Context: an optimization exercise on an open-source flow, tuned for a short achievable clock period and few clock cycles. The choices shown serve that exercise and are no tape-out recipe.
Where RTL was checked, it was by simulation tests only, not by an equivalence proof against the original.
The series may have gaps, and a smaller design here may also do less where the tests do not look.
For run 2, only the layout was checked, not whether the RTL still works.
Power figures rest on the tool's default switching activity, not on a simulated workload.

## design/flow/design.v

```verilog
module F_pipe_reg(
    input wire clk_i,
    input wire rst_n_i,
    input wire F_stall_i,
    input wire F_bubble_i,
    input wire[63:0] f_predPC_i,
    output wire[63:0] F_predPC_o
);
reg[63:0]predPC;
always@(posedge clk_i)begin 
    if(~rst_n_i)begin 
        predPC<=64'b0;
    end
    else if(F_bubble_i)begin 
        predPC<=64'b0;
    end
    else if(~F_stall_i)begin 
        predPC<=f_predPC_i;
    end
end
assign F_predPC_o=predPC;
endmodule
module select_pc(
    input wire[63:0] F_predPC_i,
    input wire[3:0] M_icode_i,
    input wire[3:0] W_icode_i,
    input wire[63:0] M_valA_i,
    input wire[63:0] W_valM_i,
    input wire M_cnd_i,
    output reg[63:0] f_pc_o
);
always@(*)begin 
    if(M_icode_i==4'H7 && ~M_cnd_i)
        f_pc_o=M_valA_i;
    else if(W_icode_i==4'H9)
        f_pc_o=W_valM_i;
    else
        f_pc_o=F_predPC_i;
end
endmodule
module fetch(
    input wire[63:0] PC_i,
    input wire[79:0] imem_data_i, 
    output wire[3:0] icode_o,
    output wire[3:0] ifun_o,
    output wire[3:0] rA_o,
    output wire[3:0] rB_o,
    output wire[63:0] valC_o,
    output wire[63:0] valP_o,
    output wire[63:0] predPC_o, 
    output wire[2:0] stat_o     
);
wire[79:0] instr;
wire need_regids;
wire need_valC;
wire imem_error;
wire instr_valid;
assign imem_error=(PC_i>1023);
assign instr=imem_error==0?imem_data_i:80'b0;
assign icode_o=instr[7:4];
assign ifun_o=instr[3:0];
assign instr_valid=(icode_o<4'hC);
assign need_regids=(icode_o==4'H2)||(icode_o==4'H3)||(icode_o==4'H4)||
(icode_o==4'H5)||(icode_o==4'H6)||(icode_o==4'HA)||(icode_o==4'HB);
assign need_valC=(icode_o==4'H3)||(icode_o==4'H4)||
        (icode_o==4'H5)||(icode_o==4'H7)||(icode_o==4'H8);
assign rA_o=need_regids?{instr[15:12]}:4'hf;
assign rB_o=need_regids?{instr[11:8]}:4'hf;
assign valC_o=need_valC?(need_regids?instr[79:16]:instr[71:8]):64'b0;
assign valP_o=PC_i+1+8*need_valC+need_regids;
assign stat_o=imem_error?{1'b0,2'H2}:
                (!instr_valid)?{1'b0,2'H3}:
                (icode_o==4'H0)?{1'b0,2'H1}:{1'b0,2'H0};
assign predPC_o=(icode_o==4'H7||icode_o==4'H8)?valC_o:valP_o;
endmodule
module fetch_D_pipe_reg(
    input wire clk_i,
    input wire rst_n_i,
    input wire D_stall_i,
    input wire D_bubble_i,
    input wire[2:0] f_stat_i,
    input wire[63:0] f_pc_i,
    input wire[3:0] f_icode_i,
    input wire[3:0] f_ifun_i,
    input wire[3:0] f_rA_i,
    input wire[3:0] f_rB_i,
    input wire[63:0] f_valC_i,
    input wire[63:0] f_valP_i,
    output reg[2:0] D_stat_o,
    output reg[63:0] D_pc_o,
    output reg[3:0] D_icode_o,
    output reg[3:0] D_ifun_o,
    output reg[3:0] D_rA_o,
    output reg[3:0] D_rB_o,
    output reg[63:0] D_valC_o,
    output reg[63:0] D_valP_o
);
always@(posedge clk_i)begin 
    if(~rst_n_i)begin 
        D_stat_o<=2'H0;
        D_pc_o<=64'b0;
        D_icode_o<=4'H1;
        D_ifun_o<=4'b0;
        D_rA_o<=4'HF;
        D_rB_o<=4'HF;
        D_valC_o<=64'b0;
        D_valP_o<=64'b0;
    end
    else if(D_bubble_i)begin 
        D_stat_o<=2'H0;
        D_pc_o<=64'b0;
        D_icode_o<=4'H1;
        D_ifun_o<=4'b0;
        D_rA_o<=4'HF;
        D_rB_o<=4'HF;
        D_valC_o<=64'b0;
        D_valP_o<=64'b0;
    end
    else if(~D_stall_i)begin 
        D_stat_o<=f_stat_i;
        D_pc_o<=f_pc_i;
        D_icode_o<=f_icode_i;
        D_ifun_o<=f_ifun_i;
        D_rA_o<=f_rA_i;
        D_rB_o<=f_rB_i;
        D_valC_o<=f_valC_i;
        D_valP_o<=f_valP_i;
    end
end
endmodule
module decode(
    input wire clk_i,
    input wire rst_n_i,
    input wire decode_stall_i,
    input wire decode_bubble_i,
    input [3:0] D_icode_i,
    input [3:0] D_rA_i,
    input [3:0] D_rB_i,
    input [63:0] D_valP_i,
    input [2:0] D_stat_i,
    input wire[3:0] e_dstE_i,
    input wire[63:0] e_valE_i,
    input wire[3:0] M_dstM_i,
    input wire[63:0] m_valM_i,
    input wire[3:0] M_dstE_i,
    input wire[63:0] M_valE_i,
    input wire[3:0] W_dstM_i,
    input wire[63:0] W_valM_i,
    input wire[3:0] W_dstE_i,
    input wire[63:0] W_valE_i,
    output wire[63:0] d_valA_o,
    output wire[63:0] d_valB_o,
    output wire[3:0] d_dstE_o,
    output wire[3:0] d_dstM_o,
    output wire[3:0] d_srcA_o,
    output wire[3:0] d_srcB_o,
    output wire[2:0] d_stat_o
);
wire[63:0]d_rvalA;
wire[63:0]d_rvalB;
wire[63:0]fwdA_valA_o;
wire[63:0]fwdA_valB_o;
reg [63:0] regfile[14:0];
assign d_srcA_o=(D_icode_i==4'H2 || D_icode_i==4'H4 ||
                D_icode_i==4'H6 ||D_icode_i==4'HA )?D_rA_i:
                (D_icode_i==4'HB || D_icode_i==4'H9)?4'H4:4'HF;
assign d_srcB_o=(D_icode_i==4'H6 ||D_icode_i==4'H4 ||D_icode_i==4'H5)?D_rB_i:
                (D_icode_i==4'H8||D_icode_i==4'HA||D_icode_i==4'HB||D_icode_i==4'H9)?4'H4:4'HF;
assign d_dstE_o=(D_icode_i==4'H2||D_icode_i==4'H3||D_icode_i==4'H6)?D_rB_i:
                (D_icode_i==4'HA||D_icode_i==4'HB||
                D_icode_i==4'H8||D_icode_i==4'H9)?4'H4:4'HF;
assign d_dstM_o=(D_icode_i==4'H5||D_icode_i==4'HB)?D_rA_i:4'HF;
assign d_rvalA=(d_srcA_o==4'HF)?64'b0:regfile[d_srcA_o];
assign d_rvalB=(d_srcB_o==4'HF)?64'b0:regfile[d_srcB_o];
assign fwdA_valA_o=((D_icode_i==4'H8 || D_icode_i==4'H7)?D_valP_i:
                    (d_srcA_o==e_dstE_i)?e_valE_i:
                    (d_srcA_o==M_dstM_i)?m_valM_i:
                    (d_srcA_o==M_dstE_i)?M_valE_i:
                    (d_srcA_o==W_dstM_i)?W_valM_i:
                    (d_srcA_o==W_dstE_i)?W_valE_i:d_rvalA);
assign fwdA_valB_o=(d_srcB_o==e_dstE_i)?e_valE_i:
                    (d_srcB_o==M_dstM_i)?m_valM_i:
                    (d_srcB_o==M_dstE_i)?M_valE_i:
                    (d_srcB_o==W_dstM_i)?W_valM_i:
                    (d_srcB_o==W_dstE_i)?W_valE_i:d_rvalB;
assign d_valA_o=fwdA_valA_o;
assign d_valB_o=fwdA_valB_o;
assign d_stat_o=D_stat_i;
integer i;
always@(posedge clk_i)begin 
    if(~rst_n_i)begin 
        for(i=0;i<15;i=i+1)begin 
            regfile[i]<=64'b0;
        end
    end else begin 
        if(W_dstE_i!=4'HF)begin 
            regfile[W_dstE_i]<=W_valE_i;
        end 
        if(W_dstM_i!=4'HF)begin 
            regfile[W_dstM_i]<=W_valM_i;
        end
    end
end
endmodule
module decode_E_pipe_reg(
    input wire clk_i,
    input wire rst_n_i,
    input wire E_stall_i,
    input wire E_bubble_i,
    input wire[2:0]d_stat_i,
    input wire[63:0]d_pc_i,
    input wire[3:0]d_icode_i,
    input wire[3:0]d_ifun_i,
    input wire[63:0]d_valC_i,
    input wire[63:0]d_valA_i,
    input wire[63:0]d_valB_i,
    input wire[3:0]d_dstE_i,
    input wire[3:0]d_dstM_i,
    input wire[3:0]d_srcA_i,
    input wire[3:0]d_srcB_i,
    output reg[2:0]E_stat_o,
    output reg[63:0]E_pc_o,
    output reg[3:0]E_icode_o,
    output reg[3:0]E_ifun_o,
    output reg[63:0]E_valA_o,
    output reg[63:0]E_valB_o,
    output reg[63:0]E_valC_o,
    output reg[3:0]E_dstE_o,
    output reg[3:0]E_dstM_o,
    output reg[3:0]E_srcA_o,
    output reg[3:0]E_srcB_o
);
always@(posedge clk_i)begin 
    if(~rst_n_i)begin 
        E_stat_o<=3'b0;
        E_pc_o<=64'b0;
        E_icode_o<=4'H1;
        E_ifun_o<=4'b0;
        E_valA_o<=64'b0;
        E_valB_o<=64'b0;
        E_valC_o<=64'b0;
        E_dstE_o<=4'HF;
        E_dstM_o<=4'HF;
        E_srcA_o<=4'HF;
        E_srcB_o<=4'HF;
    end
    else if(E_bubble_i)begin
        E_stat_o<={1'b0,2'H0};
        E_pc_o<=64'b0;
        E_icode_o<=4'H1;
        E_ifun_o<=4'b0;
        E_valA_o<=64'b0;
        E_valB_o<=64'b0;
        E_valC_o<=64'b0;
        E_dstE_o<=4'HF;
        E_dstM_o<=4'HF;
        E_srcA_o<=4'HF;
        E_srcB_o<=4'HF;
    end
    else if(~E_stall_i)begin 
        E_stat_o<=d_stat_i;
        E_pc_o<=d_pc_i;
        E_icode_o<=d_icode_i;
        E_ifun_o<=d_ifun_i;
        E_valA_o<=d_valA_i;
        E_valB_o<=d_valB_i;
        E_valC_o<=d_valC_i;
        E_dstE_o<=d_dstE_i;
        E_dstM_o<=d_dstM_i;
        E_srcA_o<=d_srcA_i;
        E_srcB_o<=d_srcB_i;
    end
end
endmodule
module execute(
    input wire clk_i,
    input wire rst_n_i,
    input wire execute_stall_i,
    input wire execute_bubble_i,
    input wire[3:0] icode_i,
    input wire [3:0] ifun_i,
    input wire[2:0] stat_i,
    input wire[3:0] E_dstE_i,
    input wire signed[63:0]valA_i,
    input wire signed[63:0]valB_i,
    input wire signed[63:0]valC_i,
    input wire[2:0]m_stat_i,
    input wire[2:0]W_stat_i,
    output wire signed[63:0] valE_o,
    output wire[3:0]dstE_o,
    output wire e_cnd_o,
    output wire[2:0] stat_o,
    output wire [2:0]cc_debug
);
wire [63:0] aluA;
wire[63:0] aluB;
wire [3:0] alu_fun;
reg[2:0]new_cc;
reg[2:0]cc;
wire of=cc[0];
wire sf=cc[1];
wire zf=cc[2];
assign aluA=(icode_i==4'H2||icode_i==4'H6)?valA_i:
            (icode_i==4'H3||icode_i==4'H4||icode_i==4'H5)?valC_i: 
            (icode_i==4'H8||icode_i==4'HA)?-8:
            (icode_i==4'H9||icode_i==4'HB)?8:0;
assign aluB=(icode_i==4'H4||icode_i==4'H5||
            icode_i==4'H6||icode_i==4'H8||
            icode_i==4'HA||icode_i==4'H9||
            icode_i==4'HB)?valB_i:
            (icode_i==4'H2||icode_i==4'H3)?0:0;
assign alu_fun=(icode_i==4'H6)?ifun_i:4'H0;
assign valE_o=(alu_fun==4'H1)?(aluB-aluA):
              (alu_fun==4'H2)?(aluB & aluA):
              (alu_fun==4'H3)?(aluB ^ aluA):(aluB+aluA);
always@(*)begin 
    new_cc[2]=(valE_o==0)?1'b1:1'b0;
    new_cc[1]=valE_o[63];
    new_cc[0]=(alu_fun==4'H0)?
                (aluA[63]==aluB[63])&(aluA[63]!=valE_o[63]):
                (alu_fun==4'H1)?
                (~aluA[63]==aluB[63])&(aluB[63]!=valE_o[63]):1'b0;
end
wire set_cc;
assign set_cc=(icode_i==4'H6)&&(m_stat_i==2'H0)&&(W_stat_i==2'H0);
always@(posedge clk_i)begin 
    if(~rst_n_i)
        cc<=3'b100; 
    else if( (~execute_stall_i) && set_cc)
    begin 
        cc<=new_cc;
    end
end
assign e_cnd_o= 
    ((ifun_i==4'h0)||
    (ifun_i==4'h1 && ((sf^of)||zf))||
    (ifun_i==4'h2 &&(sf^of))||
    (ifun_i==4'h3 && zf)||
    (ifun_i==4'h4 && ~zf)||
    (ifun_i==4'h5 && ~(sf ^ of))||
    (ifun_i==4'h6 && (~(sf ^ of)&&~zf)));
assign dstE_o=((icode_i==4'H2)&&!e_cnd_o)?4'HF:E_dstE_i;
assign stat_o=stat_i;
assign cc_debug=cc;
endmodule
module execute_M_pipe_reg(
    input wire clk_i,
    input wire rst_n_i,
    input wire M_stall_i,
    input wire M_bubble_i,
    input wire[2:0]e_stat_i,
    input wire[63:0]e_pc_i,
    input wire[3:0]e_icode_i,
    input wire[3:0]e_ifun_i,
    input wire      e_cnd_i,
    input wire[63:0]e_valE_i,
    input wire[63:0]e_valA_i,
    input wire[3:0]e_dstE_i,
    input wire[3:0]e_dstM_i,
    output reg[2:0]M_stat_o,
    output reg[63:0]M_pc_o, 
    output reg[3:0]M_icode_o,
    output reg[3:0]M_ifun_o,
    output reg      M_cnd_o,
    output reg[63:0]M_valE_o,
    output reg[63:0]M_valA_o,
    output reg[3:0]M_dstE_o,
    output reg[3:0]M_dstM_o
);
always@(posedge clk_i)begin
    if(~rst_n_i)begin 
        M_stat_o<=2'b0;
        M_pc_o<=64'b0;
        M_icode_o<=4'H1;
        M_ifun_o<=4'b0;
        M_cnd_o<=1'b0;
        M_valE_o<=64'b0;
        M_valA_o<=64'b0;
        M_dstE_o<=4'HF;
        M_dstM_o<=4'HF;
    end
    else if(M_bubble_i)begin 
        M_stat_o<=2'H0; 
        M_pc_o<=64'b0;
        M_icode_o<=4'H1;
        M_ifun_o<=4'b0;
        M_cnd_o<=1'b0;
        M_valE_o<=64'b0;
        M_valA_o<=64'b0;
        M_dstE_o<=4'HF;
        M_dstM_o<=4'HF;
    end 
    else if(~M_stall_i)begin 
        M_stat_o<=e_stat_i; 
        M_pc_o<=e_pc_i;
        M_icode_o<=e_icode_i;
        M_ifun_o<=e_ifun_i;
        M_cnd_o<=e_cnd_i;
        M_valE_o<=e_valE_i;
        M_valA_o<=e_valA_i;
        M_dstE_o<=e_dstE_i;
        M_dstM_o<=e_dstM_i;
    end
end
endmodule
module  memory_access(
    input wire[3:0]icode_i,
    input wire[2:0]stat_i,
    input wire[63:0] valA_i,
    input wire[63:0] valE_i,
    input wire[3:0] dstE_i,
    input wire[3:0] dstM_i,
    input wire cnd_i,
    output wire[9:0] dmem_addr_o,
    output wire[63:0] dmem_wdata_o,
    output wire dmem_we_o,
    input wire[63:0] dmem_rdata_i,
    output wire[3:0]icode_o,
    output wire[2:0]stat_o,
    output wire [63:0] valM_o,
    output wire [63:0] valE_o,
    output wire[3:0]dstE_o,
    output wire[3:0]dstM_o,
    output wire[63:0]M_valA_o
);
reg r_en;
reg w_en;
reg[63:0] mem_addr;
wire dmem_error;
always@(*)begin 
    case(icode_i)
        4'H4,4'HA,4'H8:begin 
            r_en=1'b0;w_en=1'b1;mem_addr=valE_i;
            end
        4'H5:begin 
            r_en=1'b1;w_en=1'b0;mem_addr=valE_i;
            end
        4'HB,4'H9:begin 
            r_en=1'b1;w_en=1'b0;mem_addr=valA_i;
            end
        default:begin 
            r_en=1'b0;w_en=1'b0;mem_addr=valE_i;
            end
    endcase
end
assign dmem_error=(r_en|w_en)&&(mem_addr>=1023);
assign dmem_addr_o=mem_addr[9:0];
assign dmem_wdata_o=valA_i;
assign dmem_we_o=w_en&&!dmem_error;
assign icode_o=icode_i;
assign stat_o=(stat_i=={1'b0,2'H3})?{1'b0,2'H3}:
                (stat_i=={1'b0,2'H2})?{1'b0,2'H2}:
                (stat_i=={1'b0,2'H1})?{1'b0,2'H1}:
                dmem_error?{1'b0,2'H2}:{1'b0,2'H0};
assign valE_o=valE_i;
assign valM_o=(r_en&&!dmem_error)?dmem_rdata_i:64'b0;
assign dstE_o=dstE_i;
assign dstM_o=dstM_i;
assign M_valA_o=valA_i;
endmodule
module writeback(
    input wire clk_i,
    input wire rst_n_i,
    input wire stall_i,
    input wire bubble_i,
    input wire [3:0] icode_i,
    input wire [63:0] valE_i,
    input wire [63:0] valM_i,
    input wire [3:0] dstE_i,
    input wire [3:0] dstM_i,
    input wire [2:0] stat_i,
    output wire [63:0] valM_o,
    output wire [63:0] valE_o,
    output wire [3:0] dstE_o,
    output wire [3:0] dstM_o,
    output wire [3:0] icode_o,
    output wire [2:0] stat_o
);
reg[2:0]stat;
reg[3:0]icode;
reg[63:0]valE;
reg[63:0]valM;
reg[3:0]dstE;
reg[3:0]dstM;
always@(posedge clk_i)begin 
    if(~rst_n_i)begin
        stat<=2'H0;
        icode<=4'H1;
        valE<=0;
        valM<=0;
        dstE<=4'HF;
        dstM<=4'HF;
    end else if(bubble_i)begin 
        stat<=2'H0;
        icode<=4'H1;
        valE<=0;
        valM<=0;
        dstE<=4'HF;
        dstM<=4'HF;
    end else if(~stall_i) begin 
        stat<=stat_i;
        icode<=icode_i;
        valE<=valE_i;
        valM<=valM_i;
        dstE<=dstE_i;
        dstM<=dstM_i;
    end
end
assign valE_o=valE;
assign valM_o=valM;
assign dstE_o=dstE;
assign dstM_o=dstM;
assign icode_o=icode;
assign stat_o=stat;
endmodule
module controller(
    input wire[3:0]D_icode_i,
    input wire[3:0]d_srcA_i,
    input wire[3:0]d_srcB_i,
    input wire[3:0]E_icode_i,
    input wire[3:0]E_dstM_i,
    input wire e_Cnd_i,
    input wire[3:0]M_icode_i,
    input wire[2:0]m_stat_i,
    input wire[2:0]W_stat_i,
    output wire F_stall_o,
    output wire D_bubble_o,
    output wire D_stall_o,
    output wire E_bubble_o,
    output wire M_bubble_o,
    output wire W_stall_o  
);
assign F_stall_o=(((E_icode_i==4'H5 || E_icode_i==4'HB)&&
    (E_dstM_i==d_srcA_i || E_dstM_i==d_srcB_i)) ||
    (D_icode_i==4'H9 || E_icode_i==4'H9 || M_icode_i==4'H9));
assign D_stall_o=(E_icode_i==4'H5 || E_icode_i == 4'HB) &&
                    (E_dstM_i==d_srcA_i ||E_dstM_i==d_srcB_i);
assign D_bubble_o=((E_icode_i==4'H7)&&(~e_Cnd_i)) ||
                    ((~((E_icode_i==4'H5 || E_icode_i==4'HB)&& 
                    (E_dstM_i==d_srcA_i || E_dstM_i ==d_srcB_i)) &&
                    (D_icode_i==4'H9 || E_icode_i==4'H9 || M_icode_i==4'H9)));
assign E_bubble_o=(((E_icode_i==4'H7)&& (~e_Cnd_i)) ||
                    ((E_icode_i==4'H5 || E_icode_i==4'HB)&&
                    (E_dstM_i==d_srcA_i || E_dstM_i==d_srcB_i)));
assign M_bubble_o=((m_stat_i==2'H2 || m_stat_i==2'H3 || m_stat_i==2'H1) |
                    (W_stat_i==2'H2 || W_stat_i==2'H3 || W_stat_i==2'H1));
assign W_stall_o=(W_stat_i==2'H2 || W_stat_i==2'H3 || W_stat_i == 2'H1);
endmodule
module dawn_cpu(
    input  wire        clk_i,
    input  wire        rst_n_i,
    output wire [9:0]  imem_addr_o,
    input  wire [79:0] imem_data_i,
    output wire [9:0]  dmem_addr_o,
    output wire [63:0] dmem_wdata_o,
    output wire        dmem_we_o,
    input  wire [63:0] dmem_rdata_i,
    output wire        halted_o,
    output wire [1:0]  stat_o
);
wire F_stall_i;
wire F_bubble_i;
assign F_bubble_i=0;
wire [63:0] F_predPC_o;
wire [63:0] f_predPC_o;
F_pipe_reg f_reg(
    .clk_i(clk_i),
    .rst_n_i(rst_n_i),
    .F_stall_i(F_stall_i),
    .F_bubble_i(F_bubble_i),
    .f_predPC_i(f_predPC_o),
    .F_predPC_o(F_predPC_o)
);
wire [3:0] M_icode_o;
wire [3:0] W_icode_o;
wire [63:0] M_valA_o;
wire [63:0] W_valM_o;
wire [63:0] f_pc_o;
wire M_cnd_o;
select_pc select_pc_module  (
    .F_predPC_i(F_predPC_o),
    .M_icode_i(M_icode_o), 
    .W_icode_i(W_icode_o), 
    .M_valA_i(M_valA_o), 
    .W_valM_i(W_valM_o), 
    .M_cnd_i(M_cnd_o), 
    .f_pc_o(f_pc_o)
);
wire[3:0] f_icode_o;
wire[3:0] f_ifun_o;
wire[3:0] f_rA_o;
wire[3:0] f_rB_o;
wire[63:0] f_valC_o;
wire[63:0] f_valP_o;
wire[2:0] f_stat_o;
fetch fetch_module(
    .PC_i(f_pc_o),
    .imem_data_i(imem_data_i),
    .icode_o(f_icode_o),
    .ifun_o(f_ifun_o),
    .rA_o(f_rA_o),
    .rB_o(f_rB_o),
    .valC_o(f_valC_o),
    .valP_o(f_valP_o) ,
    .predPC_o(f_predPC_o),
    .stat_o(f_stat_o)
);
wire D_stall_i;
wire D_bubble_i;
wire[3:0]D_icode_o;
wire[3:0]D_ifun_o;
wire[63:0]D_valC_o;
wire[63:0]D_valP_o;
wire[63:0]D_pc_o;
wire[2:0]D_stat_o;
wire[3:0]D_rA_o;
wire[3:0]D_rB_o;
fetch_D_pipe_reg  D_reg (
    .clk_i(clk_i),
    .rst_n_i(rst_n_i),
    .D_stall_i(D_stall_i),
    .D_bubble_i(D_bubble_i),
    .f_stat_i(f_stat_o),
    .f_pc_i(f_pc_o),
    .f_icode_i(f_icode_o),
    .f_ifun_i(f_ifun_o),
    .f_rA_i(f_rA_o),
    .f_rB_i(f_rB_o),
    .f_valC_i(f_valC_o),
    .f_valP_i(f_valP_o),
    .D_stat_o(D_stat_o),
    .D_pc_o(D_pc_o),
    .D_icode_o(D_icode_o),
    .D_ifun_o(D_ifun_o),
    .D_rA_o(D_rA_o),
    .D_rB_o(D_rB_o),
    .D_valC_o(D_valC_o),
    .D_valP_o(D_valP_o)
);
wire[3:0] e_dstE_o;
wire[63:0] e_valE_o;
wire[3:0] M_dstM_o;
wire[63:0] m_valM_o;
wire[3:0] M_dstE_o;
wire[63:0] M_valE_o;
wire[3:0] W_dstM_o;
wire[3:0] W_dstE_o;
wire[63:0] W_valE_o;
wire[63:0] d_valA_o;
wire[63:0] d_valB_o;
wire[3:0] d_dstE_o;
wire[3:0] d_dstM_o;
wire[3:0] d_srcA_o;
wire[3:0] d_srcB_o;
wire[2:0] d_stat_o;
decode decode_module(
    .clk_i(clk_i),
    .rst_n_i(rst_n_i),
    .decode_stall_i(D_stall_i),
    .decode_bubble_i(D_bubble_i),
    .D_icode_i(D_icode_o),
    .D_rA_i(D_rA_o),
    .D_rB_i(D_rB_o),
    .D_valP_i(D_valP_o),
    .D_stat_i(D_stat_o),
    .e_dstE_i(e_dstE_o),
    .e_valE_i(e_valE_o),
    .M_dstM_i(M_dstM_o),
    .m_valM_i(m_valM_o),
    .M_dstE_i(M_dstE_o),
    .M_valE_i(M_valE_o),
    .W_dstM_i(W_dstM_o),
    .W_valM_i(W_valM_o),
    .W_dstE_i(W_dstE_o),
    .W_valE_i(W_valE_o),
    .d_valA_o(d_valA_o),
    .d_valB_o(d_valB_o),
    .d_dstE_o(d_dstE_o),
    .d_dstM_o(d_dstM_o),
    .d_srcA_o(d_srcA_o),
    .d_srcB_o(d_srcB_o),
    .d_stat_o(d_stat_o)
);
wire E_stall_i;
assign E_stall_i=0;
wire E_bubble_i;
wire[2:0]E_stat_o;
wire[63:0]E_pc_o;
wire[3:0]E_icode_o;
wire[3:0]E_ifun_o;
wire[63:0]E_valA_o;
wire[63:0]E_valB_o;
wire[63:0]E_valC_o;
wire[3:0]E_dstE_o;
wire[3:0]E_dstM_o;
wire[3:0]E_srcA_o;
wire[3:0]E_srcB_o;
decode_E_pipe_reg  E_reg (
    .clk_i(clk_i),
    .rst_n_i(rst_n_i),
    .E_stall_i(E_stall_i),
    .E_bubble_i(E_bubble_i),
    .d_stat_i(D_stat_o),
    .d_pc_i(D_pc_o),
    .d_icode_i(D_icode_o),
    .d_ifun_i(D_ifun_o),
    .d_valC_i(D_valC_o),
    .d_valA_i(d_valA_o),
    .d_valB_i(d_valB_o),
    .d_dstE_i(d_dstE_o),
    .d_dstM_i(d_dstM_o),
    .d_srcA_i(d_srcA_o),
    .d_srcB_i(d_srcB_o),
    .E_stat_o(E_stat_o),
    .E_pc_o(E_pc_o),
    .E_icode_o(E_icode_o),
    .E_ifun_o(E_ifun_o),
    .E_valA_o(E_valA_o),
    .E_valB_o(E_valB_o),
    .E_valC_o(E_valC_o),
    .E_dstE_o(E_dstE_o),
    .E_dstM_o(E_dstM_o),
    .E_srcA_o(E_srcA_o),
    .E_srcB_o(E_srcB_o)
);
wire[2:0]m_stat_o;
wire[2:0]W_stat_o;
wire[2:0]e_stat_o;
wire e_cnd_o;
wire [2:0]cc_debug_o;
execute execute_module(
    .clk_i(clk_i),
    .rst_n_i(rst_n_i),
    .execute_stall_i(E_stall_i),
    .execute_bubble_i(E_bubble_i),
    .icode_i(E_icode_o),
    .ifun_i(E_ifun_o),
    .stat_i(E_stat_o),
    .E_dstE_i(E_dstE_o),
    .valA_i(E_valA_o),
    .valB_i(E_valB_o),
    .valC_i(E_valC_o),
    .m_stat_i(m_stat_o),
    .W_stat_i(W_stat_o),
    .valE_o(e_valE_o),
    .dstE_o(e_dstE_o),
    .e_cnd_o(e_cnd_o),
    .stat_o(e_stat_o),
    .cc_debug(cc_debug_o)
);
wire   M_stall_i;
assign M_stall_i=0;
wire   M_bubble_i;
wire [2:0]M_stat_o;
wire [63:0]M_pc_o;
wire [3:0]M_ifun_o;
execute_M_pipe_reg  M_reg (
    .clk_i( clk_i),
    .rst_n_i( rst_n_i),
    .M_stall_i( M_stall_i),
    .M_bubble_i( M_bubble_i),
    .e_stat_i(E_stat_o),
    .e_pc_i(E_pc_o),
    .e_icode_i(E_icode_o),
    .e_ifun_i(E_ifun_o),
    .e_cnd_i(e_cnd_o),
    .e_valE_i(e_valE_o),
    .e_valA_i(E_valA_o),
    .e_dstE_i(e_dstE_o),
    .e_dstM_i(E_dstM_o),
    .M_stat_o(M_stat_o),
    .M_pc_o(M_pc_o),
    .M_icode_o(M_icode_o),
    .M_ifun_o(M_ifun_o),
    .M_cnd_o(M_cnd_o),
    .M_valE_o(M_valE_o),
    .M_valA_o(M_valA_o),
    .M_dstE_o(M_dstE_o),
    .M_dstM_o(M_dstM_o)
);
wire [3:0]   m_icode_o;
wire [63:0]   m_valE_o;
wire [63:0]   m_valA_o;
wire [3:0]   m_dstE_o;
wire [3:0]   m_dstM_o;
memory_access memory_module(
    .icode_i(M_icode_o),
    .stat_i(M_stat_o),
    .valA_i(M_valA_o),
    .valE_i(M_valE_o),
    .dstE_i(M_dstE_o),
    .dstM_i(M_dstM_o),
    .cnd_i(M_cnd_o),
    .dmem_addr_o(dmem_addr_o),
    .dmem_wdata_o(dmem_wdata_o),
    .dmem_we_o(dmem_we_o),
    .dmem_rdata_i(dmem_rdata_i),
    .icode_o(m_icode_o),
    .stat_o(m_stat_o),
    .valM_o(m_valM_o),
    .valE_o(m_valE_o),
    .dstE_o(m_dstE_o),
    .dstM_o(m_dstM_o),
    .M_valA_o(m_valA_o)
);
wire W_stall_i;
wire W_bubble_i;
assign W_bubble_i=0;
writeback writeback_module(
    .clk_i(clk_i),
    .rst_n_i(rst_n_i),
    .stall_i(W_stall_i),
    .bubble_i(W_bubble_i),
    .icode_i(m_icode_o),
    .valE_i(m_valE_o),
    .valM_i(m_valM_o),
    .dstE_i(m_dstE_o),
    .dstM_i(m_dstM_o),
    .stat_i(m_stat_o),
    .valM_o(W_valM_o),
    .valE_o(W_valE_o),
    .dstE_o(W_dstE_o),
    .dstM_o(W_dstM_o),
    .icode_o(W_icode_o),
    .stat_o(W_stat_o)
);
controller controller_module(
    .D_icode_i(D_icode_o),
    .d_srcA_i(d_srcA_o),
    .d_srcB_i(d_srcB_o),
    .E_icode_i(E_icode_o),
    .E_dstM_i(E_dstM_o),
    .e_Cnd_i(e_cnd_o),
    .M_icode_i(M_icode_o),
    .m_stat_i(m_stat_o),
    .W_stat_i(W_stat_o),
    .F_stall_o(F_stall_i),
    .D_bubble_o(D_bubble_i),
    .D_stall_o(D_stall_i),
    .E_bubble_o(E_bubble_i),
    .M_bubble_o(M_bubble_i),
    .W_stall_o(W_stall_i)
);
assign imem_addr_o=f_pc_o[9:0];
assign halted_o=(W_stat_o!={1'b0,2'H0});
assign stat_o=W_stat_o[1:0];
endmodule
```

## design/flow/run.sh

```bash
#!/bin/bash
# synth_recipe.tcl (not shown) runs the flow's synth.tcl, then flattens the netlist and writes it again
# the make line also repeats each setting of config.mk as NAME=value (left out here)
make -C /OpenROAD-flow-scripts/flow DESIGN_CONFIG=/design/flow/config.mk WORK_HOME=/design/flow/orfs CLKGATE_MAP_FILE= SYNTH_SCRIPT=/design/flow/synth_recipe.tcl finish
```

## design/flow/config.mk

```make
export PLATFORM = sky130hd
export DESIGN_NAME = dawn_cpu
export DESIGN_NICKNAME = dawn_cpu
export VERILOG_FILES = /design/flow/design.v
export SDC_FILE = /design/flow/constraint.sdc
export NUM_CORES = 4
export LEC_CHECK = 0
export CAP_MARGIN = 20
export CORE_MARGIN = 2
export CORE_UTILIZATION = 30
export SLEW_MARGIN = 20
```

## design/flow/constraint.sdc

```tcl
create_clock -name core_clock -period 10.0 [get_ports {clk_i}]
set_input_delay 2.0000 -clock core_clock [delete_from_list [all_inputs] [get_ports {clk_i}]]
set_output_delay 2.0000 -clock core_clock [all_outputs]
set_load 0.01 [all_outputs]
```

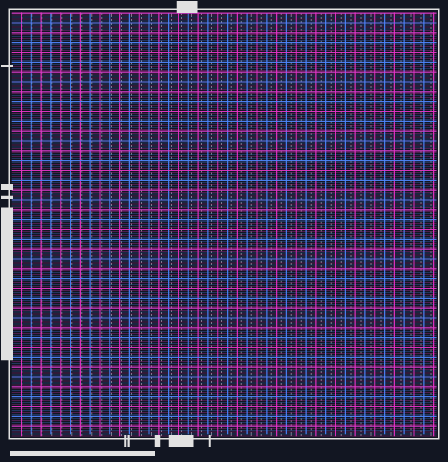
run_1/power_grid.png
The bar under the picture is 200 µm long. Pins as bars on the die edge. Tap cells in gray.
- blue: VDD
- magenta: VSS
- met4 straps: 43
- rows: 215
- met5 straps: 43

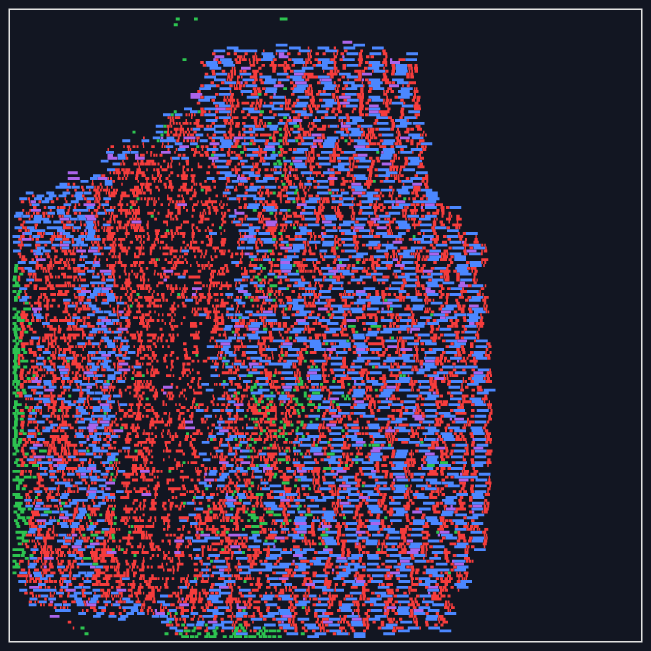
run_1/placement_by_type.png
- green: other buffers and delay cells (cells 554; share of their area 4.6%)
- purple: clock drivers and dummy loads (cells 349; share of their area 5.7%)
- red: combinational and other logic (cells 8774; share of their area 49%)
- blue: flops (cells 1732; share of their area 41%)

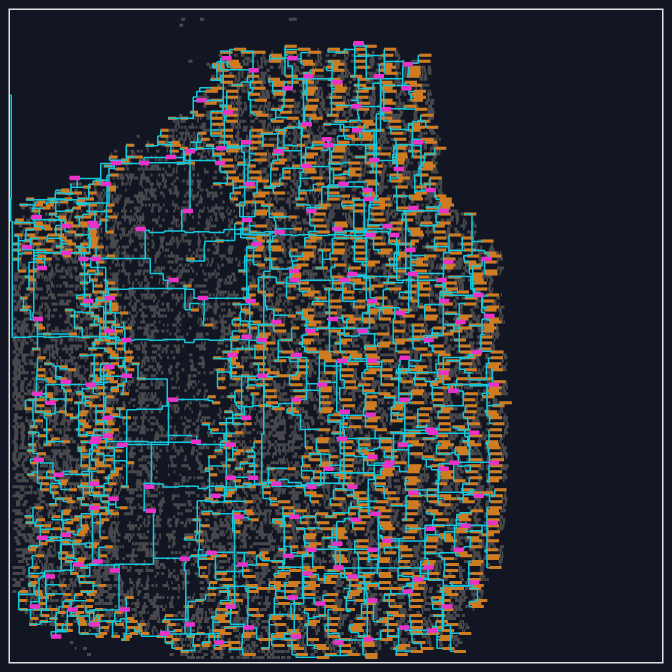
run_1/clk_routes.png
- orange: flip-flops (count 1732)
- magenta: clock drivers (count 193)
- cyan: clock wires (length 24.4 mm)
- routed clock nets: 194

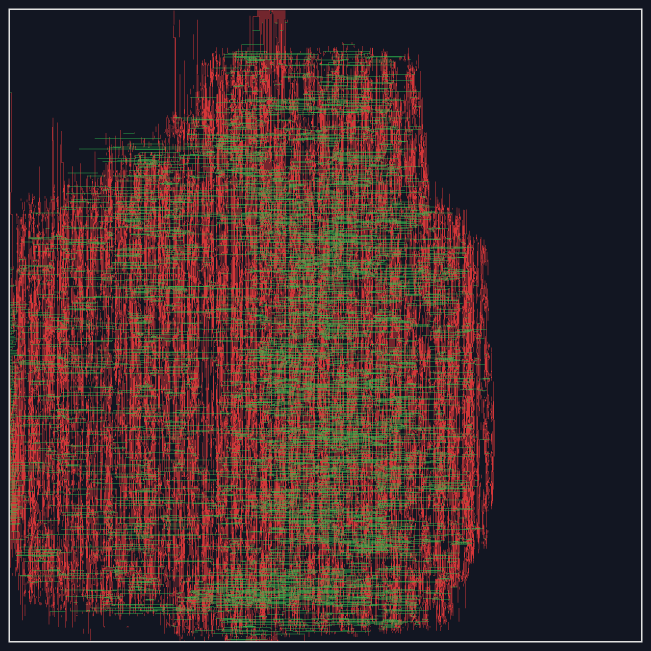
run_1/wires.png
Only two layers are drawn.
- red: metal 2 (wire length 225 mm)
- green: metal 3 (wire length 71.2 mm)

==> summary.txt, run 1 <==
The fraction of synthesized cell area in xor and xnor cells came out at 1.021%. 8614 cells are multi-input combinational gates. The layout has 263 clock buffers. The achievable clock frequency came out at 121.7 MHz. The well tap count came out at 4557. The slowest stage cell on the critical path is a21boi_0. The number of placed instances, taps included is 15620. The highest net fanout along the worst path came out at 45.

For the final database, setup skew stands at 0.1268 ns. The number of hold-slack violations in the final timing report is 0. After synthesis the netlist holds a flip-flop and latch count of 1732. The routed length on met3 came out at 71250 µm. The standard cell core area is 343500 µm². The tightest min-delay check is of the reg -> reg type. The first global-routing pass estimated 746000 µm of wire. The switching fraction of total power came out at 38.66%. The number of I/O pins came out at 234. The flip-flop and latch count came out at 1732. The die extent in x came out at 591.9 µm. The layout cell share with drive strength beyond 1 came out at 7.214%. Setup repair after global routing left no endpoint under its margin.

The initial cell density of the core came out at 30.18%. The layer carrying the most global-route usage is met2. The clock transition at the register clock pins on the worst setup and hold paths after CTS came out at 0.07 ns. The met3 usage in global routing is 8.540%. The number of synthesized flops with an enable pin is 1024. The worst hold path begins at D_reg.D_valC_o[44].

The internal power component came out at 14.50 mW. The global routing usage summed across all routing layers came out at 29.44%. The deepest clock path buffer count came out at 4.

The number of buffers outside the clock class in the layout came out at 554. The number of synthesis warnings came out at 9. TritonCTS built the clock tree. STA classifies the critical path endpoint as a flip-flop. Gates resized during post-CTS repair numbered 0. The flow ran to the end and the layout has no timing, DRC or antenna violations. The max-slew violation total from the final report is 0. The tool flagged a number of max-cap violations equal to 0.

Across all register-to-register paths, the minimum setup slack is 1.78 ns. The via count of the first global-routing pass came to 95430. For this run, asynchronously set or reset flops after synthesis account for 0%. The cell family contributing the most delay on the critical path is simple AND/OR/NAND/NOR gates. The most area-hungry cell class in the final design is multi-input gates.

The critical path arrival is 9.03 ns. The cell count after synthesis is 11890. In this run, CTS created clock tree buffers numbering 193. The signal on the critical path passes through inv_1 > nand2_1 > a21oi_1 > a21oi_4 > buf_4 > nor2b_1 > ha_1 > or4_1 > or3_1 > nor4_1 > a21boi_0 > o21ai_0 > a2bb2oi_1 > a31oi_1 > o2111ai_1 > nor4b_1 > nand4_1 > nor4_1 > nand4_1 > o21ai_1.

The adder-cell share of the synthesized area came out at 1.607%. The die covers 350300 µm². The area taken by multi-input logic gates is 53420 µm².

The total wire length came out at 541400 µm. The share of final layout cell area taken by clock buffers and inverters came out at 5.439%. The worst pin sits at a relative slew slack of 12.22%. The commonest cells after synthesis are nand2_1 (1687), clkbuf_1 (1266), edfxtp_1 (1024), a21oi_1 (981), a22o_1 (974). The power attributed to the clock group is 7.40 mW. The insertion delay to the later sink of the worst-skew pair is 0.96 ns. The required time of the critical path came out at 10.81 ns. The longest individual stage delay on the worst path is 0.82 ns. The dominant register cell in the synthesized netlist is edfxtp_1.

The most common cell in the synthesized netlist is nand2_1. The proportion of final cell area spent on non-clock buffers is 4.359%. The HPWL after detailed placement is 339800 µm. For this run, the register share of the synthesized area comes to 43.33%. The worst register-to-register path ends at execute_module.cc[2].

The floorplan row count came out at 215. The setup path with the least slack is of type reg -> reg. The instance count along the most critical hold path is 1.

The number of non-filler instances in the completed layout came out at 16000. The weighted congestion at the end of routability-driven global placement came out at 1.028. OpenSTA, run right after detailed placement, puts the worst setup slack at 2.142 ns.

In this run the mean area of a mapped cell was 8.721 µm². The final net count is 11530. The final total negative setup slack is 0 ns. The chip height came out at 591.9 µm. The power density over the cells came out at 203.5 nW/µm². Per report_power, the sequential group accounts for 37.9% of the total.

By area, the combinational part of the netlist is dominated by compound AO/OA/AOI/OAI gates. The number of cells traversed by the worst register-to-register path came out at 20. The count of input and output buffers came out at 233.

The tightest hold margin is 0.4308 ns. The number of inserted diodes came out at 34. The overall power after layout is 23.63 mW.

The number of vias after detailed routing is 104000.
Testbench counts for the RTL of run 1, summed over its fixed seeds: cycles 37,551.
-- run 1: sequential cells by signal, summed over array words and instances, names as in the netlist, 64 cells and up --
signal and count:
M_reg.M_valE_o 64, D_reg.D_valP_o 64, writeback_module.valE 64, E_reg.E_valB_o 64, M_reg.M_valA_o 64, decode_module.regfile 1024, E_reg.E_valA_o 64, f_reg.predPC 64
writeback_module.valM 64, E_reg.E_valC_o 64, D_reg.D_valC_o 64
-- run 1: cells in the final DEF (no fill, tap or decap), types with 122 or more instances in the layout --
cell / count
mux2i_1: 293
dfxtp_1: 707
clkdlybuf4s50_1: 232
nor3_1: 160
a31oi_1: 122
o311ai_0: 149
inv_1: 155
clkbuf_16: 196
a22o_1: 974
and3_1: 179
nand3_1: 612
nand2_1: 1679
o21ai_0: 307
a21oi_1: 978
ha_1: 130
nor2_1: 864
buf_4: 294
o211ai_1: 129
a211oi_1: 243
edfxtp_1: 1024
a221oi_1: 308
-- run 1: cell families after synthesis --
kind of cell / count (synthesis)
buffers and inverters: 1606
and+or+nand+nor: 4102
DFF: 1732
muxes: 321
adders and majority gates: 132
AOI/OAI and AO/OA: 3875
other: 1
xor gates and xnor gates: 120
run_1/clocks.png
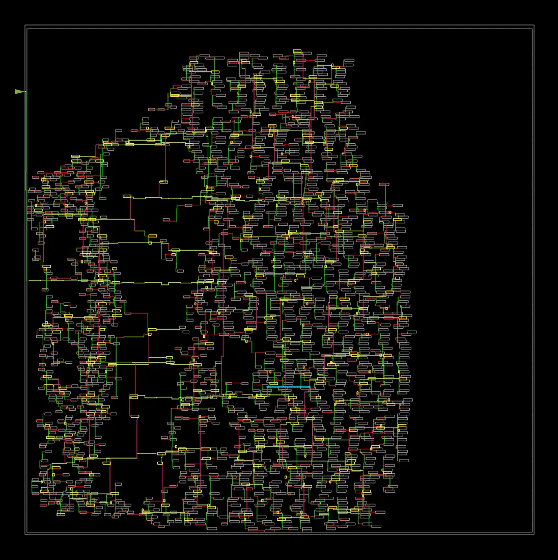

## Run 2: files that changed since run 1, shown whole
==> design/flow/design.v <==
module dawn_cpu(
    input  wire        clk_i,
    input  wire        rst_n_i,
    output wire [9:0]  imem_addr_o,
    input  wire [79:0] imem_data_i,
    output wire [9:0]  dmem_addr_o,
    output wire [63:0] dmem_wdata_o,
    output wire        dmem_we_o,
    input  wire [63:0] dmem_rdata_i,
    output wire        halted_o,
    output wire [1:0]  stat_o
);
localparam [3:0] RNONE = 4'hF;
localparam [3:0] RRSP  = 4'h4;
function cond;
    input [3:0] fn;
    input [2:0] c;       
    begin
        case (fn)
            4'h0: cond = 1'b1;
            4'h1:  cond = (c[1] ^ c[0]) | c[2];
            4'h2:   cond = c[1] ^ c[0];
            4'h3:   cond = c[2];
            4'h4:  cond = ~c[2];
            4'h5:  cond = ~(c[1] ^ c[0]);
            4'h6:   cond = ~(c[1] ^ c[0]) & ~c[2];
            default: cond = 1'b0;
        endcase
    end
endfunction
reg  [9:0]  pc;
reg         pc_bad;              
reg  [10:0] ras [0:3];           
reg  [1:0]  ras_ptr;
reg         fix;                 
reg  [63:0] fix_pc;
reg  [1:0]  fix_rp;
reg         D_valid;
reg  [3:0]  D_icode, D_ifun;
reg  [3:0]  D_srcA, D_srcB, D_dstE, D_dstM;
reg  [63:0] D_valC;
reg  [10:0] D_valP;              
reg  [1:0]  D_stat;
reg         D_predT;
reg  [1:0]  D_rp;
reg  [10:0] D_rpred;
reg         E_valid;
reg  [63:0] E_a;                 
reg  [63:0] E_b;
reg         E_sub;
reg  [1:0]  E_op;                
reg         E_setcc, E_cmov, E_jmp, E_predT, E_mem, E_popret, E_store, E_ret;
reg  [3:0]  E_ifun, E_dstE, E_dstM;
reg  [63:0] E_sd;                
reg  [10:0] E_valP, E_rpred;
reg  [1:0]  E_stat, E_rp;
reg  [2:0]  cc;                  
reg         M_valid;
reg  [63:0] M_valE, M_sd;
reg  [9:0]  M_addr;
reg         M_we, M_ret;
reg  [3:0]  M_dstE, M_dstM;
reg  [10:0] M_rpred;
reg  [1:0]  M_rp;
reg         halted;
reg  [1:0]  stop_code;
reg  [63:0] rf [0:14];
wire [7:0]  b1 = imem_data_i[15:8];
wire [3:0]  f_icode = pc_bad ? 4'H0 : imem_data_i[7:4];
wire [3:0]  f_ifun  = pc_bad ? 4'h0  : imem_data_i[3:0];
wire [63:0] f_valC  = imem_data_i[79:16];
wire [63:0] f_dest  = imem_data_i[71:8];
wire [10:0] pc1  = {1'b0, pc} + 11'd1;
wire [10:0] pc2  = {1'b0, pc} + 11'd2;
wire [10:0] pc9  = {1'b0, pc} + 11'd9;
wire [10:0] pc10 = {1'b0, pc} + 11'd10;
wire [1:0] f_stat = pc_bad ? 2'H2 :
                    (f_icode >= 4'hC) ? 2'H3 :
                    (f_icode == 4'H0) ? 2'H1 : 2'H0;
reg [3:0] f_srcA, f_srcB, f_dstE, f_dstM;
always @(*) begin
    case (f_icode)
        4'H2, 4'H4, 4'H6, 4'HA: f_srcA = b1[7:4];
        4'HB, 4'H9:                      f_srcA = RRSP;
        default:                            f_srcA = RNONE;
    endcase
    case (f_icode)
        4'H4, 4'H5, 4'H6:          f_srcB = b1[3:0];
        4'H8, 4'H9, 4'HA, 4'HB:     f_srcB = RRSP;
        default:                            f_srcB = RNONE;
    endcase
    case (f_icode)
        4'H2, 4'H3, 4'H6:          f_dstE = b1[3:0];
        4'H8, 4'H9, 4'HA, 4'HB:     f_dstE = RRSP;
        default:                            f_dstE = RNONE;
    endcase
    case (f_icode)
        4'H5, 4'HB:                   f_dstM = b1[7:4];
        default:                            f_dstM = RNONE;
    endcase
end
wire D_isop = D_icode == 4'H6;
wire f_resolv = ~(D_valid & D_isop) & ~(E_valid & E_setcc);
wire f_predT  = f_resolv ? cond(f_ifun, cc) : 1'b1;
wire [10:0] ras_top = ras[ras_ptr];
wire [1:0]  f_rp = (f_icode == 4'H8) ? ras_ptr + 2'd1 :
                   (f_icode == 4'H9)  ? ras_ptr - 2'd1 : ras_ptr;
reg [9:0] f_npc;
reg       f_nbad;
always @(*) begin
    case (f_icode)
        4'H7: begin
            if (f_predT) begin f_nbad = |f_dest[63:10]; f_npc = f_dest[9:0]; end
            else         begin f_nbad = pc9[10];        f_npc = pc9[9:0];    end
        end
        4'H8:  begin f_nbad = |f_dest[63:10]; f_npc = f_dest[9:0]; end
        4'H9:   begin f_nbad = ras_top[10];    f_npc = ras_top[9:0]; end
        4'H2, 4'H6, 4'HA, 4'HB:
                 begin f_nbad = pc2[10];        f_npc = pc2[9:0];    end
        4'H3, 4'H4, 4'H5:
                 begin f_nbad = pc10[10];       f_npc = pc10[9:0];   end
        default: begin f_nbad = pc1[10];        f_npc = pc1[9:0];    end
    endcase
end
wire cnd_E = cond(E_ifun, cc);
wire cnd_D = cond(D_ifun, cc);
wire [3:0] E_dstE_eff = (E_cmov & ~cnd_E) ? RNONE : E_dstE;
wire e_redir = E_valid & E_jmp & E_predT & ~cnd_E & ~halted;
wire d_redir = D_valid & (D_icode == 4'H7) & D_predT & ~(E_valid & E_setcc) & ~cnd_D & ~halted;
wire stall   = D_valid & E_valid & (E_dstM != RNONE) &
               ((E_dstM == D_srcA) | (E_dstM == D_srcB));
wire m_retbad = M_valid & M_ret & (dmem_rdata_i != {53'b0, M_rpred});
wire kill_D = e_redir | m_retbad | halted;
wire kill_F = kill_D | d_redir | fix;
wire [63:0] sum;
wire [63:0] e_valE;
wire [63:0] rfA = (D_srcA == RNONE) ? 64'd0 : rf[D_srcA];
wire [63:0] rfB = (D_srcB == RNONE) ? 64'd0 : rf[D_srcB];
wire eA  = E_valid & (E_dstE_eff != RNONE) & (E_dstE_eff == D_srcA);
wire mMA = M_valid & (M_dstM != RNONE) & (M_dstM == D_srcA);
wire mEA = M_valid & (M_dstE != RNONE) & (M_dstE == D_srcA);
wire eB  = E_valid & (E_dstE_eff != RNONE) & (E_dstE_eff == D_srcB);
wire mMB = M_valid & (M_dstM != RNONE) & (M_dstM == D_srcB);
wire mEB = M_valid & (M_dstE != RNONE) & (M_dstE == D_srcB);
wire [63:0] valA = eA ? e_valE : mMA ? dmem_rdata_i : mEA ? M_valE : rfA;
wire [63:0] valB = eB ? e_valE : mMB ? dmem_rdata_i : mEB ? M_valE : rfB;
reg         d_useA, d_useB;
reg  [63:0] d_constA;
always @(*) begin
    d_useA = (D_icode == 4'H2) | (D_icode == 4'H6);
    case (D_icode)
        4'H4, 4'H5, 4'H6, 4'H8, 4'H9, 4'HA, 4'HB: d_useB = 1'b1;
        default: d_useB = 1'b0;
    endcase
    case (D_icode)
        4'H3, 4'H4, 4'H5: d_constA = D_valC;
        4'H8, 4'HA:              d_constA = -64'd8;
        4'H9, 4'HB:                d_constA = 64'd8;
        default:                      d_constA = 64'd0;
    endcase
end
wire        d_sub = D_isop & (D_ifun == 4'H1);
wire [63:0] d_a   = d_useA ? valA : d_constA;
assign sum    = E_b + E_a + {63'd0, E_sub};
assign e_valE = (E_op == 2'd2) ? (E_a & E_b) :
                (E_op == 2'd3) ? (E_a ^ E_b) : sum;
wire   e_zf = ~|e_valE;
wire   e_sf = e_valE[63];
wire   e_of = (E_op[1] == 1'b0) & (E_a[63] == E_b[63]) & (sum[63] != E_b[63]);
wire [63:0] e_addr   = E_popret ? E_b : sum;
wire        e_adrerr = E_mem & ((|e_addr[63:10]) | (&e_addr[9:0]));
wire        e_fault  = (E_stat != 2'H0) | e_adrerr;
wire [1:0]  e_scode  = (E_stat != 2'H0) ? E_stat : 2'H2;
wire        e_go     = E_valid & ~halted & ~m_retbad;
integer i;
always @(posedge clk_i) begin
    if (~rst_n_i) begin
        pc <= 10'd0;
        pc_bad <= 1'b0;
        ras_ptr <= 2'd0;
        for (i = 0; i < 4; i = i + 1) ras[i] <= 11'd0;
        fix <= 1'b0;
        D_valid <= 1'b0;
        E_valid <= 1'b0;
        M_valid <= 1'b0;
        M_we <= 1'b0;
        cc <= 3'b100;
        halted <= 1'b0;
        stop_code <= 2'H0;
        for (i = 0; i < 15; i = i + 1) rf[i] <= 64'd0;
    end else begin
        fix <= m_retbad;
        if (fix) begin
            pc <= fix_pc[9:0]; pc_bad <= |fix_pc[63:10]; ras_ptr <= fix_rp;
        end else if (e_redir) begin
            pc <= E_valP[9:0]; pc_bad <= E_valP[10]; ras_ptr <= E_rp;
        end else if (d_redir) begin
            pc <= D_valP[9:0]; pc_bad <= D_valP[10]; ras_ptr <= D_rp;
        end else if (~stall) begin
            pc <= f_npc; pc_bad <= f_nbad; ras_ptr <= f_rp;
            if (f_icode == 4'H8) ras[ras_ptr + 2'd1] <= pc9;
        end
        D_valid <= stall ? (D_valid & ~kill_D) : ~kill_F;
        E_valid <= D_valid & ~stall & ~kill_D;
        if (e_go & E_setcc) cc <= {e_zf, e_sf, e_of};
        M_valid <= e_go & ~e_fault;
        M_we <= e_go & ~e_fault & E_store;
        if (e_go & e_fault & ~halted) stop_code <= e_scode;
        if (e_go & e_fault) halted <= 1'b1;
        if (M_valid) begin
            if (M_dstE != RNONE) rf[M_dstE] <= M_valE;
            if (M_dstM != RNONE) rf[M_dstM] <= dmem_rdata_i;
        end
    end
end
always @(posedge clk_i) begin
    fix_pc <= dmem_rdata_i;
    fix_rp <= M_rp;
    if (~stall) begin
        D_icode <= f_icode;
        D_ifun  <= f_ifun;
        D_srcA  <= f_srcA;
        D_srcB  <= f_srcB;
        D_dstE  <= f_dstE;
        D_dstM  <= f_dstM;
        D_valC  <= f_valC;
        D_valP  <= pc9;
        D_stat  <= f_stat;
        D_predT <= f_predT;
        D_rp    <= f_rp;
        D_rpred <= ras_top;
    end
    E_a     <= d_sub ? ~d_a : d_a;
    E_b     <= d_useB ? valB : 64'd0;
    E_sub   <= d_sub;
    E_op    <= D_isop ? D_ifun[1:0] : 2'd0;
    E_setcc <= D_isop;
    E_cmov  <= D_icode == 4'H2;
    E_jmp   <= D_icode == 4'H7;
    E_predT <= D_predT;
    E_mem   <= (D_icode == 4'H4) | (D_icode == 4'H5) | (D_icode == 4'H8) |
               (D_icode == 4'H9) | (D_icode == 4'HA) | (D_icode == 4'HB);
    E_popret <= (D_icode == 4'H9) | (D_icode == 4'HB);
    E_store <= (D_icode == 4'H4) | (D_icode == 4'H8) | (D_icode == 4'HA);
    E_ret   <= D_icode == 4'H9;
    E_ifun  <= D_ifun;
    E_dstE  <= D_dstE;
    E_dstM  <= D_dstM;
    E_sd    <= (D_icode == 4'H8) ? {53'd0, D_valP} : valA;
    E_valP  <= D_valP;
    E_rpred <= D_rpred;
    E_stat  <= D_stat;
    E_rp    <= D_rp;
    M_valE  <= e_valE;
    M_sd    <= E_sd;
    M_addr  <= e_addr[9:0];
    M_ret   <= E_ret;
    M_dstE  <= E_dstE_eff;
    M_dstM  <= E_dstM;
    M_rpred <= E_rpred;
    M_rp    <= E_rp;
end
assign imem_addr_o  = pc;
assign dmem_addr_o  = M_addr;
assign dmem_wdata_o = M_sd;
assign dmem_we_o    = M_we;
assign halted_o     = halted;
assign stat_o       = stop_code;
endmodule
==> design/flow/config.mk <==
export PLATFORM = sky130hd
export DESIGN_NAME = dawn_cpu
export DESIGN_NICKNAME = dawn_cpu
export VERILOG_FILES = /design/flow/design.v
export SDC_FILE = /design/flow/constraint.sdc
export NUM_CORES = 4
export LEC_CHECK = 0
export ABC_CLOCK_PERIOD_IN_PS = 2500
export CAP_MARGIN = 20
export CORE_MARGIN = 2
export CORE_UTILIZATION = 30
export SETUP_SLACK_MARGIN = 5
export SLEW_MARGIN = 20
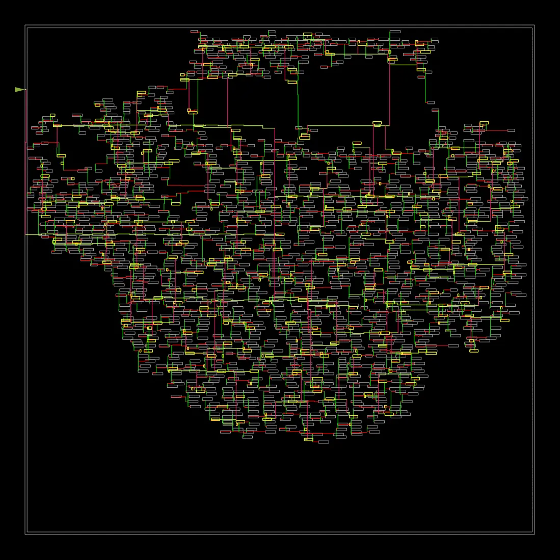
run_2/clocks.png
count of clock tree sinks: 1684
worst clock skew on the final layout: 0.05736 ns
CLK BUF: 255
Skew-Pair Late Insertion Delay: 0.90 ns

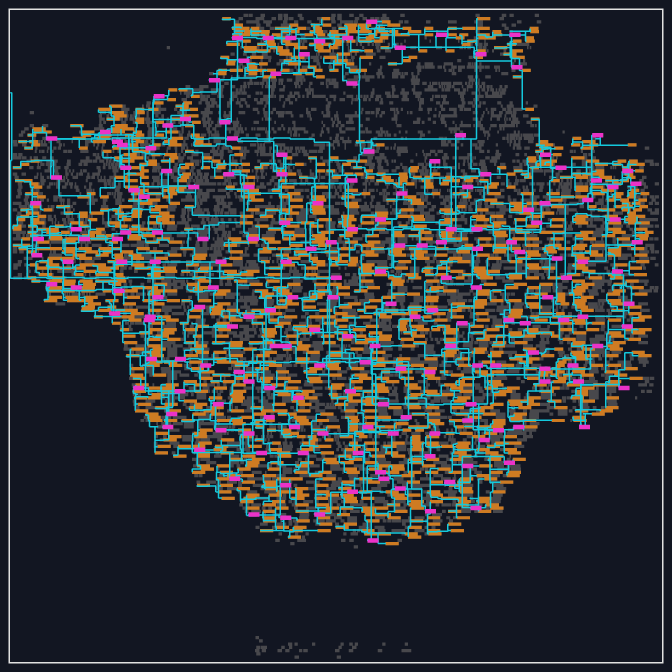
run_2/clk_routes.png
- magenta: clock drivers (count 186)
- orange: flip-flops (count 1684)
- cyan: clock wires (length 22.7 mm)
- routed clock nets: 187

==> run 2 against run 1 <==
Against the previous run: area after synthesis is 15% lower; still clean on timing, DRC and antenna; critical endpoint is now rf[13][38]; non-clock buffer count is 81 lower; cell count is 33% lower; clock skew is 0.069 ns lower; via count is 35% lower.
==> summary.txt, run 2 <==
The most common library cell in the layout ignoring fill and taps is edfxtp_1. The max-cap violation count was 0 (unchanged). The layer carrying the most global-route usage is met2. The switching fraction of total power is 30.41% (-8.2 points). The fraction of synthesized cell area in xor and xnor cells came out at 1.633% (+0.61 points). The final net count was 6924 (-40%). The number of synthesis warnings came out at 1 (-8). In the synthesized netlist, the cells that appear most often are edfxtp_1 (1183), a22o_1 (964), clkbuf_1 (727), mux4_2 (651), dfxtp_1 (501).

The sequential fraction of design power is 45.5% (+7.6 points). The deepest clock path buffer count is 4 (unchanged). The internal power component is 13.30 mW (-8.3%). The critical path arrival came out at 5.74 ns (-3.29 ns).

The number of I/O pins is 234 (unchanged). The floorplan row count is 199 (-7.4%). The share of synthesized flip-flops with an asynchronous set or reset is 0% (unchanged). The longest individual stage delay on the worst path is 1.01 ns (+0.19 ns). The adder-cell share of the synthesized area came out at 1.012% (-0.60 points). The path class of the tightest hold or removal check is reg -> reg. The worst setup slack after placement is 2.388 ns (+0.2458 ns). The layout cell share with drive strength beyond 1 is 19.92% (+13 points). The max-slew headroom at the worst pin came to 9.879% (-2.3 points). The via count of the first global-routing pass came out at 65710 (-31%). The clock transition at the register clock pins on the worst setup and hold paths after CTS was 0.06 ns (about the same). The chip height came out at 547.1 µm (-7.6%). The achievable clock frequency is 189.3 MHz (+56%). The power attributed to the clock group is 6.94 mW (-6.2%). The first-pass GRT wire length came out at 510200 µm (-32%). The total wire length is 369500 µm (-32%). The run finished with no timing, DRC or antenna violations.

The power density over the cells is 188.5 nW/µm² (-7.4%). Traced cell by cell, the critical path runs through buf_2 > buf_4 > nand4_1 > nor2_4 > nand3b_1 > buf_4 > buf_4. The worst setup path is captured at a flip-flop. The highest net fanout along the worst path is 50 (+11%). The register with the most flip-flops in the final layout is rf.

Yosys instantiated no cell more often than edfxtp_1. The critical path is of the in -> reg type. The required time of the critical path was 10.46 ns (-0.35 ns). The number of synthesized flops with an enable pin is 1183 (+16%). The per-instance average area after synthesis came to 12.85 µm² (+47%). The number of storage elements in the synthesis netlist is 1684 (-2.8%). The max-slew violation total from the final report was 0 (unchanged). The detailed placement HPWL is 229000 µm (-33%).

The number of buffers added by the clock tree synthesis step is 186 (-3.6%). The met3 usage in global routing is 6.214% (-2.3 points). The die extent in x is 547.1 µm (-7.6%). The final total negative setup slack is 0 ns (unchanged). For this design, the slowest cell found on the critical path is nor2_4. The weighted congestion at the end of routability-driven global placement came to 0.9757 (-5.1%). By area, the combinational part of the netlist is dominated by multiplexers.

The routed length on met3 came to 46270 µm (-35%). The part of the Yosys area used for sequential elements came out at 51.48% (+8.2 points). The count of input and output buffers came to 233 (unchanged). The slack of the worst reg-to-reg path is 4.83 ns (+3.05 ns). The cell count after synthesis came out at 6886 (-42%). TritonCTS built the clock tree. The full die area came out at 299300 µm² (-15%).
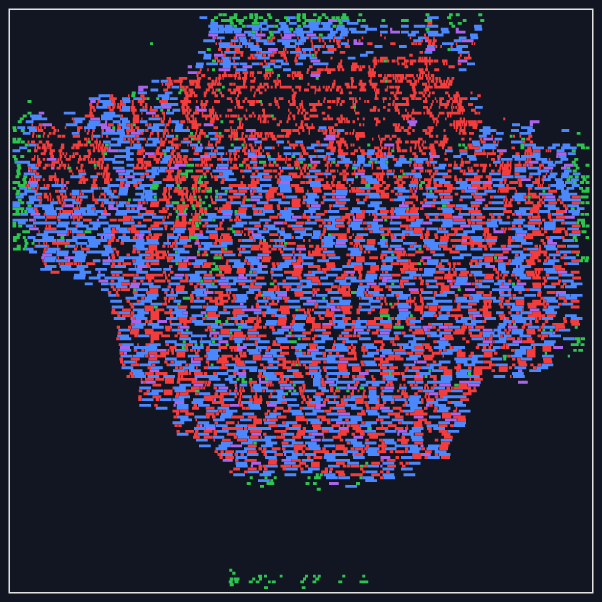
run_2/placement_by_type.png
- blue: flops (cells 1684; share of their area 47%)
- green: other buffers and delay cells (cells 473; share of their area 4.5%)
- red: combinational and other logic (cells 4365; share of their area 42%)
- purple: clock drivers and dummy loads (cells 336; share of their area 6.2%)

## run 2: worst max-delay path, delay by kind of cell
family / cells / cell delay [ns]
buffers and inverters: 4 / 1.97
and+or+nand+nor: 3 / 1.66
## run 2: path summary, 6_finish.rpt
kind,from,endpoint,depth (start not counted)
max,rst_n_i,rf[13][38],7
min,E_sd[27],M_sd[27],0
max reg2reg,D_srcA[1],E_a[30],12
min reg2reg,E_sd[27],M_sd[27],0
## run 2: metrics by stage
stage | std cells | hold WS [ns] | total power [mW] | utilization, % | area, µm²
final | 10790 | 0.3088 | 19.11 | 34.53 | 101400
after global routing | 10790 | 0.3268 | 19.56 | 34.53 | 101400
after CTS | 10760 | 0.3238 | 19.01 | 34.39 | 101000
after detailed placement | 10420 | 0.3121 | 12.16 | 32.29 | 94780
after global placement | 10420 | 0.3106 | 12.12 | 32.28 | 94760
after floorplan | 6949 | 0.3096 | 10.61 | - | 88800
## run 2: cell type report
type | count | area share (%)
Inverter | 63 | 0.2333
Tap cell | 3919 | 4.837
Sequential cell | 1684 | 44.97
Antenna cell | 17 | 0.04196
Clock buffer | 255 | 5.196
Clock inverter | 81 | 0.7195
Multi-Input combinational cell | 4302 | 39.69
Timing Repair Buffer | 473 | 4.313
run_2/power_grid.png
The bar under the picture is 200 µm long. Pins as bars on the die edge. Tap cells in gray.
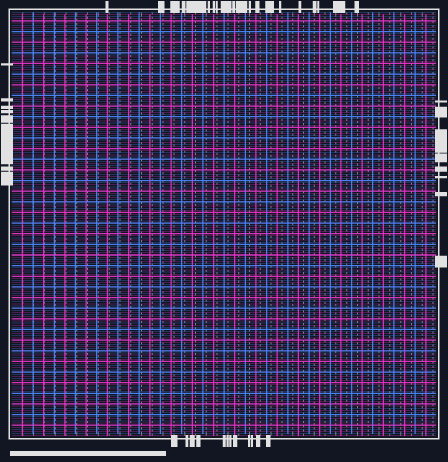

--- run 3 (changed files replaced; the others as in run 2) ---
removed: design/flow/run.sh
==> design/flow/design.v <==
module dawn_cpu(
    input  wire        clk_i,
    input  wire        rst_n_i,
    output wire [9:0]  imem_addr_o,
    input  wire [79:0] imem_data_i,
    output wire [9:0]  dmem_addr_o,
    output wire [63:0] dmem_wdata_o,
    output wire        dmem_we_o,
    input  wire [63:0] dmem_rdata_i,
    output wire        halted_o,
    output wire [1:0]  stat_o
);
localparam [3:0] RNONE = 4'hF;
localparam [3:0] RRSP  = 4'h4;
function cond;
    input [3:0] fn;
    input [2:0] c;       
    begin
        case (fn)
            4'h0: cond = 1'b1;
            4'h1:  cond = (c[1] ^ c[0]) | c[2];
            4'h2:   cond = c[1] ^ c[0];
            4'h3:   cond = c[2];
            4'h4:  cond = ~c[2];
            4'h5:  cond = ~(c[1] ^ c[0]);
            4'h6:   cond = ~(c[1] ^ c[0]) & ~c[2];
            default: cond = 1'b0;
        endcase
    end
endfunction
reg  [9:0]  pc;
reg         pc_bad;              
reg  [10:0] ras [0:3];           
reg  [1:0]  ras_ptr;
reg         fix;                 
reg  [63:0] fix_pc;
reg  [1:0]  fix_rp;
reg         D_valid;
reg  [3:0]  D_icode, D_ifun;
reg  [3:0]  D_srcA, D_srcB, D_dstE, D_dstM;
reg  [63:0] D_valC;
reg  [10:0] D_valP;              
reg  [1:0]  D_stat;
reg         D_predT;
reg  [1:0]  D_rp;
reg  [10:0] D_rpred;
reg         E_valid;
reg  [63:0] E_a;                 
reg  [63:0] E_b;                 
reg         E_fwdA, E_fwdB;      
reg         E_sub;               
reg  [1:0]  E_op;                
reg         E_setcc, E_cmov, E_jmp, E_predT, E_mem, E_popret, E_store, E_ret;
reg  [3:0]  E_ifun, E_dstE, E_dstM;
reg  [63:0] E_sd;                
reg         E_fwdS, E_ldS;       
reg         E_ldA, E_ldB;        
reg         E_logic;             
reg  [10:0] E_valP, E_rpred;
reg  [1:0]  E_stat, E_rp;
reg  [2:0]  cc;                  
reg         M_valid;
reg  [63:0] M_valE, M_sd;
reg  [9:0]  M_addr;
reg         M_we, M_ret;
reg  [3:0]  M_dstE, M_dstM;
reg  [10:0] M_rpred;
reg  [1:0]  M_rp;
reg         M_ccp;               
reg         M_add, M_sub;
reg         M_a63, M_b63;        
reg         M_zf;                
reg         halted;
reg  [1:0]  stop_code;
reg  [63:0] rf [0:14];
wire       m_sf = M_valE[63];
wire       m_of = M_sub ? ((M_a63 != M_b63) & (M_valE[63] != M_b63)) :
                  M_add ? ((M_a63 == M_b63) & (M_valE[63] != M_a63)) : 1'b0;
wire [2:0] cc_base = (M_valid & M_ccp) ? {M_zf, m_sf, m_of} : cc;
wire [7:0]  b1 = imem_data_i[15:8];
wire [3:0]  f_icode = pc_bad ? 4'H0 : imem_data_i[7:4];
wire [3:0]  f_ifun  = pc_bad ? 4'h0  : imem_data_i[3:0];
wire [63:0] f_valC  = imem_data_i[79:16];
wire [63:0] f_dest  = imem_data_i[71:8];
wire [10:0] pc1  = {1'b0, pc} + 11'd1;
wire [10:0] pc2  = {1'b0, pc} + 11'd2;
wire [10:0] pc9  = {1'b0, pc} + 11'd9;
wire [10:0] pc10 = {1'b0, pc} + 11'd10;
wire [1:0] f_stat = pc_bad ? 2'H2 :
                    (f_icode >= 4'hC) ? 2'H3 :
                    (f_icode == 4'H0) ? 2'H1 : 2'H0;
reg [3:0] f_srcA, f_srcB, f_dstE, f_dstM;
always @(*) begin
    case (f_icode)
        4'H2, 4'H4, 4'H6, 4'HA: f_srcA = b1[7:4];
        default:                            f_srcA = RNONE;
    endcase
    case (f_icode)
        4'H4, 4'H5, 4'H6:          f_srcB = b1[3:0];
        4'H8, 4'H9, 4'HA, 4'HB:     f_srcB = RRSP;
        default:                            f_srcB = RNONE;
    endcase
    case (f_icode)
        4'H2, 4'H3, 4'H6:          f_dstE = b1[3:0];
        4'H8, 4'H9, 4'HA, 4'HB:     f_dstE = RRSP;
        default:                            f_dstE = RNONE;
    endcase
    case (f_icode)
        4'H5, 4'HB:                   f_dstM = b1[7:4];
        default:                            f_dstM = RNONE;
    endcase
end
wire D_isop = D_icode == 4'H6;
wire D_jmp  = D_icode == 4'H7;
wire f_resolv = ~(D_valid & D_isop) & ~(E_valid & E_setcc);
wire f_predT  = f_resolv ? cond(f_ifun, cc_base) : 1'b1;
wire [10:0] ras_top = ras[ras_ptr];
wire [1:0]  f_rp = (f_icode == 4'H8) ? ras_ptr + 2'd1 :
                   (f_icode == 4'H9)  ? ras_ptr - 2'd1 : ras_ptr;
reg [9:0] f_npc;
reg       f_nbad;
always @(*) begin
    case (f_icode)
        4'H7: begin
            if (f_predT) begin f_nbad = |f_dest[63:10]; f_npc = f_dest[9:0]; end
            else         begin f_nbad = pc9[10];        f_npc = pc9[9:0];    end
        end
        4'H8:  begin f_nbad = |f_dest[63:10]; f_npc = f_dest[9:0]; end
        4'H9:   begin f_nbad = ras_top[10];    f_npc = ras_top[9:0]; end
        4'H2, 4'H6, 4'HA, 4'HB:
                 begin f_nbad = pc2[10];        f_npc = pc2[9:0];    end
        4'H3, 4'H4, 4'H5:
                 begin f_nbad = pc10[10];       f_npc = pc10[9:0];   end
        default: begin f_nbad = pc1[10];        f_npc = pc1[9:0];    end
    endcase
end
wire cnd_E = cond(E_ifun, cc_base);
wire cnd_D = cond(D_ifun, cc_base);
wire [3:0] E_dstE_eff = (E_cmov & ~cnd_E) ? RNONE : E_dstE;
wire d_aluA = (D_icode == 4'H2) | D_isop;
wire d_stA  = (D_icode == 4'H4) | (D_icode == 4'HA);
reg  d_useB;
always @(*) begin
    case (D_icode)
        4'H4, 4'H5, 4'H6, 4'H8, 4'H9, 4'HA, 4'HB: d_useB = 1'b1;
        default: d_useB = 1'b0;
    endcase
end
wire eA = E_valid & (E_dstE_eff != RNONE) & (E_dstE_eff == D_srcA);
wire eB = E_valid & (E_dstE_eff != RNONE) & (E_dstE_eff == D_srcB);
wire lA = E_valid & (E_dstM != RNONE) & (E_dstM == D_srcA);
wire lB = E_valid & (E_dstM != RNONE) & (E_dstM == D_srcB);
wire d_logic = (D_icode == 4'H2) | (D_isop & D_ifun[1]);
wire stall   = D_valid & ((lA & d_aluA & ~d_logic) | (lB & d_useB & ~(D_isop & D_ifun[1])));
wire e_redir = E_valid & E_jmp & E_predT & ~cnd_E & ~halted;
wire d_redir = D_valid & D_jmp & D_predT & ~(E_valid & E_setcc) & ~cnd_D & ~halted;
wire m_retbad = M_valid & M_ret & (dmem_rdata_i != {53'b0, M_rpred});
wire kill_D = e_redir | m_retbad | halted;
wire kill_F = kill_D | d_redir | fix;
wire [63:0] rfA = (D_srcA == RNONE) ? 64'd0 : rf[D_srcA];
wire [63:0] rfB = (D_srcB == RNONE) ? 64'd0 : rf[D_srcB];
wire mMA = M_valid & (M_dstM != RNONE) & (M_dstM == D_srcA);
wire mEA = M_valid & (M_dstE != RNONE) & (M_dstE == D_srcA);
wire mMB = M_valid & (M_dstM != RNONE) & (M_dstM == D_srcB);
wire mEB = M_valid & (M_dstE != RNONE) & (M_dstE == D_srcB);
wire [63:0] valA = mMA ? dmem_rdata_i : mEA ? M_valE : rfA;
wire [63:0] valB = mMB ? dmem_rdata_i : mEB ? M_valE : rfB;
reg  [63:0] d_constA;
always @(*) begin
    case (D_icode)
        4'H3, 4'H4, 4'H5: d_constA = D_valC;
        4'H8, 4'HA:              d_constA = -64'd8;
        4'H9, 4'HB:                d_constA = 64'd8;
        default:                      d_constA = 64'd0;
    endcase
end
wire d_sub = D_isop & (D_ifun == 4'H1);
wire [63:0] opA = E_fwdA ? M_valE : E_a;
wire [63:0] opB = E_fwdB ? (M_valE ^ {64{E_sub}}) : E_b;
wire [63:0] sum = opA + opB;
wire [63:0] lgA = E_ldA ? dmem_rdata_i : opA;
wire [63:0] lgB = E_ldB ? dmem_rdata_i : opB;
wire [63:0] e_lg = (E_op == 2'd2) ? (lgA & lgB) : (E_op == 2'd3) ? (lgA ^ lgB) : lgA;
wire [63:0] e_valE = E_logic ? e_lg : (sum ^ {64{E_sub}});
wire [63:0] zx = lgA ^ lgB;
wire        zf_add = (&(zx[63:1] ~^ (lgA[62:0] | lgB[62:0]))) & ~zx[0];
wire        e_zf = (E_op == 2'd0) ? zf_add : (E_op == 2'd1) ? &zx :
                   (E_op == 2'd2) ? ~|(lgA & lgB) : ~|zx;
function adr_fault;
    input [63:0] a;
    input [63:0] b;
    reg   [10:0] lo;
    reg   [53:0] hp, ho;
    begin
        lo = {1'b0, a[9:0]} + {1'b0, b[9:0]};
        hp = a[63:10] ^ b[63:10];
        ho = a[63:10] | b[63:10];
        adr_fault = ~(&(hp[53:1] ~^ ho[52:0]) & (hp[0] == lo[10])) | (&lo[9:0]);
    end
endfunction
wire        f_add_r = adr_fault(E_a, E_b);
wire        f_add_m = adr_fault(E_a, M_valE);
wire        f_pop_r = (|E_b[63:10]) | (&E_b[9:0]);
wire        f_pop_m = (|M_valE[63:10]) | (&M_valE[9:0]);
wire        f_add = E_fwdB ? f_add_m : f_add_r;
wire        f_pop = E_fwdB ? f_pop_m : f_pop_r;
wire        e_adrerr = E_mem & (E_popret ? f_pop : f_add);
wire        e_fault  = (E_stat != 2'H0) | e_adrerr;
wire [1:0]  e_scode  = (E_stat != 2'H0) ? E_stat : 2'H2;
wire        e_go     = E_valid & ~halted & ~m_retbad;
wire [63:0] e_sd     = E_ldS ? dmem_rdata_i : E_fwdS ? M_valE : E_sd;
integer i;
always @(posedge clk_i) begin
    if (~rst_n_i) begin
        pc <= 10'd0;
        pc_bad <= 1'b0;
        ras_ptr <= 2'd0;
        for (i = 0; i < 4; i = i + 1) ras[i] <= 11'd0;
        fix <= 1'b0;
        D_valid <= 1'b0;
        E_valid <= 1'b0;
        M_valid <= 1'b0;
        M_we <= 1'b0;
        cc <= 3'b100;
        halted <= 1'b0;
        stop_code <= 2'H0;
        for (i = 0; i < 15; i = i + 1) rf[i] <= 64'd0;
    end else begin
        fix <= m_retbad;
        if (fix) begin
            pc <= fix_pc[9:0]; pc_bad <= |fix_pc[63:10]; ras_ptr <= fix_rp;
        end else if (e_redir) begin
            pc <= E_valP[9:0]; pc_bad <= E_valP[10]; ras_ptr <= E_rp;
        end else if (d_redir) begin
            pc <= D_valP[9:0]; pc_bad <= D_valP[10]; ras_ptr <= D_rp;
        end else if (~stall) begin
            pc <= f_npc; pc_bad <= f_nbad; ras_ptr <= f_rp;
        end
        if (~stall & (f_icode == 4'H8)) ras[ras_ptr + 2'd1] <= pc9;
        D_valid <= stall ? (D_valid & ~kill_D) : ~kill_F;
        E_valid <= D_valid & ~stall & ~kill_D;
        M_valid <= e_go & ~e_fault;
        M_we <= e_go & ~e_fault & E_store;
        if (e_go & e_fault & ~halted) stop_code <= e_scode;
        if (e_go & e_fault) halted <= 1'b1;
        if (M_valid & M_ccp) cc <= {M_zf, m_sf, m_of};
        if (M_valid) begin
            if (M_dstE != RNONE) rf[M_dstE] <= M_valE;
            if (M_dstM != RNONE) rf[M_dstM] <= dmem_rdata_i;
        end
    end
end
always @(posedge clk_i) begin
    fix_pc <= dmem_rdata_i;
    fix_rp <= M_rp;
    if (~stall) begin
        D_icode <= f_icode;
        D_ifun  <= f_ifun;
        D_srcA  <= f_srcA;
        D_srcB  <= f_srcB;
        D_dstE  <= f_dstE;
        D_dstM  <= f_dstM;
        D_valC  <= f_valC;
        D_valP  <= pc9;
        D_stat  <= f_stat;
        D_predT <= f_predT;
        D_rp    <= f_rp;
        D_rpred <= ras_top;
    end
    E_a     <= d_aluA ? valA : d_constA;
    E_b     <= d_useB ? (valB ^ {64{d_sub}}) : 64'd0;
    E_fwdA  <= eA & d_aluA;
    E_ldA   <= lA & d_aluA;
    E_ldB   <= lB & d_useB;
    E_logic <= d_logic;
    E_fwdB  <= eB & ~lB & d_useB;
    E_fwdS  <= eA & ~lA & d_stA;
    E_ldS   <= lA & d_stA;
    E_sub   <= d_sub;
    E_op    <= D_isop ? D_ifun[1:0] : 2'd0;
    E_setcc <= D_isop;
    E_cmov  <= D_icode == 4'H2;
    E_jmp   <= D_jmp;
    E_predT <= D_predT;
    E_mem   <= (D_icode == 4'H4) | (D_icode == 4'H5) | (D_icode == 4'H8) |
               (D_icode == 4'H9) | (D_icode == 4'HA) | (D_icode == 4'HB);
    E_popret <= (D_icode == 4'H9) | (D_icode == 4'HB);
    E_store <= (D_icode == 4'H4) | (D_icode == 4'H8) | (D_icode == 4'HA);
    E_ret   <= D_icode == 4'H9;
    E_ifun  <= D_ifun;
    E_dstE  <= D_dstE;
    E_dstM  <= D_dstM;
    E_sd    <= (D_icode == 4'H8) ? {53'd0, D_valP} : valA;
    E_valP  <= D_valP;
    E_rpred <= D_rpred;
    E_stat  <= D_stat;
    E_rp    <= D_rp;
    M_valE  <= e_valE;
    M_sd    <= e_sd;
    M_addr  <= E_popret ? opB[9:0] : sum[9:0];
    M_ret   <= E_ret;
    M_dstE  <= E_dstE_eff;
    M_dstM  <= E_dstM;
    M_rpred <= E_rpred;
    M_rp    <= E_rp;
    M_ccp   <= E_setcc;
    M_zf    <= e_zf;
    M_add   <= E_setcc & (E_op == 2'd0) & ~E_sub;
    M_sub   <= E_setcc & E_sub;
    M_a63   <= opA[63];
    M_b63   <= opB[63] ^ E_sub;    
end
assign imem_addr_o  = pc;
assign dmem_addr_o  = M_addr;
assign dmem_wdata_o = M_sd;
assign dmem_we_o    = M_we;
assign halted_o     = halted;
assign stat_o       = stop_code;
endmodule
==> design/flow/flow/run.sh <==
#!/bin/bash
# Standard layout (standard.sh), with timing repair aiming well
# below the clock period and sized port buffers. Each tool's output goes
# to standard.log.
export SETUP_SLACK_MARGIN=7
export BUFFER_PORTS_ARGS="-buffer_cell sky130_fd_sc_hd__buf_4"
bash standard.sh > standard.log 2>&1
==> design/flow/standard.sh <==
#!/bin/bash
# synth_recipe.tcl (not shown) runs the flow's synth.tcl, then flattens the netlist and writes it again
# the make line also repeats each setting of config.mk as NAME=value (left out here)
make -C /OpenROAD-flow-scripts/flow DESIGN_CONFIG=/design/flow/config.mk WORK_HOME=/design/flow/orfs CLKGATE_MAP_FILE= SYNTH_SCRIPT=/design/flow/synth_recipe.tcl "${@:-finish}"
==> design/flow/config.mk <==
export PLATFORM = sky130hd
export DESIGN_NAME = dawn_cpu
export DESIGN_NICKNAME = dawn_cpu
export VERILOG_FILES = /design/flow/design.v
export SDC_FILE = /design/flow/constraint.sdc
export NUM_CORES = 4
export LEC_CHECK = 0
export ABC_CLOCK_PERIOD_IN_PS = 1000
export CAP_MARGIN = 20
export CORE_MARGIN = 2
export CORE_UTILIZATION = 40
export SLEW_MARGIN = 20
export TNS_END_PERCENT = 10
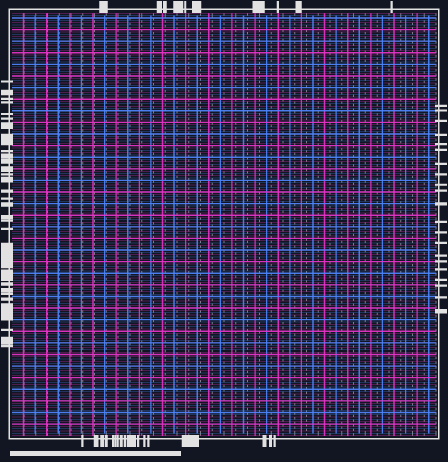
run_3/power_grid.png
The bar under the picture is 200 µm long. Pins as bars on the die edge. Tap cells in gray.
height of the die: 501.7 µm
core area: 246200 µm²
Die X: 501.7 µm
worst ir drop on vdd: 0.0001657 V

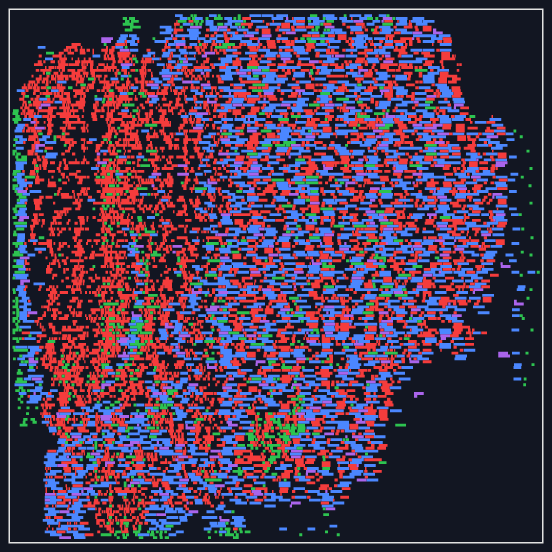
run_3/placement_by_type.png
- green: other buffers and delay cells (cells 805; share of their area 8.2%)
- red: combinational and other logic (cells 5755; share of their area 46%)
- blue: flops (cells 1697; share of their area 40%)
- purple: clock drivers and dummy loads (cells 357; share of their area 5.5%)

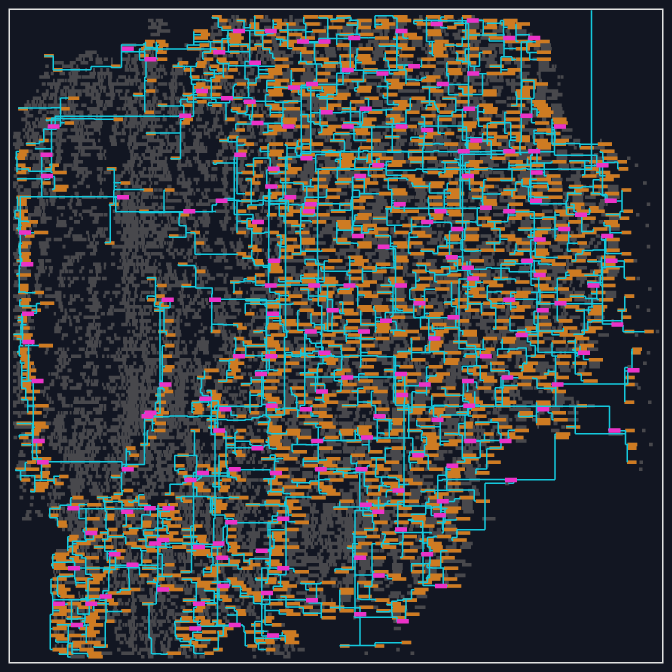
run_3/clk_routes.png
- orange: flip-flops (count 1697)
- cyan: clock wires (length 23.5 mm)
- magenta: clock drivers (count 190)
- flops lie: spread over the die
- routed clock nets: 191

==> run 3 against run 2 <==
Against the previous run: still clean; clock power is 3.7% higher; clock skew up 0.023 ns; first-iteration DRC count increased by 32%; area after synthesis rose by 12%; die area is 16% lower; setup slack improved by 1.4 ns; worst hold slack gained 0.018 ns; combinational power grew 99%; clock-buffer cell count is 6 lower; non-clock buffer count rose by 332; cell count rose by 11%; power rose by 19%; critical endpoint is now M_valE[47]; largest power group unchanged.
==> summary.txt, run 3 <==
The run finished with no timing, DRC or antenna violations. In this run the most used layer during global routing was met2. The routed length on met3 is 72720 µm (+57%).

The number of synthesis warnings is 1 (unchanged). The floorplan row count came to 182 (-8.5%). The number of buffers outside the clock class in the layout came to 805 (+70%).

The multi-input combinational area share is 43.44% (+3.7 points). The worst setup slack after placement came to 4.048 ns (+1.660 ns). The number of storage elements in the synthesis netlist is 1697 (+0.77%). The worst-case clock skew is 0.08059 ns (+0.02322 ns). The final total negative setup slack is 0 ns (unchanged). The total wire length came out at 471400 µm (+28%). The number of placed instances, taps included is 11200 (+7.5%).

The sequential fraction of design power came out at 37.8% (-7.7 points). The proportion of final cell area spent on non-clock buffers came out at 7.955% (+3.6 points). The most common library cell in the layout ignoring fill and taps is edfxtp_1. The critical path arrival came out at 4.71 ns (-1.03 ns).

The power density over the cells was 190.5 nW/µm² (+1.1%). The switching fraction of total power is 35.51% (+5.1 points). The part of the Yosys area used for sequential elements came out at 46.24% (-5.2 points). Ranked by flip-flop count, first place goes to rf.

The well tap count came out at 3312 (-15%). The number of inserted diodes is 24 (+7). The met3 usage in global routing is 14.20% (+8.0 points). The count of non-CTS inverters in the layout is 396 (+530%). The fraction of synthesized cell area in xor and xnor cells is 4.049% (+2.4 points).

The via count of the first global-routing pass is 77210 (+18%). The number of synthesized flops with an enable pin came out at 1183 (unchanged). The startpoint identified for the worst hold timing path is E_rpred[8]. After synthesis, the largest family of logic cells by area is multiplexers.

The overall power after layout came out at 22.71 mW (+19%). The end-of-flow core utilization came out at 48.42% (+14 points). The power attributed to the clock group was 7.20 mW (+3.7%). The layout cell share with drive strength beyond 1 came out at 27.36% (+7.4 points).

In this run the critical register-to-register path is launched from E_fwdA. Among all cell classes, the greatest summed area belongs to multi-input gates. The number of buffers added by the clock tree synthesis step was 190 (+2.2%). The achievable clock frequency is 255.4 MHz (+35%).

The first-pass GRT wire length came out at 626100 µm (+23%). The clock sink count was 1697 (+0.77%). TritonCTS built the clock tree.

The max-slew headroom at the worst pin was 14.93% (+5.1 points). The clock transition at the register clock pins on the worst setup and hold paths after CTS came out at 0.07 ns (about the same). The number of non-filler instances in the completed layout is 11950 (+11%). The full die area was 251700 µm² (-16%). The count of input and output buffers is 233 (unchanged).
Testbench counts for the RTL of run 3, summed over its fixed seeds: cycles 30,644.
-- run 3: cell types whose count changed after synthesis, sizes merged, moves of 67 or more --
cell / previous run / this run
xnor2: 125 / 375
clkbuf: 728 / 838
a221o: 2 / 69
inv: 61 / 395
nand2: 339 / 571
nor4: 73 / 143
a21oi: 372 / 209
ha: 66 / 318
o21ai: 321 / 495
-- run 3: path summary, 6_finish.rpt --
path	endpoint	cells past startpoint	slack, ns
worst min register to register	M_rpred[8]	0	0.33
worst max-delay path	M_valE[47]	13	6.08
worst max register to register	M_valE[47]	13	6.08
worst min-delay path	M_rpred[8]	0	0.33
-- run 3: worst max-delay path, stage by stage, from the launching register on --
cell and delay [ns]:
dfxtp_4 0.44, buf_8 0.18, mux2_2 0.40, ha_2 0.42, nand2_1 0.09, nor2_2 0.17
nor4_4 0.08, a211o_1 0.32, a2111o_1 0.57, a2111oi_4 0.41, buf_6 0.21, o21ai_4 0.07
and3_4 0.18, o31a_1 0.25
-- run 3: metrics by stage --
step           hold WS, ns  cell area [µm²]
2_1_floorplan       0.3096            99470
6_report            0.3269           119200
4_1_cts             0.3263           116800
3_5_place_dp        0.3121           103700
3_3_place_gp        0.3131           103600
5_1_grt             0.3314           119100
run_3/clocks.png
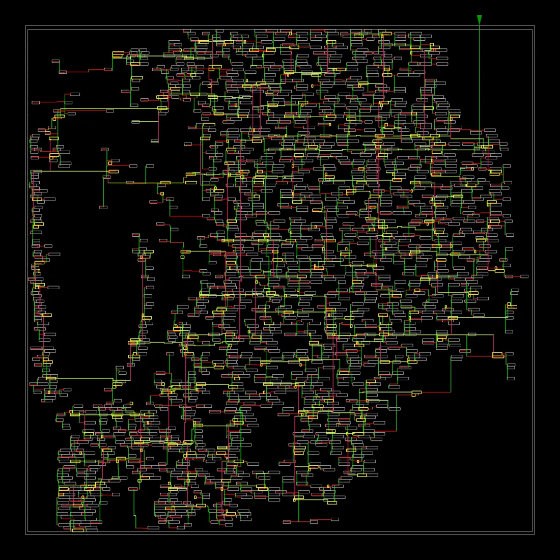

==> run 3 -> run 4 <==
--- a/design/flow/design.v
+++ b/design/flow/design.v
@@ -62,4 +62,5 @@
 reg         M_valid;
 reg  [63:0] M_valE, M_sd;
+reg  [63:0] M_valEn;             
 reg  [9:0]  M_addr;
 reg         M_we, M_ret;
@@ -177,5 +178,5 @@
 wire d_sub = D_isop & (D_ifun == 4'H1);
 wire [63:0] opA = E_fwdA ? M_valE : E_a;
-wire [63:0] opB = E_fwdB ? (M_valE ^ {64{E_sub}}) : E_b;
+wire [63:0] opB = ~E_fwdB ? E_b : E_sub ? M_valEn : M_valE;
 wire [63:0] sum = opA + opB;
 wire [63:0] lgA = E_ldA ? dmem_rdata_i : opA;
@@ -297,4 +298,5 @@
     E_rp    <= D_rp;
     M_valE  <= e_valE;
+    M_valEn <= ~e_valE;
     M_sd    <= e_sd;
     M_addr  <= E_popret ? opB[9:0] : sum[9:0];
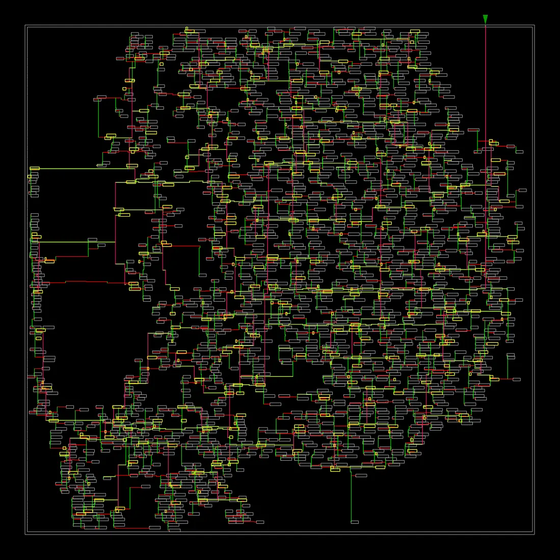
run_4/clocks.png
CLK BUF: 261
worst clock skew on the final layout: 0.05107 ns
count of sequential standard cells: 1761

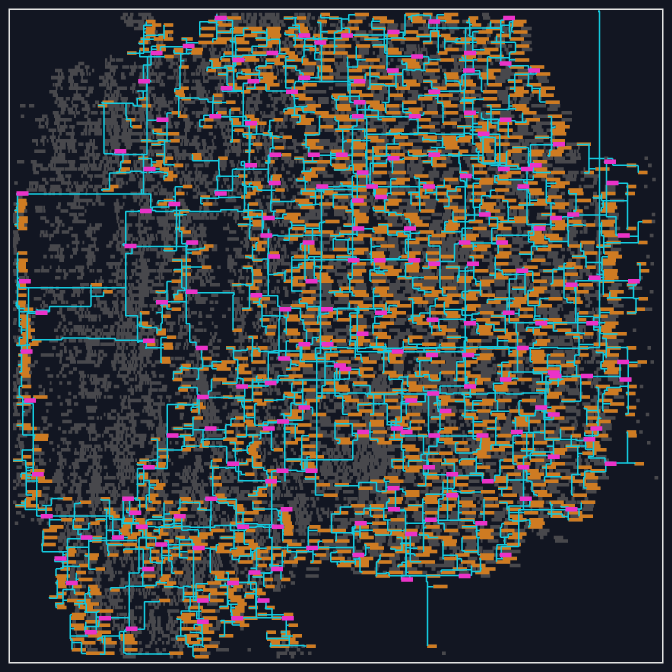
run_4/clk_routes.png
power in the clock group: 7.40 mW
clock network power share: 33.7%

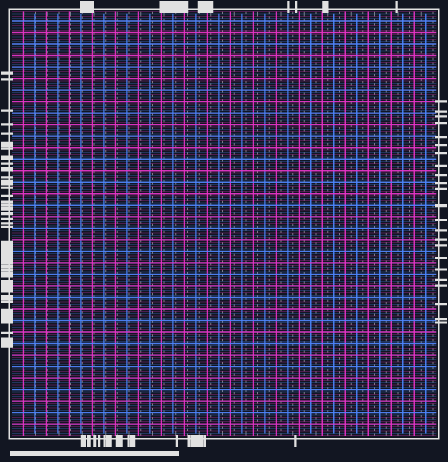
run_4/power_grid.png
The bar under the picture is 200 µm long. Pins as bars on the die edge. Tap cells in gray.
worst ir drop on vdd: 0.0001720 V
height of the die: 505.3 µm
Die X: 505.3 µm
core area: 250700 µm²

==> run 4 against run 3 <==
Against the previous run: highest routed layer unchanged; critical path type unchanged; flip-flop and latch count grew 64; critical path depth is 4 higher; area after synthesis increased by 1.5%; critical endpoint is now M_valE[48]; final area rose by 1.6%; power is 3.3% lower; global-route usage is 1.8 points lower; clock skew is 0.030 ns lower; still clean on timing, DRC and antenna.
==> summary.txt, run 4 <==
The flow ran to the end and the layout has no timing, DRC or antenna violations. The internal power component is 14.56 mW. edfxtp_1 takes more of the synthesized area than any other cell.

TritonCTS built the clock tree. The total wire length is 466600 µm (-1.0%). The number of placed instances, taps included is 11410 (+1.9%). The number of storage elements in the synthesis netlist is 1761 (+3.8%). The final total negative setup slack was 0 ns (unchanged). The via count of the first global-routing pass came out at 76170 (-1.3%).

The commonest cells after synthesis are edfxtp_1 (1183), a22o_1 (961), clkbuf_1 (834), mux4_2 (651), nand2_1 (621). The largest net degree at the start of global routing is 115. The part of the Yosys area used for sequential elements is 46.85% (+0.61 points).

The post-place instance area came to 105100 µm² (+1.4%). The library cell used most frequently in the layout, excluding fill and tap cells, is edfxtp_1. The worst hold path startpoint is E_rpred[7]. The overall power after layout is 21.95 mW (-3.3%). The buffer and inverter count on the worst path is 4 (+2). The combinational family with the most area after synthesis is multiplexers. The type of the tightest min-delay check is reg -> reg. The layout cell share with drive strength beyond 1 is 26.80% (-0.56 points).

The full die area is 255300 µm² (+1.4%). For this block, the initial DRC count from the detailed router was 12850. The number of iterations in the first detailed-routing pass is 8. The source of the critical timing path is E_sub. met2 is the most crowded layer. Setup violations remaining at the end of the flow were counted as 0.

The number of buffers added by the clock tree synthesis step is 193 (+1.6%). The remaining global-route overflow is 0. The sequential fraction of design power came to 40.3% (+2.5 points). The category of cells accounting for the largest share of critical-path delay is compound AO/OA/AOI/OAI gates. The fraction of synthesized cell area in xor and xnor cells is 3.459% (-0.59 points). The dominant register cell in the synthesized netlist is edfxtp_1. The critical path depth in cells came out at 17 (+4). The instance count along the most critical hold path was 0 (unchanged). The achievable clock frequency came to 257.3 MHz (+0.77%).

The worst path in the final design needs a cycle of 3.886 ns, including I/O delays and setup. In this run the critical register-to-register path is launched from E_sub. The most numerous cell type found on the critical path is o21ai_2. STA classifies the critical path endpoint as a flip-flop. The met1 track utilization from global routing is 44.11%. The via-per-instance ratio is 6.708. The end-of-flow core utilization came out at 48.32% (-0.10 points). The per-instance average area after synthesis is 11.77 µm². The final net count came out at 9126. The number of synthesis warnings was 1 (unchanged). The floorplan row count was 184 (+1.1%). The slowest stage of the critical path is the a311o_2 cell. The dominant power group in this design is sequential cells. At the pin with the least slew margin, the transition time is 1.169 ns. The worst setup slack after placement came out at 4.169 ns (+0.1212 ns).

The max-slew violation total from the final report came to 0. The number of cells traversed by the worst register-to-register path came out at 17 (+4). The longest individual stage delay on the worst path is 0.52 ns (-0.05 ns). The register with the most flip-flops is rf. Following the worst setup path forward leads to its endpoint at M_valE[48]. The global routing usage on met2 is 48.97%. Walking the worst path, the cells encountered are buf_8 > buf_12 > buf_16 > nand2_1 > o211ai_1 > o21ai_2 > inv_1 > ha_4 > nand2_2 > a211oi_2 > a21oi_4 > a211o_4 > a311o_2 > a21boi_2 > o21ai_2 > and3_4 > or3_1. The number of non-filler instances in the completed layout is 12200 (+2.1%). The deepest clock path buffer count is 3. The met3 usage in global routing is 12.32% (-1.9 points). The final non-filler cell area came out at 121100 µm² (+1.6%). For hold timing, the worst endpoint is M_rpred[7].

The count of input and output buffers came to 233 (unchanged). The worst setup path is launched from a flip-flop. The critical path arrival is 4.62 ns (-0.09 ns). The number of synthesized flops with an enable pin came to 1183 (unchanged). The first-pass GRT wire length came out at 609400 µm (-2.7%). The clock transition at the register clock pins on the worst setup and hold paths after CTS is 0.07 ns (about the same). The switching fraction of total power came out at 33.66% (-1.9 points). The tightest hold margin was 0.3259 ns (-0.0009990 ns). The max-slew headroom at the worst pin is 21.93% (+7.0 points). The relative area change from synthesis to final layout is 20.53%. The share of synthesized flip-flops with an asynchronous set or reset is 0%. For the combinational group, total power comes out at 5.70 mW. The slack of the worst reg-to-reg path is 6.11 ns (+0.03 ns).

The number of vias after detailed routing is 81810. The clock sink count is 1761 (+3.8%). The worst register-to-register path ends at M_valE[48]. The power density over the cells is 181.2 nW/µm² (-4.9%).
Testbench counts for the RTL of run 4, summed over its fixed seeds: cycles 30,644.
==> run 4: kinds of logic (layout without fill, tap and decap cells) <==
| logic type | after synthesis | count (layout) |
|---|---|---|
| buf+inv | 1404 | 1623 |
| mux | 935 | 935 |
| simple gates | 1505 | 1516 |
| fa+ha+maj | 325 | 325 |
| other cells | 1 | 81 |
| flops | 1761 | 1761 |
| compound gates | 2209 | 2210 |
| xor+xnor | 397 | 397 |
==> run 4: timing repair <==
item                       in CTS  in global routing
resized for setup             531                562
hold buffers                    0                  0
pin swaps                      79                160
setup buffers                 136                161
setup endpoints to repair    2560               2250
cloned                         62                 39
==> run 4: cell type report <==
class	count	area [µm²]
flip-flops and latches	1761	47240
well taps	3348	4189
clock buffers	261	5366
fillers	22010	129600
clock inverters	106	1085
repair buffers	815	9928
diodes	17	42.54
multi-input cells	5447	51620
inverters	441	1680
==> run 4: per-layer routing <==
layer  up-vias  wire [µm]
li1      32710          -
met1     41130     168000
met2      6534     194500
met3      1417      69490
met4        14      34460
met5         -         86
run_4/wires.png
Only two layers are drawn.
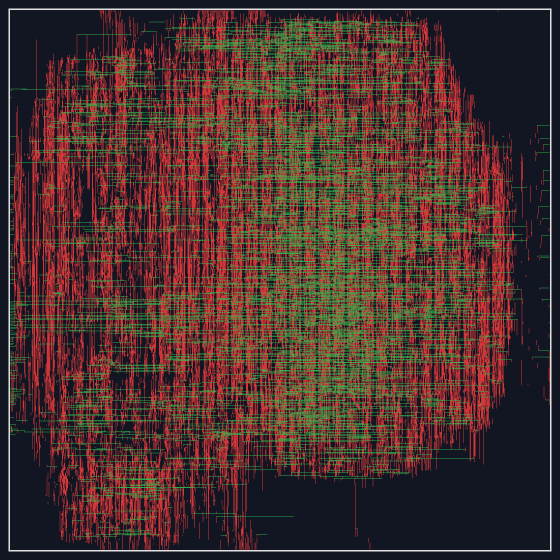

==> run 4 -> run 5 <==
--- a/design/flow/design.v
+++ b/design/flow/design.v
@@ -41,4 +41,5 @@
 reg  [63:0] D_valC;
 reg  [10:0] D_valP;              
+reg  [10:0] D_alt;               
 reg  [1:0]  D_stat;
 reg         D_predT;
@@ -57,5 +58,5 @@
 reg         E_ldA, E_ldB;        
 reg         E_logic;             
-reg  [10:0] E_valP, E_rpred;
+reg  [10:0] E_valP, E_rpred, E_alt;
 reg  [1:0]  E_stat, E_rp;
 reg  [2:0]  cc;                  
@@ -115,5 +116,6 @@
 wire D_jmp  = D_icode == 4'H7;
 wire f_resolv = ~(D_valid & D_isop) & ~(E_valid & E_setcc);
-wire f_predT  = f_resolv ? cond(f_ifun, cc_base) : 1'b1;
+wire f_predT  = f_resolv ? cond(f_ifun, cc_base) : (f_ifun != 4'h3);
+wire [10:0] f_alt = f_predT ? pc9 : {|f_dest[63:10], f_dest[9:0]};
 wire [10:0] ras_top = ras[ras_ptr];
 wire [1:0]  f_rp = (f_icode == 4'H8) ? ras_ptr + 2'd1 :
@@ -154,6 +156,6 @@
 wire d_logic = (D_icode == 4'H2) | (D_isop & D_ifun[1]);
 wire stall   = D_valid & ((lA & d_aluA & ~d_logic) | (lB & d_useB & ~(D_isop & D_ifun[1])));
-wire e_redir = E_valid & E_jmp & E_predT & ~cnd_E & ~halted;
-wire d_redir = D_valid & D_jmp & D_predT & ~(E_valid & E_setcc) & ~cnd_D & ~halted;
+wire e_redir = E_valid & E_jmp & (E_predT ^ cnd_E) & ~halted;
+wire d_redir = D_valid & D_jmp & ~(E_valid & E_setcc) & (D_predT ^ cnd_D) & ~halted;
 wire m_retbad = M_valid & M_ret & (dmem_rdata_i != {53'b0, M_rpred});
 wire kill_D = e_redir | m_retbad | halted;
@@ -232,7 +234,7 @@
             pc <= fix_pc[9:0]; pc_bad <= |fix_pc[63:10]; ras_ptr <= fix_rp;
         end else if (e_redir) begin
-            pc <= E_valP[9:0]; pc_bad <= E_valP[10]; ras_ptr <= E_rp;
+            pc <= E_alt[9:0]; pc_bad <= E_alt[10]; ras_ptr <= E_rp;
         end else if (d_redir) begin
-            pc <= D_valP[9:0]; pc_bad <= D_valP[10]; ras_ptr <= D_rp;
+            pc <= D_alt[9:0]; pc_bad <= D_alt[10]; ras_ptr <= D_rp;
         end else if (~stall) begin
             pc <= f_npc; pc_bad <= f_nbad; ras_ptr <= f_rp;
@@ -264,4 +266,5 @@
         D_valC  <= f_valC;
         D_valP  <= pc9;
+        D_alt   <= f_alt;
         D_stat  <= f_stat;
         D_predT <= f_predT;
@@ -283,5 +286,5 @@
     E_cmov  <= D_icode == 4'H2;
     E_jmp   <= D_jmp;
-    E_predT <= D_predT;
+    E_predT <= D_predT ^ d_redir;    
     E_mem   <= (D_icode == 4'H4) | (D_icode == 4'H5) | (D_icode == 4'H8) |
                (D_icode == 4'H9) | (D_icode == 4'HA) | (D_icode == 4'HB);
@@ -294,4 +297,5 @@
     E_sd    <= (D_icode == 4'H8) ? {53'd0, D_valP} : valA;
     E_valP  <= D_valP;
+    E_alt   <= D_alt;
     E_rpred <= D_rpred;
     E_stat  <= D_stat;
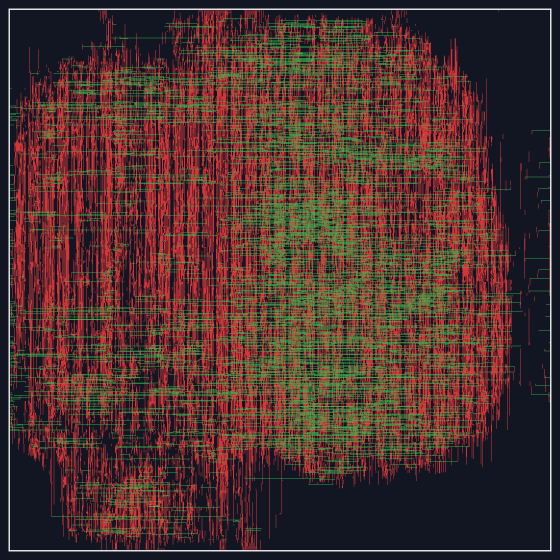
run_5/wires.png
Only two layers are drawn.
- green: metal 3 (wire length 68.9 mm)
- red: metal 2 (wire length 202 mm)

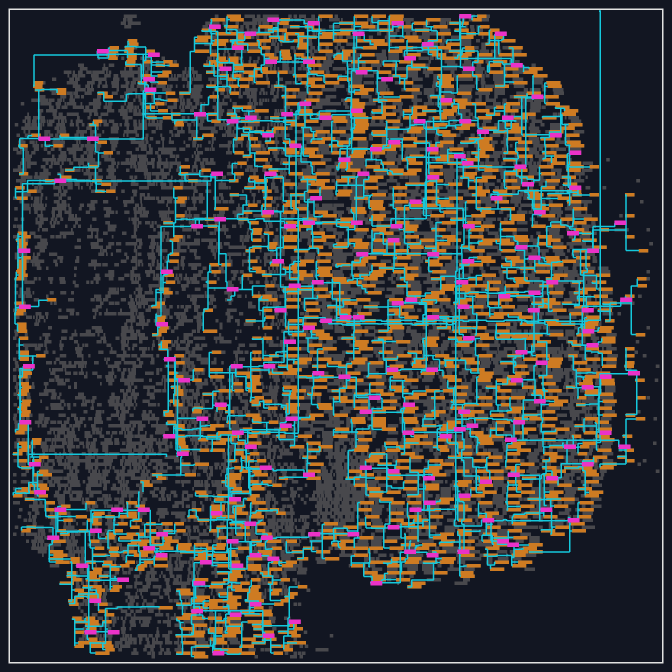
run_5/clk_routes.png
Skew-Pair Late Insertion Delay: 0.91 ns
clock network power share: 31.9%
power in the clock group: 7.73 mW
worst clock skew on the final layout: 0.07634 ns

==> run 5 against run 4 <==
Against the previous run: wire length increased by 1.8%; critical path type unchanged; synthesized cell count rose by 0.60%; utilization is 0.13 points higher; combinational power rose by 28%; clock power up 4.5%; flip-flop and latch count rose by 11; largest cell class unchanged; via count rose by 1.1%; sequential power up 4.0%; area after synthesis increased by 0.53%; sequential share of layout area about the same; still clean on timing, DRC and antenna.
==> summary.txt, run 5 <==
The nature of the critical path endpoint is a flip-flop. TritonCTS built the clock tree. The sequential fraction of design power came out at 38.0% (-2.3 points). The number of placed instances, taps included is 11450 (+0.36%). The worst setup slack after placement is 4.193 ns (+0.02328 ns). The per-instance average area after synthesis is 11.77 µm² (about the same). The met1 layer wirelength in the final routing came out at 167800 µm (-0.12%).

met2 is the most crowded layer. The final net count came out at 9204 (+0.85%). The final total negative setup slack is 0 ns (unchanged). The critical path depth in cells was 15 (-2). The slack of the worst reg-to-reg path was 5.93 ns (-0.19 ns). In this run the critical register-to-register path is launched from E_sub. The critical path starts at E_sub. The floorplan row count is 184 (unchanged).

The standard cell core area came out at 251400 µm² (+0.28%). The overall power after layout came out at 24.22 mW (+10%). The met1 track utilization from global routing is 42.95% (-1.2 points).

The number of vias after detailed routing is 82730 (+1.1%). The power dissipated in combinational cells came out at 7.29 mW (+28%). The number of synthesis warnings is 1 (unchanged). The remaining global-route overflow is 0 (unchanged). The register with the most flip-flops is rf. The layout cell share with drive strength beyond 1 came to 26.52% (-0.29 points). The largest area contributor in the netlist is edfxtp_1.

The post-place instance area is 105600 µm² (+0.44%). The instance count along the most critical hold path came out at 0 (unchanged). The deepest clock path buffer count is 3 (unchanged). The buffer and inverter count on the worst path is 3 (-1). The hold buffer count at cts is 0 (unchanged). The critical path arrival is 4.85 ns (+0.23 ns). The run finished with no timing, DRC or antenna violations. The startpoint identified for the worst hold timing path is E_rpred[1]. The relative area change from synthesis to final layout is 20.53% (about the same). The die extent in x is 506.6 µm (+0.26%). The count of input and output buffers was 233 (unchanged).

The filler cell count in the final layout came out at 22050 (+0.19%). The largest net degree at the start of global routing is 98 (-15%). The nature of the critical path startpoint is a flip-flop. In this run the critical register-to-register path is captured at M_valE[60].

The number of non-filler instances in the completed layout came out at 12270 (+0.64%). The full die area came out at 256700 µm² (+0.53%). The end-of-flow core utilization came to 48.45% (+0.13 points). The achievable clock frequency came out at 245.6 MHz (-4.6%). The part of the Yosys area used for sequential elements is 46.93% (+0.079 points).

The max-slew violation total from the final report came to 0 (unchanged). The dominant register cell in the synthesized netlist is edfxtp_1. The most critical setup path has its endpoint at M_valE[60]. The internal power component is 15.58 mW (+7.0%).

The final number of setup-violating endpoints came out at 0 (unchanged). The number of cells traversed by the worst register-to-register path is 15 (-2). Signal routing reaches up to met5.
Testbench counts for the RTL of run 5, summed over its fixed seeds: cycles 30,316.
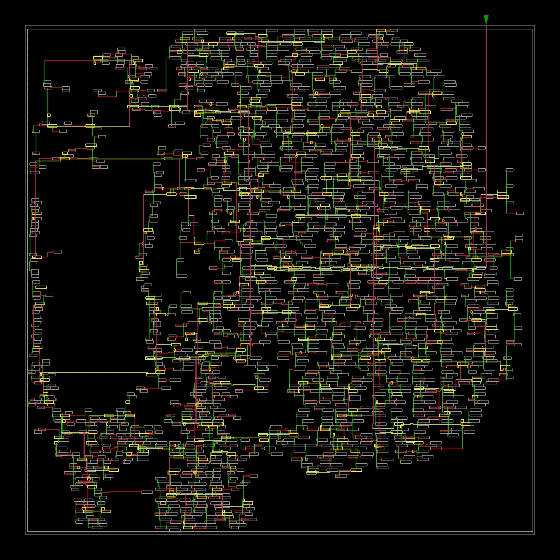
run_5/clocks.png
count of clock tree sinks: 1772
number of clock buffers inserted by TritonCTS: 197

-- run 5: cell types whose count changed in the layout (fill, tap and decap cells not counted), moves of 29 or more --
cell     delta
o21ai_0    -35
a21oi_4    +49
buf_4      +60
a22oi_1    -59
nor2b_1    +58
a21oi_1    +35
buf_6      -29
xnor2_1    +99
xor2_1     -69
-- run 5: logic make-up after synthesis --
family / share of synthesized area, %
multiplexers: 17.10
buffers and inverters: 5.218
adder cells (fa/ha/maj): 4.017
other: 0.003711
XOR/XNOR: 3.536
AND/OR/NAND/NOR: 7.347
flip-flops: 46.93
AO/OA/AOI/OAI: 15.85
-- run 5: what timing repair did --
item                                     CTS  global route
pin swaps                                119            76
endpoints found under the setup margin  2580          2467
gates resized for setup                  519           482
setup buffers                            137           196
gates cloned                              34            65
-- run 5: cell type report --
cell class | instances | area [µm²] | area share, %
diodes | 18 | 45.04 | 0.03698
well taps | 3348 | 4189 | 3.439
repair buffers | 839 | 9836 | 8.075
clock inverters | 104 | 1287 | 1.057
flip-flops and latches | 1772 | 47540 | 39.03
inverters | 429 | 1645 | 1.351
repair inverters | 2 | 17.52 | 0.01438
multi-input cells | 5496 | 51660 | 42.42
clock buffers | 266 | 5577 | 4.579
run_5/power_grid.png
The bar under the picture is 200 µm long. Pins as bars on the die edge. Tap cells in gray.
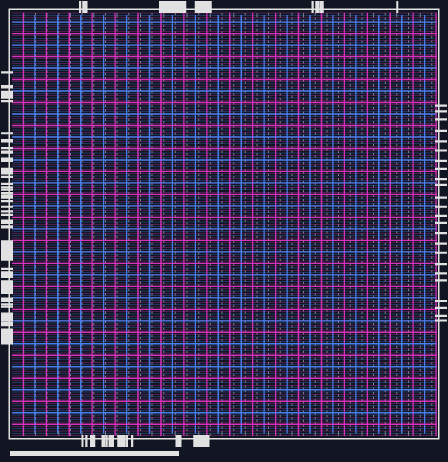

==> run 5 -> run 6 <==
--- a/design/flow/design.v
+++ b/design/flow/design.v
@@ -49,5 +49,4 @@
 reg  [63:0] E_a;                 
 reg  [63:0] E_b;                 
-reg         E_fwdA, E_fwdB;      
 reg         E_sub;               
 reg  [1:0]  E_op;                
@@ -63,5 +62,5 @@
 reg         M_valid;
 reg  [63:0] M_valE, M_sd;
-reg  [63:0] M_valEn;             
+reg  [63:0] M_fwdA, M_fwdB;      
 reg  [9:0]  M_addr;
 reg         M_we, M_ret;
@@ -155,4 +154,6 @@
 wire lB = E_valid & (E_dstM != RNONE) & (E_dstM == D_srcB);
 wire d_logic = (D_icode == 4'H2) | (D_isop & D_ifun[1]);
+wire d_fwdA = eA & d_aluA;
+wire d_fwdB = eB & ~lB & d_useB;
 wire stall   = D_valid & ((lA & d_aluA & ~d_logic) | (lB & d_useB & ~(D_isop & D_ifun[1])));
 wire e_redir = E_valid & E_jmp & (E_predT ^ cnd_E) & ~halted;
@@ -179,6 +180,6 @@
 end
 wire d_sub = D_isop & (D_ifun == 4'H1);
-wire [63:0] opA = E_fwdA ? M_valE : E_a;
-wire [63:0] opB = ~E_fwdB ? E_b : E_sub ? M_valEn : M_valE;
+wire [63:0] opA = E_a | M_fwdA;
+wire [63:0] opB = E_b | M_fwdB;
 wire [63:0] sum = opA + opB;
 wire [63:0] lgA = E_ldA ? dmem_rdata_i : opA;
@@ -202,10 +203,6 @@
     end
 endfunction
-wire        f_add_r = adr_fault(E_a, E_b);
-wire        f_add_m = adr_fault(E_a, M_valE);
-wire        f_pop_r = (|E_b[63:10]) | (&E_b[9:0]);
-wire        f_pop_m = (|M_valE[63:10]) | (&M_valE[9:0]);
-wire        f_add = E_fwdB ? f_add_m : f_add_r;
-wire        f_pop = E_fwdB ? f_pop_m : f_pop_r;
+wire        f_add = adr_fault(opA, opB);
+wire        f_pop = (|opB[63:10]) | (&opB[9:0]);
 wire        e_adrerr = E_mem & (E_popret ? f_pop : f_add);
 wire        e_fault  = (E_stat != 2'H0) | e_adrerr;
@@ -272,11 +269,9 @@
         D_rpred <= ras_top;
     end
-    E_a     <= d_aluA ? valA : d_constA;
-    E_b     <= d_useB ? (valB ^ {64{d_sub}}) : 64'd0;
-    E_fwdA  <= eA & d_aluA;
+    E_a     <= d_fwdA ? 64'd0 : d_aluA ? valA : d_constA;
+    E_b     <= (d_useB & ~d_fwdB) ? (valB ^ {64{d_sub}}) : 64'd0;
     E_ldA   <= lA & d_aluA;
     E_ldB   <= lB & d_useB;
     E_logic <= d_logic;
-    E_fwdB  <= eB & ~lB & d_useB;
     E_fwdS  <= eA & ~lA & d_stA;
     E_ldS   <= lA & d_stA;
@@ -302,5 +297,6 @@
     E_rp    <= D_rp;
     M_valE  <= e_valE;
-    M_valEn <= ~e_valE;
+    M_fwdA  <= d_fwdA ? e_valE : 64'd0;
+    M_fwdB  <= d_fwdB ? (e_valE ^ {64{d_sub}}) : 64'd0;
     M_sd    <= e_sd;
     M_addr  <= E_popret ? opB[9:0] : sum[9:0];
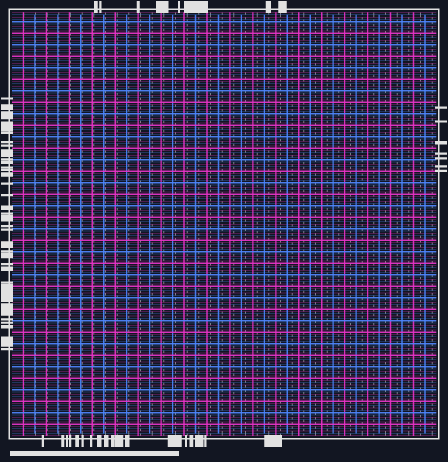
run_6/power_grid.png
The bar under the picture is 200 µm long. Pins as bars on the die edge. Tap cells in gray.
worst ir drop on vdd: 0.0002022 V
height of the die: 506.2 µm
core area: 251200 µm²
Die X: 506.2 µm

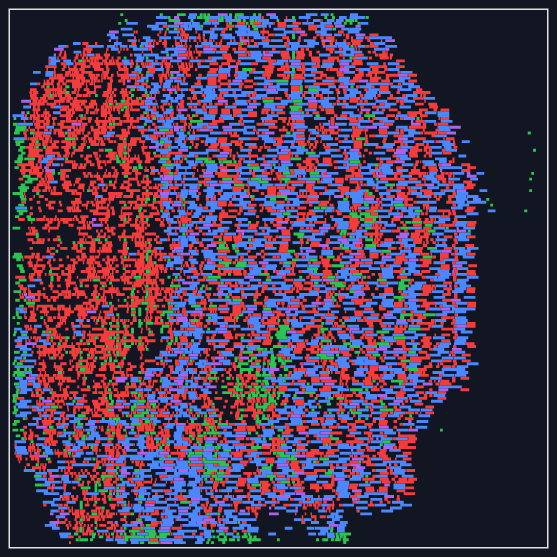
run_6/placement_by_type.png
- blue: flops (cells 1834; share of their area 40%)
- red: combinational and other logic (cells 5710; share of their area 45%)
- purple: clock drivers and dummy loads (cells 366; share of their area 5.4%)
- green: other buffers and delay cells (cells 983; share of their area 9.3%)

==> run 6 against run 5 <==
Against the previous run: still clean; clock skew grew 0.0085 ns; critical path depth down 7; sequential power is 2% higher; power is 2.0% lower; first-iteration DRC count rose by 0.84%; setup slack improved by 0.27 ns; clock-buffer cell count up 6; final area up 3.2%; area after synthesis fell by 0.15%; worst hold slack improved by 0.0011 ns; combinational power shrank 7.4%; non-clock buffer count is 144 higher; critical endpoint is now pc_bad; largest cell class unchanged.
==> summary.txt, run 6 <==
The deepest clock path buffer count is 3 (unchanged). The run finished with no timing, DRC or antenna violations. The clock sink count came out at 1834 (+3.5%). The met1 layer wirelength in the final routing came out at 167000 µm (-0.48%). The count of instances resized after the clock tree is built came out at 606 (+17%). The number of non-filler instances in the completed layout came out at 12270 (-0.065%). The number of placed instances, taps included came out at 11300 (-1.4%). The worst-case clock skew came out at 0.08481 ns (+0.008470 ns). The internal power component is 15.55 mW (-0.21%).

The register area came out at 48790 µm² (+2.6%). The insertion delay to the later sink of the worst-skew pair was 0.93 ns (+0.02 ns). The worst hold path begins at M_rp[0]. The slack of the worst reg-to-reg path is 6.36 ns (+0.43 ns). The worst register-to-register path begins at M_fwdB[1]. The achievable clock frequency is 262.7 MHz (+7.0%). The instance count along the most critical hold path came out at 0 (unchanged). The floorplan row count is 184 (unchanged). The relative area change from synthesis to final layout came out at 24.61%.

The number of buffers added by the clock tree synthesis step is 195 (-1.0%). The power dissipated in combinational cells was 6.75 mW (-7.4%). The per-instance average area after synthesis is 11.93 µm² (+1.4%).

The buffer and inverter count on the worst path came out at 1 (-2). Routed signal wires occupy layers up through met5. The count of input and output buffers is 233 (unchanged).

The register with the most flip-flops is rf. The layer carrying the most global-route usage is met2. The power attributed to the clock group came out at 7.60 mW (-2%).

TritonCTS built the clock tree. The sequential fraction of design power is 39.6% (+1.6 points). The full die area came out at 256300 µm² (-0.15%).

The number of vias after detailed routing came out at 83540 (+0.98%). The part of the total power dissipated in the clock network is 32.0% (about the same). The final net count came out at 9116 (-0.96%).

The final number of setup-violating endpoints came out at 0 (unchanged). The remaining global-route overflow is 0 (unchanged). The worst setup slack after placement came to 3.870 ns (-0.3223 ns).

The number of cells traversed by the worst register-to-register path is 12 (-3). The layout cell share with drive strength beyond 1 is 33.21% (+6.7 points). The part of the Yosys area used for sequential elements was 48.23% (+1.3 points). The largest net degree at the start of global routing is 101 (+3.1%).
Testbench counts for the RTL of run 6, summed over its fixed seeds: cycles 30,316.
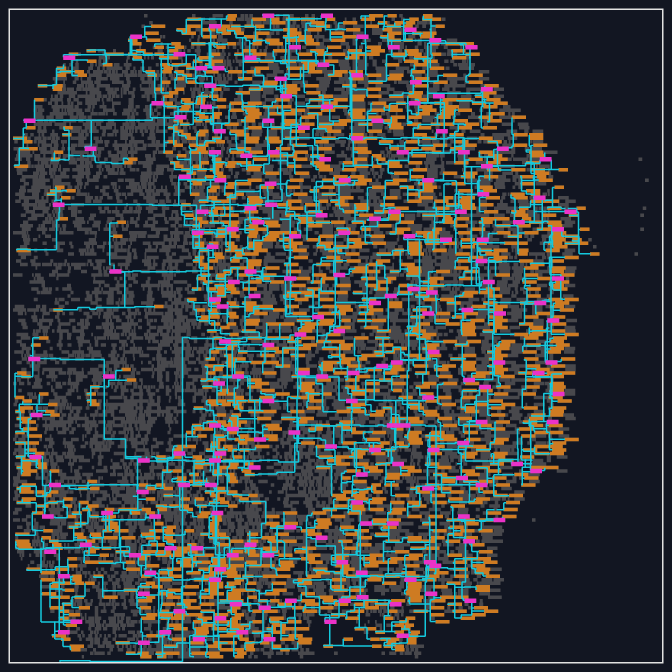
run_6/clk_routes.png
- magenta: clock drivers (count 195)
- orange: flip-flops (count 1834)
- cyan: clock wires (length 24.4 mm)
- routed clock nets: 196

==> run 6: final cells by class <==
type	count	area share, %
multi-input combinational	5363	42.45
sequential	1834	38.80
timing repair buffer	983	8.985
clock buffer	272	4.358
tap	3348	3.332
inverter	347	1.118
clock inverter	94	0.9036
antenna	25	0.04976
==> run 6: logic make-up (layout without fill, tap and decap cells) <==
kind of cell	after synthesis	count (layout)	synth area share, %
AOI/OAI and AO/OA	2047	2048	14.87
DFF	1834	1834	48.23
and+or+nand+nor	1704	1712	8.180
buffers and inverters	1334	1696	5.072
muxes	916	916	17.30
xor gates and xnor gates	376	376	3.279
adders and majority gates	247	247	3.068
other	1	89	0.003717
==> run 6: worst max-delay path by stage <==
stage | from | end | slack [ns] | cells past startpoint
final | imem_data_i[68] | pc_bad | 6.19 | 8
after global routing | imem_data_i[52] | pc_bad | 6.29 | 8
after CTS | imem_data_i[52] | pc_bad | 6.33 | 8
after detailed placement | rst_n_i | rf[1][56] | 3.87 | 9
after global placement | rst_n_i | rf[1][55] | 3.86 | 9
after floorplan | rst_n_i | rf[12][0] | 3.98 | 3
run_6/wires.png
Only two layers are drawn.
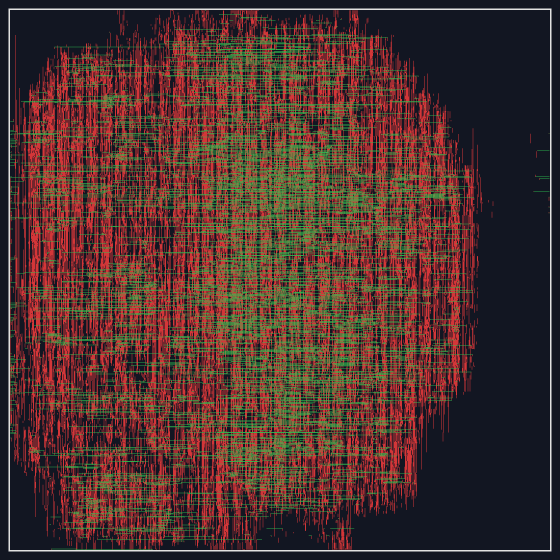

==> run 6 -> run 7 <==
--- a/design/flow/design.v
+++ b/design/flow/design.v
@@ -125,8 +125,8 @@
     case (f_icode)
         4'H7: begin
-            if (f_predT) begin f_nbad = |f_dest[63:10]; f_npc = f_dest[9:0]; end
+            if (f_predT) begin f_nbad = 1'b0;           f_npc = f_dest[9:0]; end
             else         begin f_nbad = pc9[10];        f_npc = pc9[9:0];    end
         end
-        4'H8:  begin f_nbad = |f_dest[63:10]; f_npc = f_dest[9:0]; end
+        4'H8:  begin f_nbad = 1'b0;           f_npc = f_dest[9:0]; end
         4'H9:   begin f_nbad = ras_top[10];    f_npc = ras_top[9:0]; end
         4'H2, 4'H6, 4'HA, 4'HB:
@@ -162,4 +162,9 @@
 wire kill_D = e_redir | m_retbad | halted;
 wire kill_F = kill_D | d_redir | fix;
+wire f_tgt   = (f_icode == 4'H8) | ((f_icode == 4'H7) & f_predT);
+wire tgt_bad = |f_dest[63:10];
+wire pc_bad_n0 = fix ? |fix_pc[63:10] : e_redir ? E_alt[10] : d_redir ? D_alt[10] :
+                 ~stall ? f_nbad : pc_bad;
+wire pc_bad_n  = pc_bad_n0 | (~fix & ~e_redir & ~d_redir & ~stall & f_tgt & tgt_bad);
 wire [63:0] rfA = (D_srcA == RNONE) ? 64'd0 : rf[D_srcA];
 wire [63:0] rfB = (D_srcB == RNONE) ? 64'd0 : rf[D_srcB];
@@ -228,12 +233,13 @@
     end else begin
         fix <= m_retbad;
+        pc_bad <= pc_bad_n;
         if (fix) begin
-            pc <= fix_pc[9:0]; pc_bad <= |fix_pc[63:10]; ras_ptr <= fix_rp;
+            pc <= fix_pc[9:0]; ras_ptr <= fix_rp;
         end else if (e_redir) begin
-            pc <= E_alt[9:0]; pc_bad <= E_alt[10]; ras_ptr <= E_rp;
+            pc <= E_alt[9:0]; ras_ptr <= E_rp;
         end else if (d_redir) begin
-            pc <= D_alt[9:0]; pc_bad <= D_alt[10]; ras_ptr <= D_rp;
+            pc <= D_alt[9:0]; ras_ptr <= D_rp;
         end else if (~stall) begin
-            pc <= f_npc; pc_bad <= f_nbad; ras_ptr <= f_rp;
+            pc <= f_npc; ras_ptr <= f_rp;
         end
         if (~stall & (f_icode == 4'H8)) ras[ras_ptr + 2'd1] <= pc9;
--- a/design/flow/config.mk
+++ b/design/flow/config.mk
@@ -11,3 +11,3 @@
 export CORE_UTILIZATION = 40
 export SLEW_MARGIN = 20
-export TNS_END_PERCENT = 10
+export TNS_END_PERCENT = 25
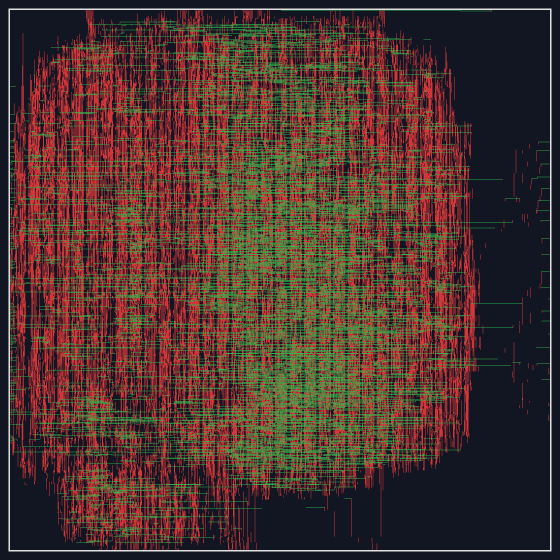
run_7/wires.png
Only two layers are drawn.
- green: metal 3 (wire length 77.9 mm)
- red: metal 2 (wire length 202 mm)

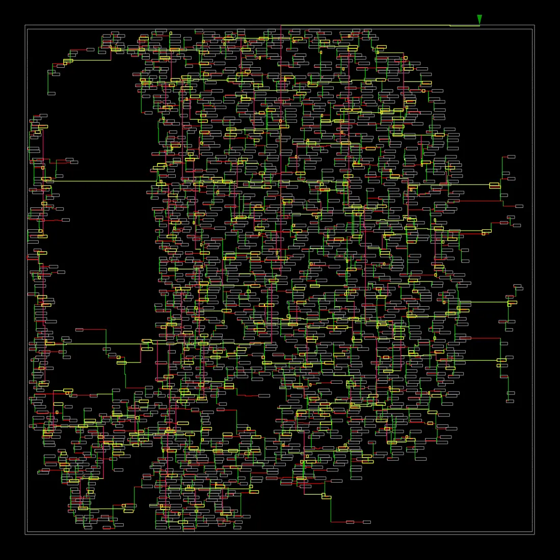
run_7/clocks.png
Skew-Pair Late Insertion Delay: 0.93 ns
worst clock skew on the final layout: 0.07860 ns

==> run 7 against run 6 <==
Against the previous run: final area grew 2.3%; area after synthesis shrank 0.68%; wire length grew 2.6%; maximum frequency grew 2.1%; setup slack gained 0.080 ns; power shrank 3.4%; clock power grew 4.7%; via count shrank 0.17%; worst hold slack lost 0.0037 ns; critical path depth grew 2; sequential power shrank 1%; combinational power shrank 16%; critical endpoint is now M_we; largest power group unchanged.
==> summary.txt, run 7 <==
The via count of the first global-routing pass was 77540. The clock sink count is 1834 (unchanged). For this design, the slowest cell found on the critical path is or4_4. The critical path depth in cells was 10 (+2). The number of buffers added by the clock tree synthesis step came out at 198 (+1.5%). After clock tree synthesis, the flow added hold-fix buffers numbering 0. The register area came out at 48790 µm² (about the same). Counting every instance in the synthesized netlist gives 8378.

The worst register-to-register path begins at M_fwdB[48]. The instance count along the most critical hold path is 0 (unchanged). In the global route stage, met1 resource usage came out at 44.14%. The per-instance average area after synthesis is 11.96 µm² (+0.28%). For hold timing, the worst endpoint is M_rpred[7]. The max-slew headroom at the worst pin came out at 9.059%.

The largest net degree at the start of global routing came out at 78 (-23%). The first-pass GRT wire length came out at 627200 µm. The layout cell share with drive strength beyond 1 is 35.97% (+2.8 points). The fraction of synthesized cell area in xor and xnor cells is 3.505% (+0.23 points). The weighted congestion at the end of routability-driven global placement came out at 1.003. The flow ran to the end and the layout has no timing, DRC or antenna violations. The max-cap violation count came out at 0. The full die area was 254500 µm² (-0.67%). The worst voltage drop across the vdd grid was 0.0001578 V (-22%).

The area share of the largest cell type after synthesis came out at 35.78%. The standard cell core area is 248900 µm² (-0.91%). Once layout is complete, the utilization of the core stands at 51.66%. The number of placed instances, taps included came to 11190 (-0.97%). The final clock period utilization by the worst path is 37.27%. The achievable clock frequency was 268.3 MHz (+2.1%).

The wire length on met2 is 201600 µm. The final net count is 9100 (-0.18%). The via-per-instance ratio came out at 6.820. The final number of setup-violating endpoints came out at 0 (unchanged). The switching fraction of total power came out at 32.68%. edfxtp_1 is the most common cell in the netlist. The met3 usage in global routing came out at 13.91%. The slack of the worst reg-to-reg path came out at 6.27 ns (-0.09 ns).

The met1 layer wirelength in the final routing came out at 167800 µm (+0.49%). The type of the tightest min-delay check is reg -> reg. The number of cells traversed by the worst register-to-register path came out at 10 (-2). The chip height came to 504.5 µm (-0.34%). The worst hold path startpoint is E_rpred[7].

The sequential fraction of design power is 40.5% (+0.9 points). TritonCTS built the clock tree. Setup repair after global routing could not meet its margin everywhere.

Clock tree synthesis selected as its root buffer the cell clkbuf_16. The HPWL after detailed placement is 269800 µm. The count of input and output buffers is 233 (unchanged).

The remaining global-route overflow came out at 0 (unchanged). The part of the Yosys area used for sequential elements came to 48.56% (+0.33 points). The die extent in x is 504.5 µm (-0.34%). In this run the most used layer during global routing was met2. The worst setup slack after placement came to 3.995 ns (+0.1246 ns). The shortest clock period the worst path allows after layout is 3.727 ns. The compound-cell area share of the yosys netlist came to 14.07% (-0.80 points). The internal power component came out at 15.44 mW (-0.71%).

The register with the most flip-flops is rf. The adder-cell share of the synthesized area came out at 3.099% (+0.031 points). The critical path capture point is M_we.

The violation count after the first detailed-route iteration came out at 14100. The number of non-filler instances in the completed layout was 12230 (-0.31%). The source of the critical timing path is M_fwdB[48]. After synthesis, the largest family of logic cells by area is multiplexers. The distinct cell type count after synthesis came out at 84.

The deepest clock path buffer count is 3 (unchanged). The buffer and inverter count on the worst path came out at 1 (unchanged). The fraction of the mapped netlist area in simple logic gates came out at 8.279% (+0.10 points). Relative to the synthesized area, the layout overhead comes to 28.31%. The number of vias after detailed routing is 83400 (-0.17%). The floorplan row count is 183 (-0.54%). The multiplexer share of the synthesized area came out at 17.49% (+0.20 points). The uppermost metal layer occupied by signal nets is met5.

The part of the total power dissipated in the clock network came to 34.7% (+2.7 points).
Testbench counts for the RTL of run 7, summed over its fixed seeds: cycles 30,316.
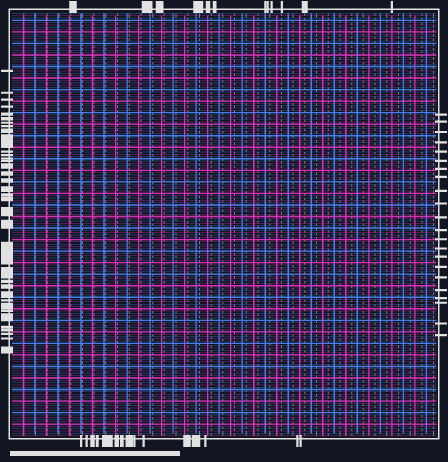
run_7/power_grid.png
The bar under the picture is 200 µm long. Pins as bars on the die edge. Tap cells in gray.
- blue: VDD
- magenta: VSS
- rows: 183
- met5 straps: 36
- tap cells: 3330

==> run 7: changes by cell type in the layout (fill, tap and decap cells not counted), moves of 59 or more <==
cell     delta
nand2_1    +59
nor2_1     -89
a21oi_1    -89
nor2_4     +94
o21a_1     -67
buf_4      -76
==> run 7: final cells by class <==
cell class / count / share of cell area [%]
multi-input cells: 5308 / 41.87
clock buffers: 288 / 4.569
inverters: 337 / 1.047
repair inverters: 4 / 0.02919
diodes: 14 / 0.02725
repair buffers: 1025 / 10.33
well taps: 3330 / 3.240
flip-flops and latches: 1834 / 37.95
clock inverters: 88 / 0.9400
==> run 7: power groups by stage <==
stage	combinational (mW)	clock, mW	sequential [mW]
3_3_place_gp	3.99	0	9.39
3_5_place_dp	3.99	0	9.42
4_1_cts	4.97	7.94	9.25
5_1_grt	5.77	8.24	9.33
6_report	5.69	7.96	9.29
2_1_floorplan	2.74	0	8.90
==> run 7: what timing repair did <==
action,4_1_cts,5_1_grt
setup endpoints to repair,2577,1959
setup buffers,292,209
cloned,86,63
resized for setup,1229,792
pin swaps,268,235

==> re-timing with driven ports <==
The flow's constraints put no driver on any port. The routed layouts listed below were extracted and timed again, unchanged, in two steps.
Step 1, drivers: a clkbuf_16 drives clk_i and a buf_2 each remaining input, both assumed.
Step 2, shift: input delay + t, output delay - t, t = (earliest + latest rising clock arrival at the registers) / 2. This alone moves slack from input paths to output paths.
Slacks: ideal / step 1 / step 2; pairs: ideal / step 1.
run	t (ns)	setup slack, ns	clock arrival spread, ns	worst slew at a driven data input, ns
run 1	0.975	1.784 / 1.784 / 1.784	0.127 / 0.127	0.26
run 2	0.965	4.718 / 4.784 / 3.819	0.066 / 0.066	0.24
run 3	0.972	6.084 / 6.084 / 5.274	0.084 / 0.085	0.46
run 4	0.981	6.114 / 6.114 / 5.289	0.054 / 0.055	0.39
run 5	0.980	5.928 / 5.928 / 5.154	0.093 / 0.092	0.38
run 6	1.002	6.193 / 6.219 / 5.217	0.107 / 0.107	0.52
run 7	0.985	6.273 / 6.273 / 5.323	0.087 / 0.087	0.51
After both steps every run listed still meets setup and hold. For run 6, which loses most, drivers alone change the setup slack by +0.026 ns; drivers and shift together by -0.976 ns.
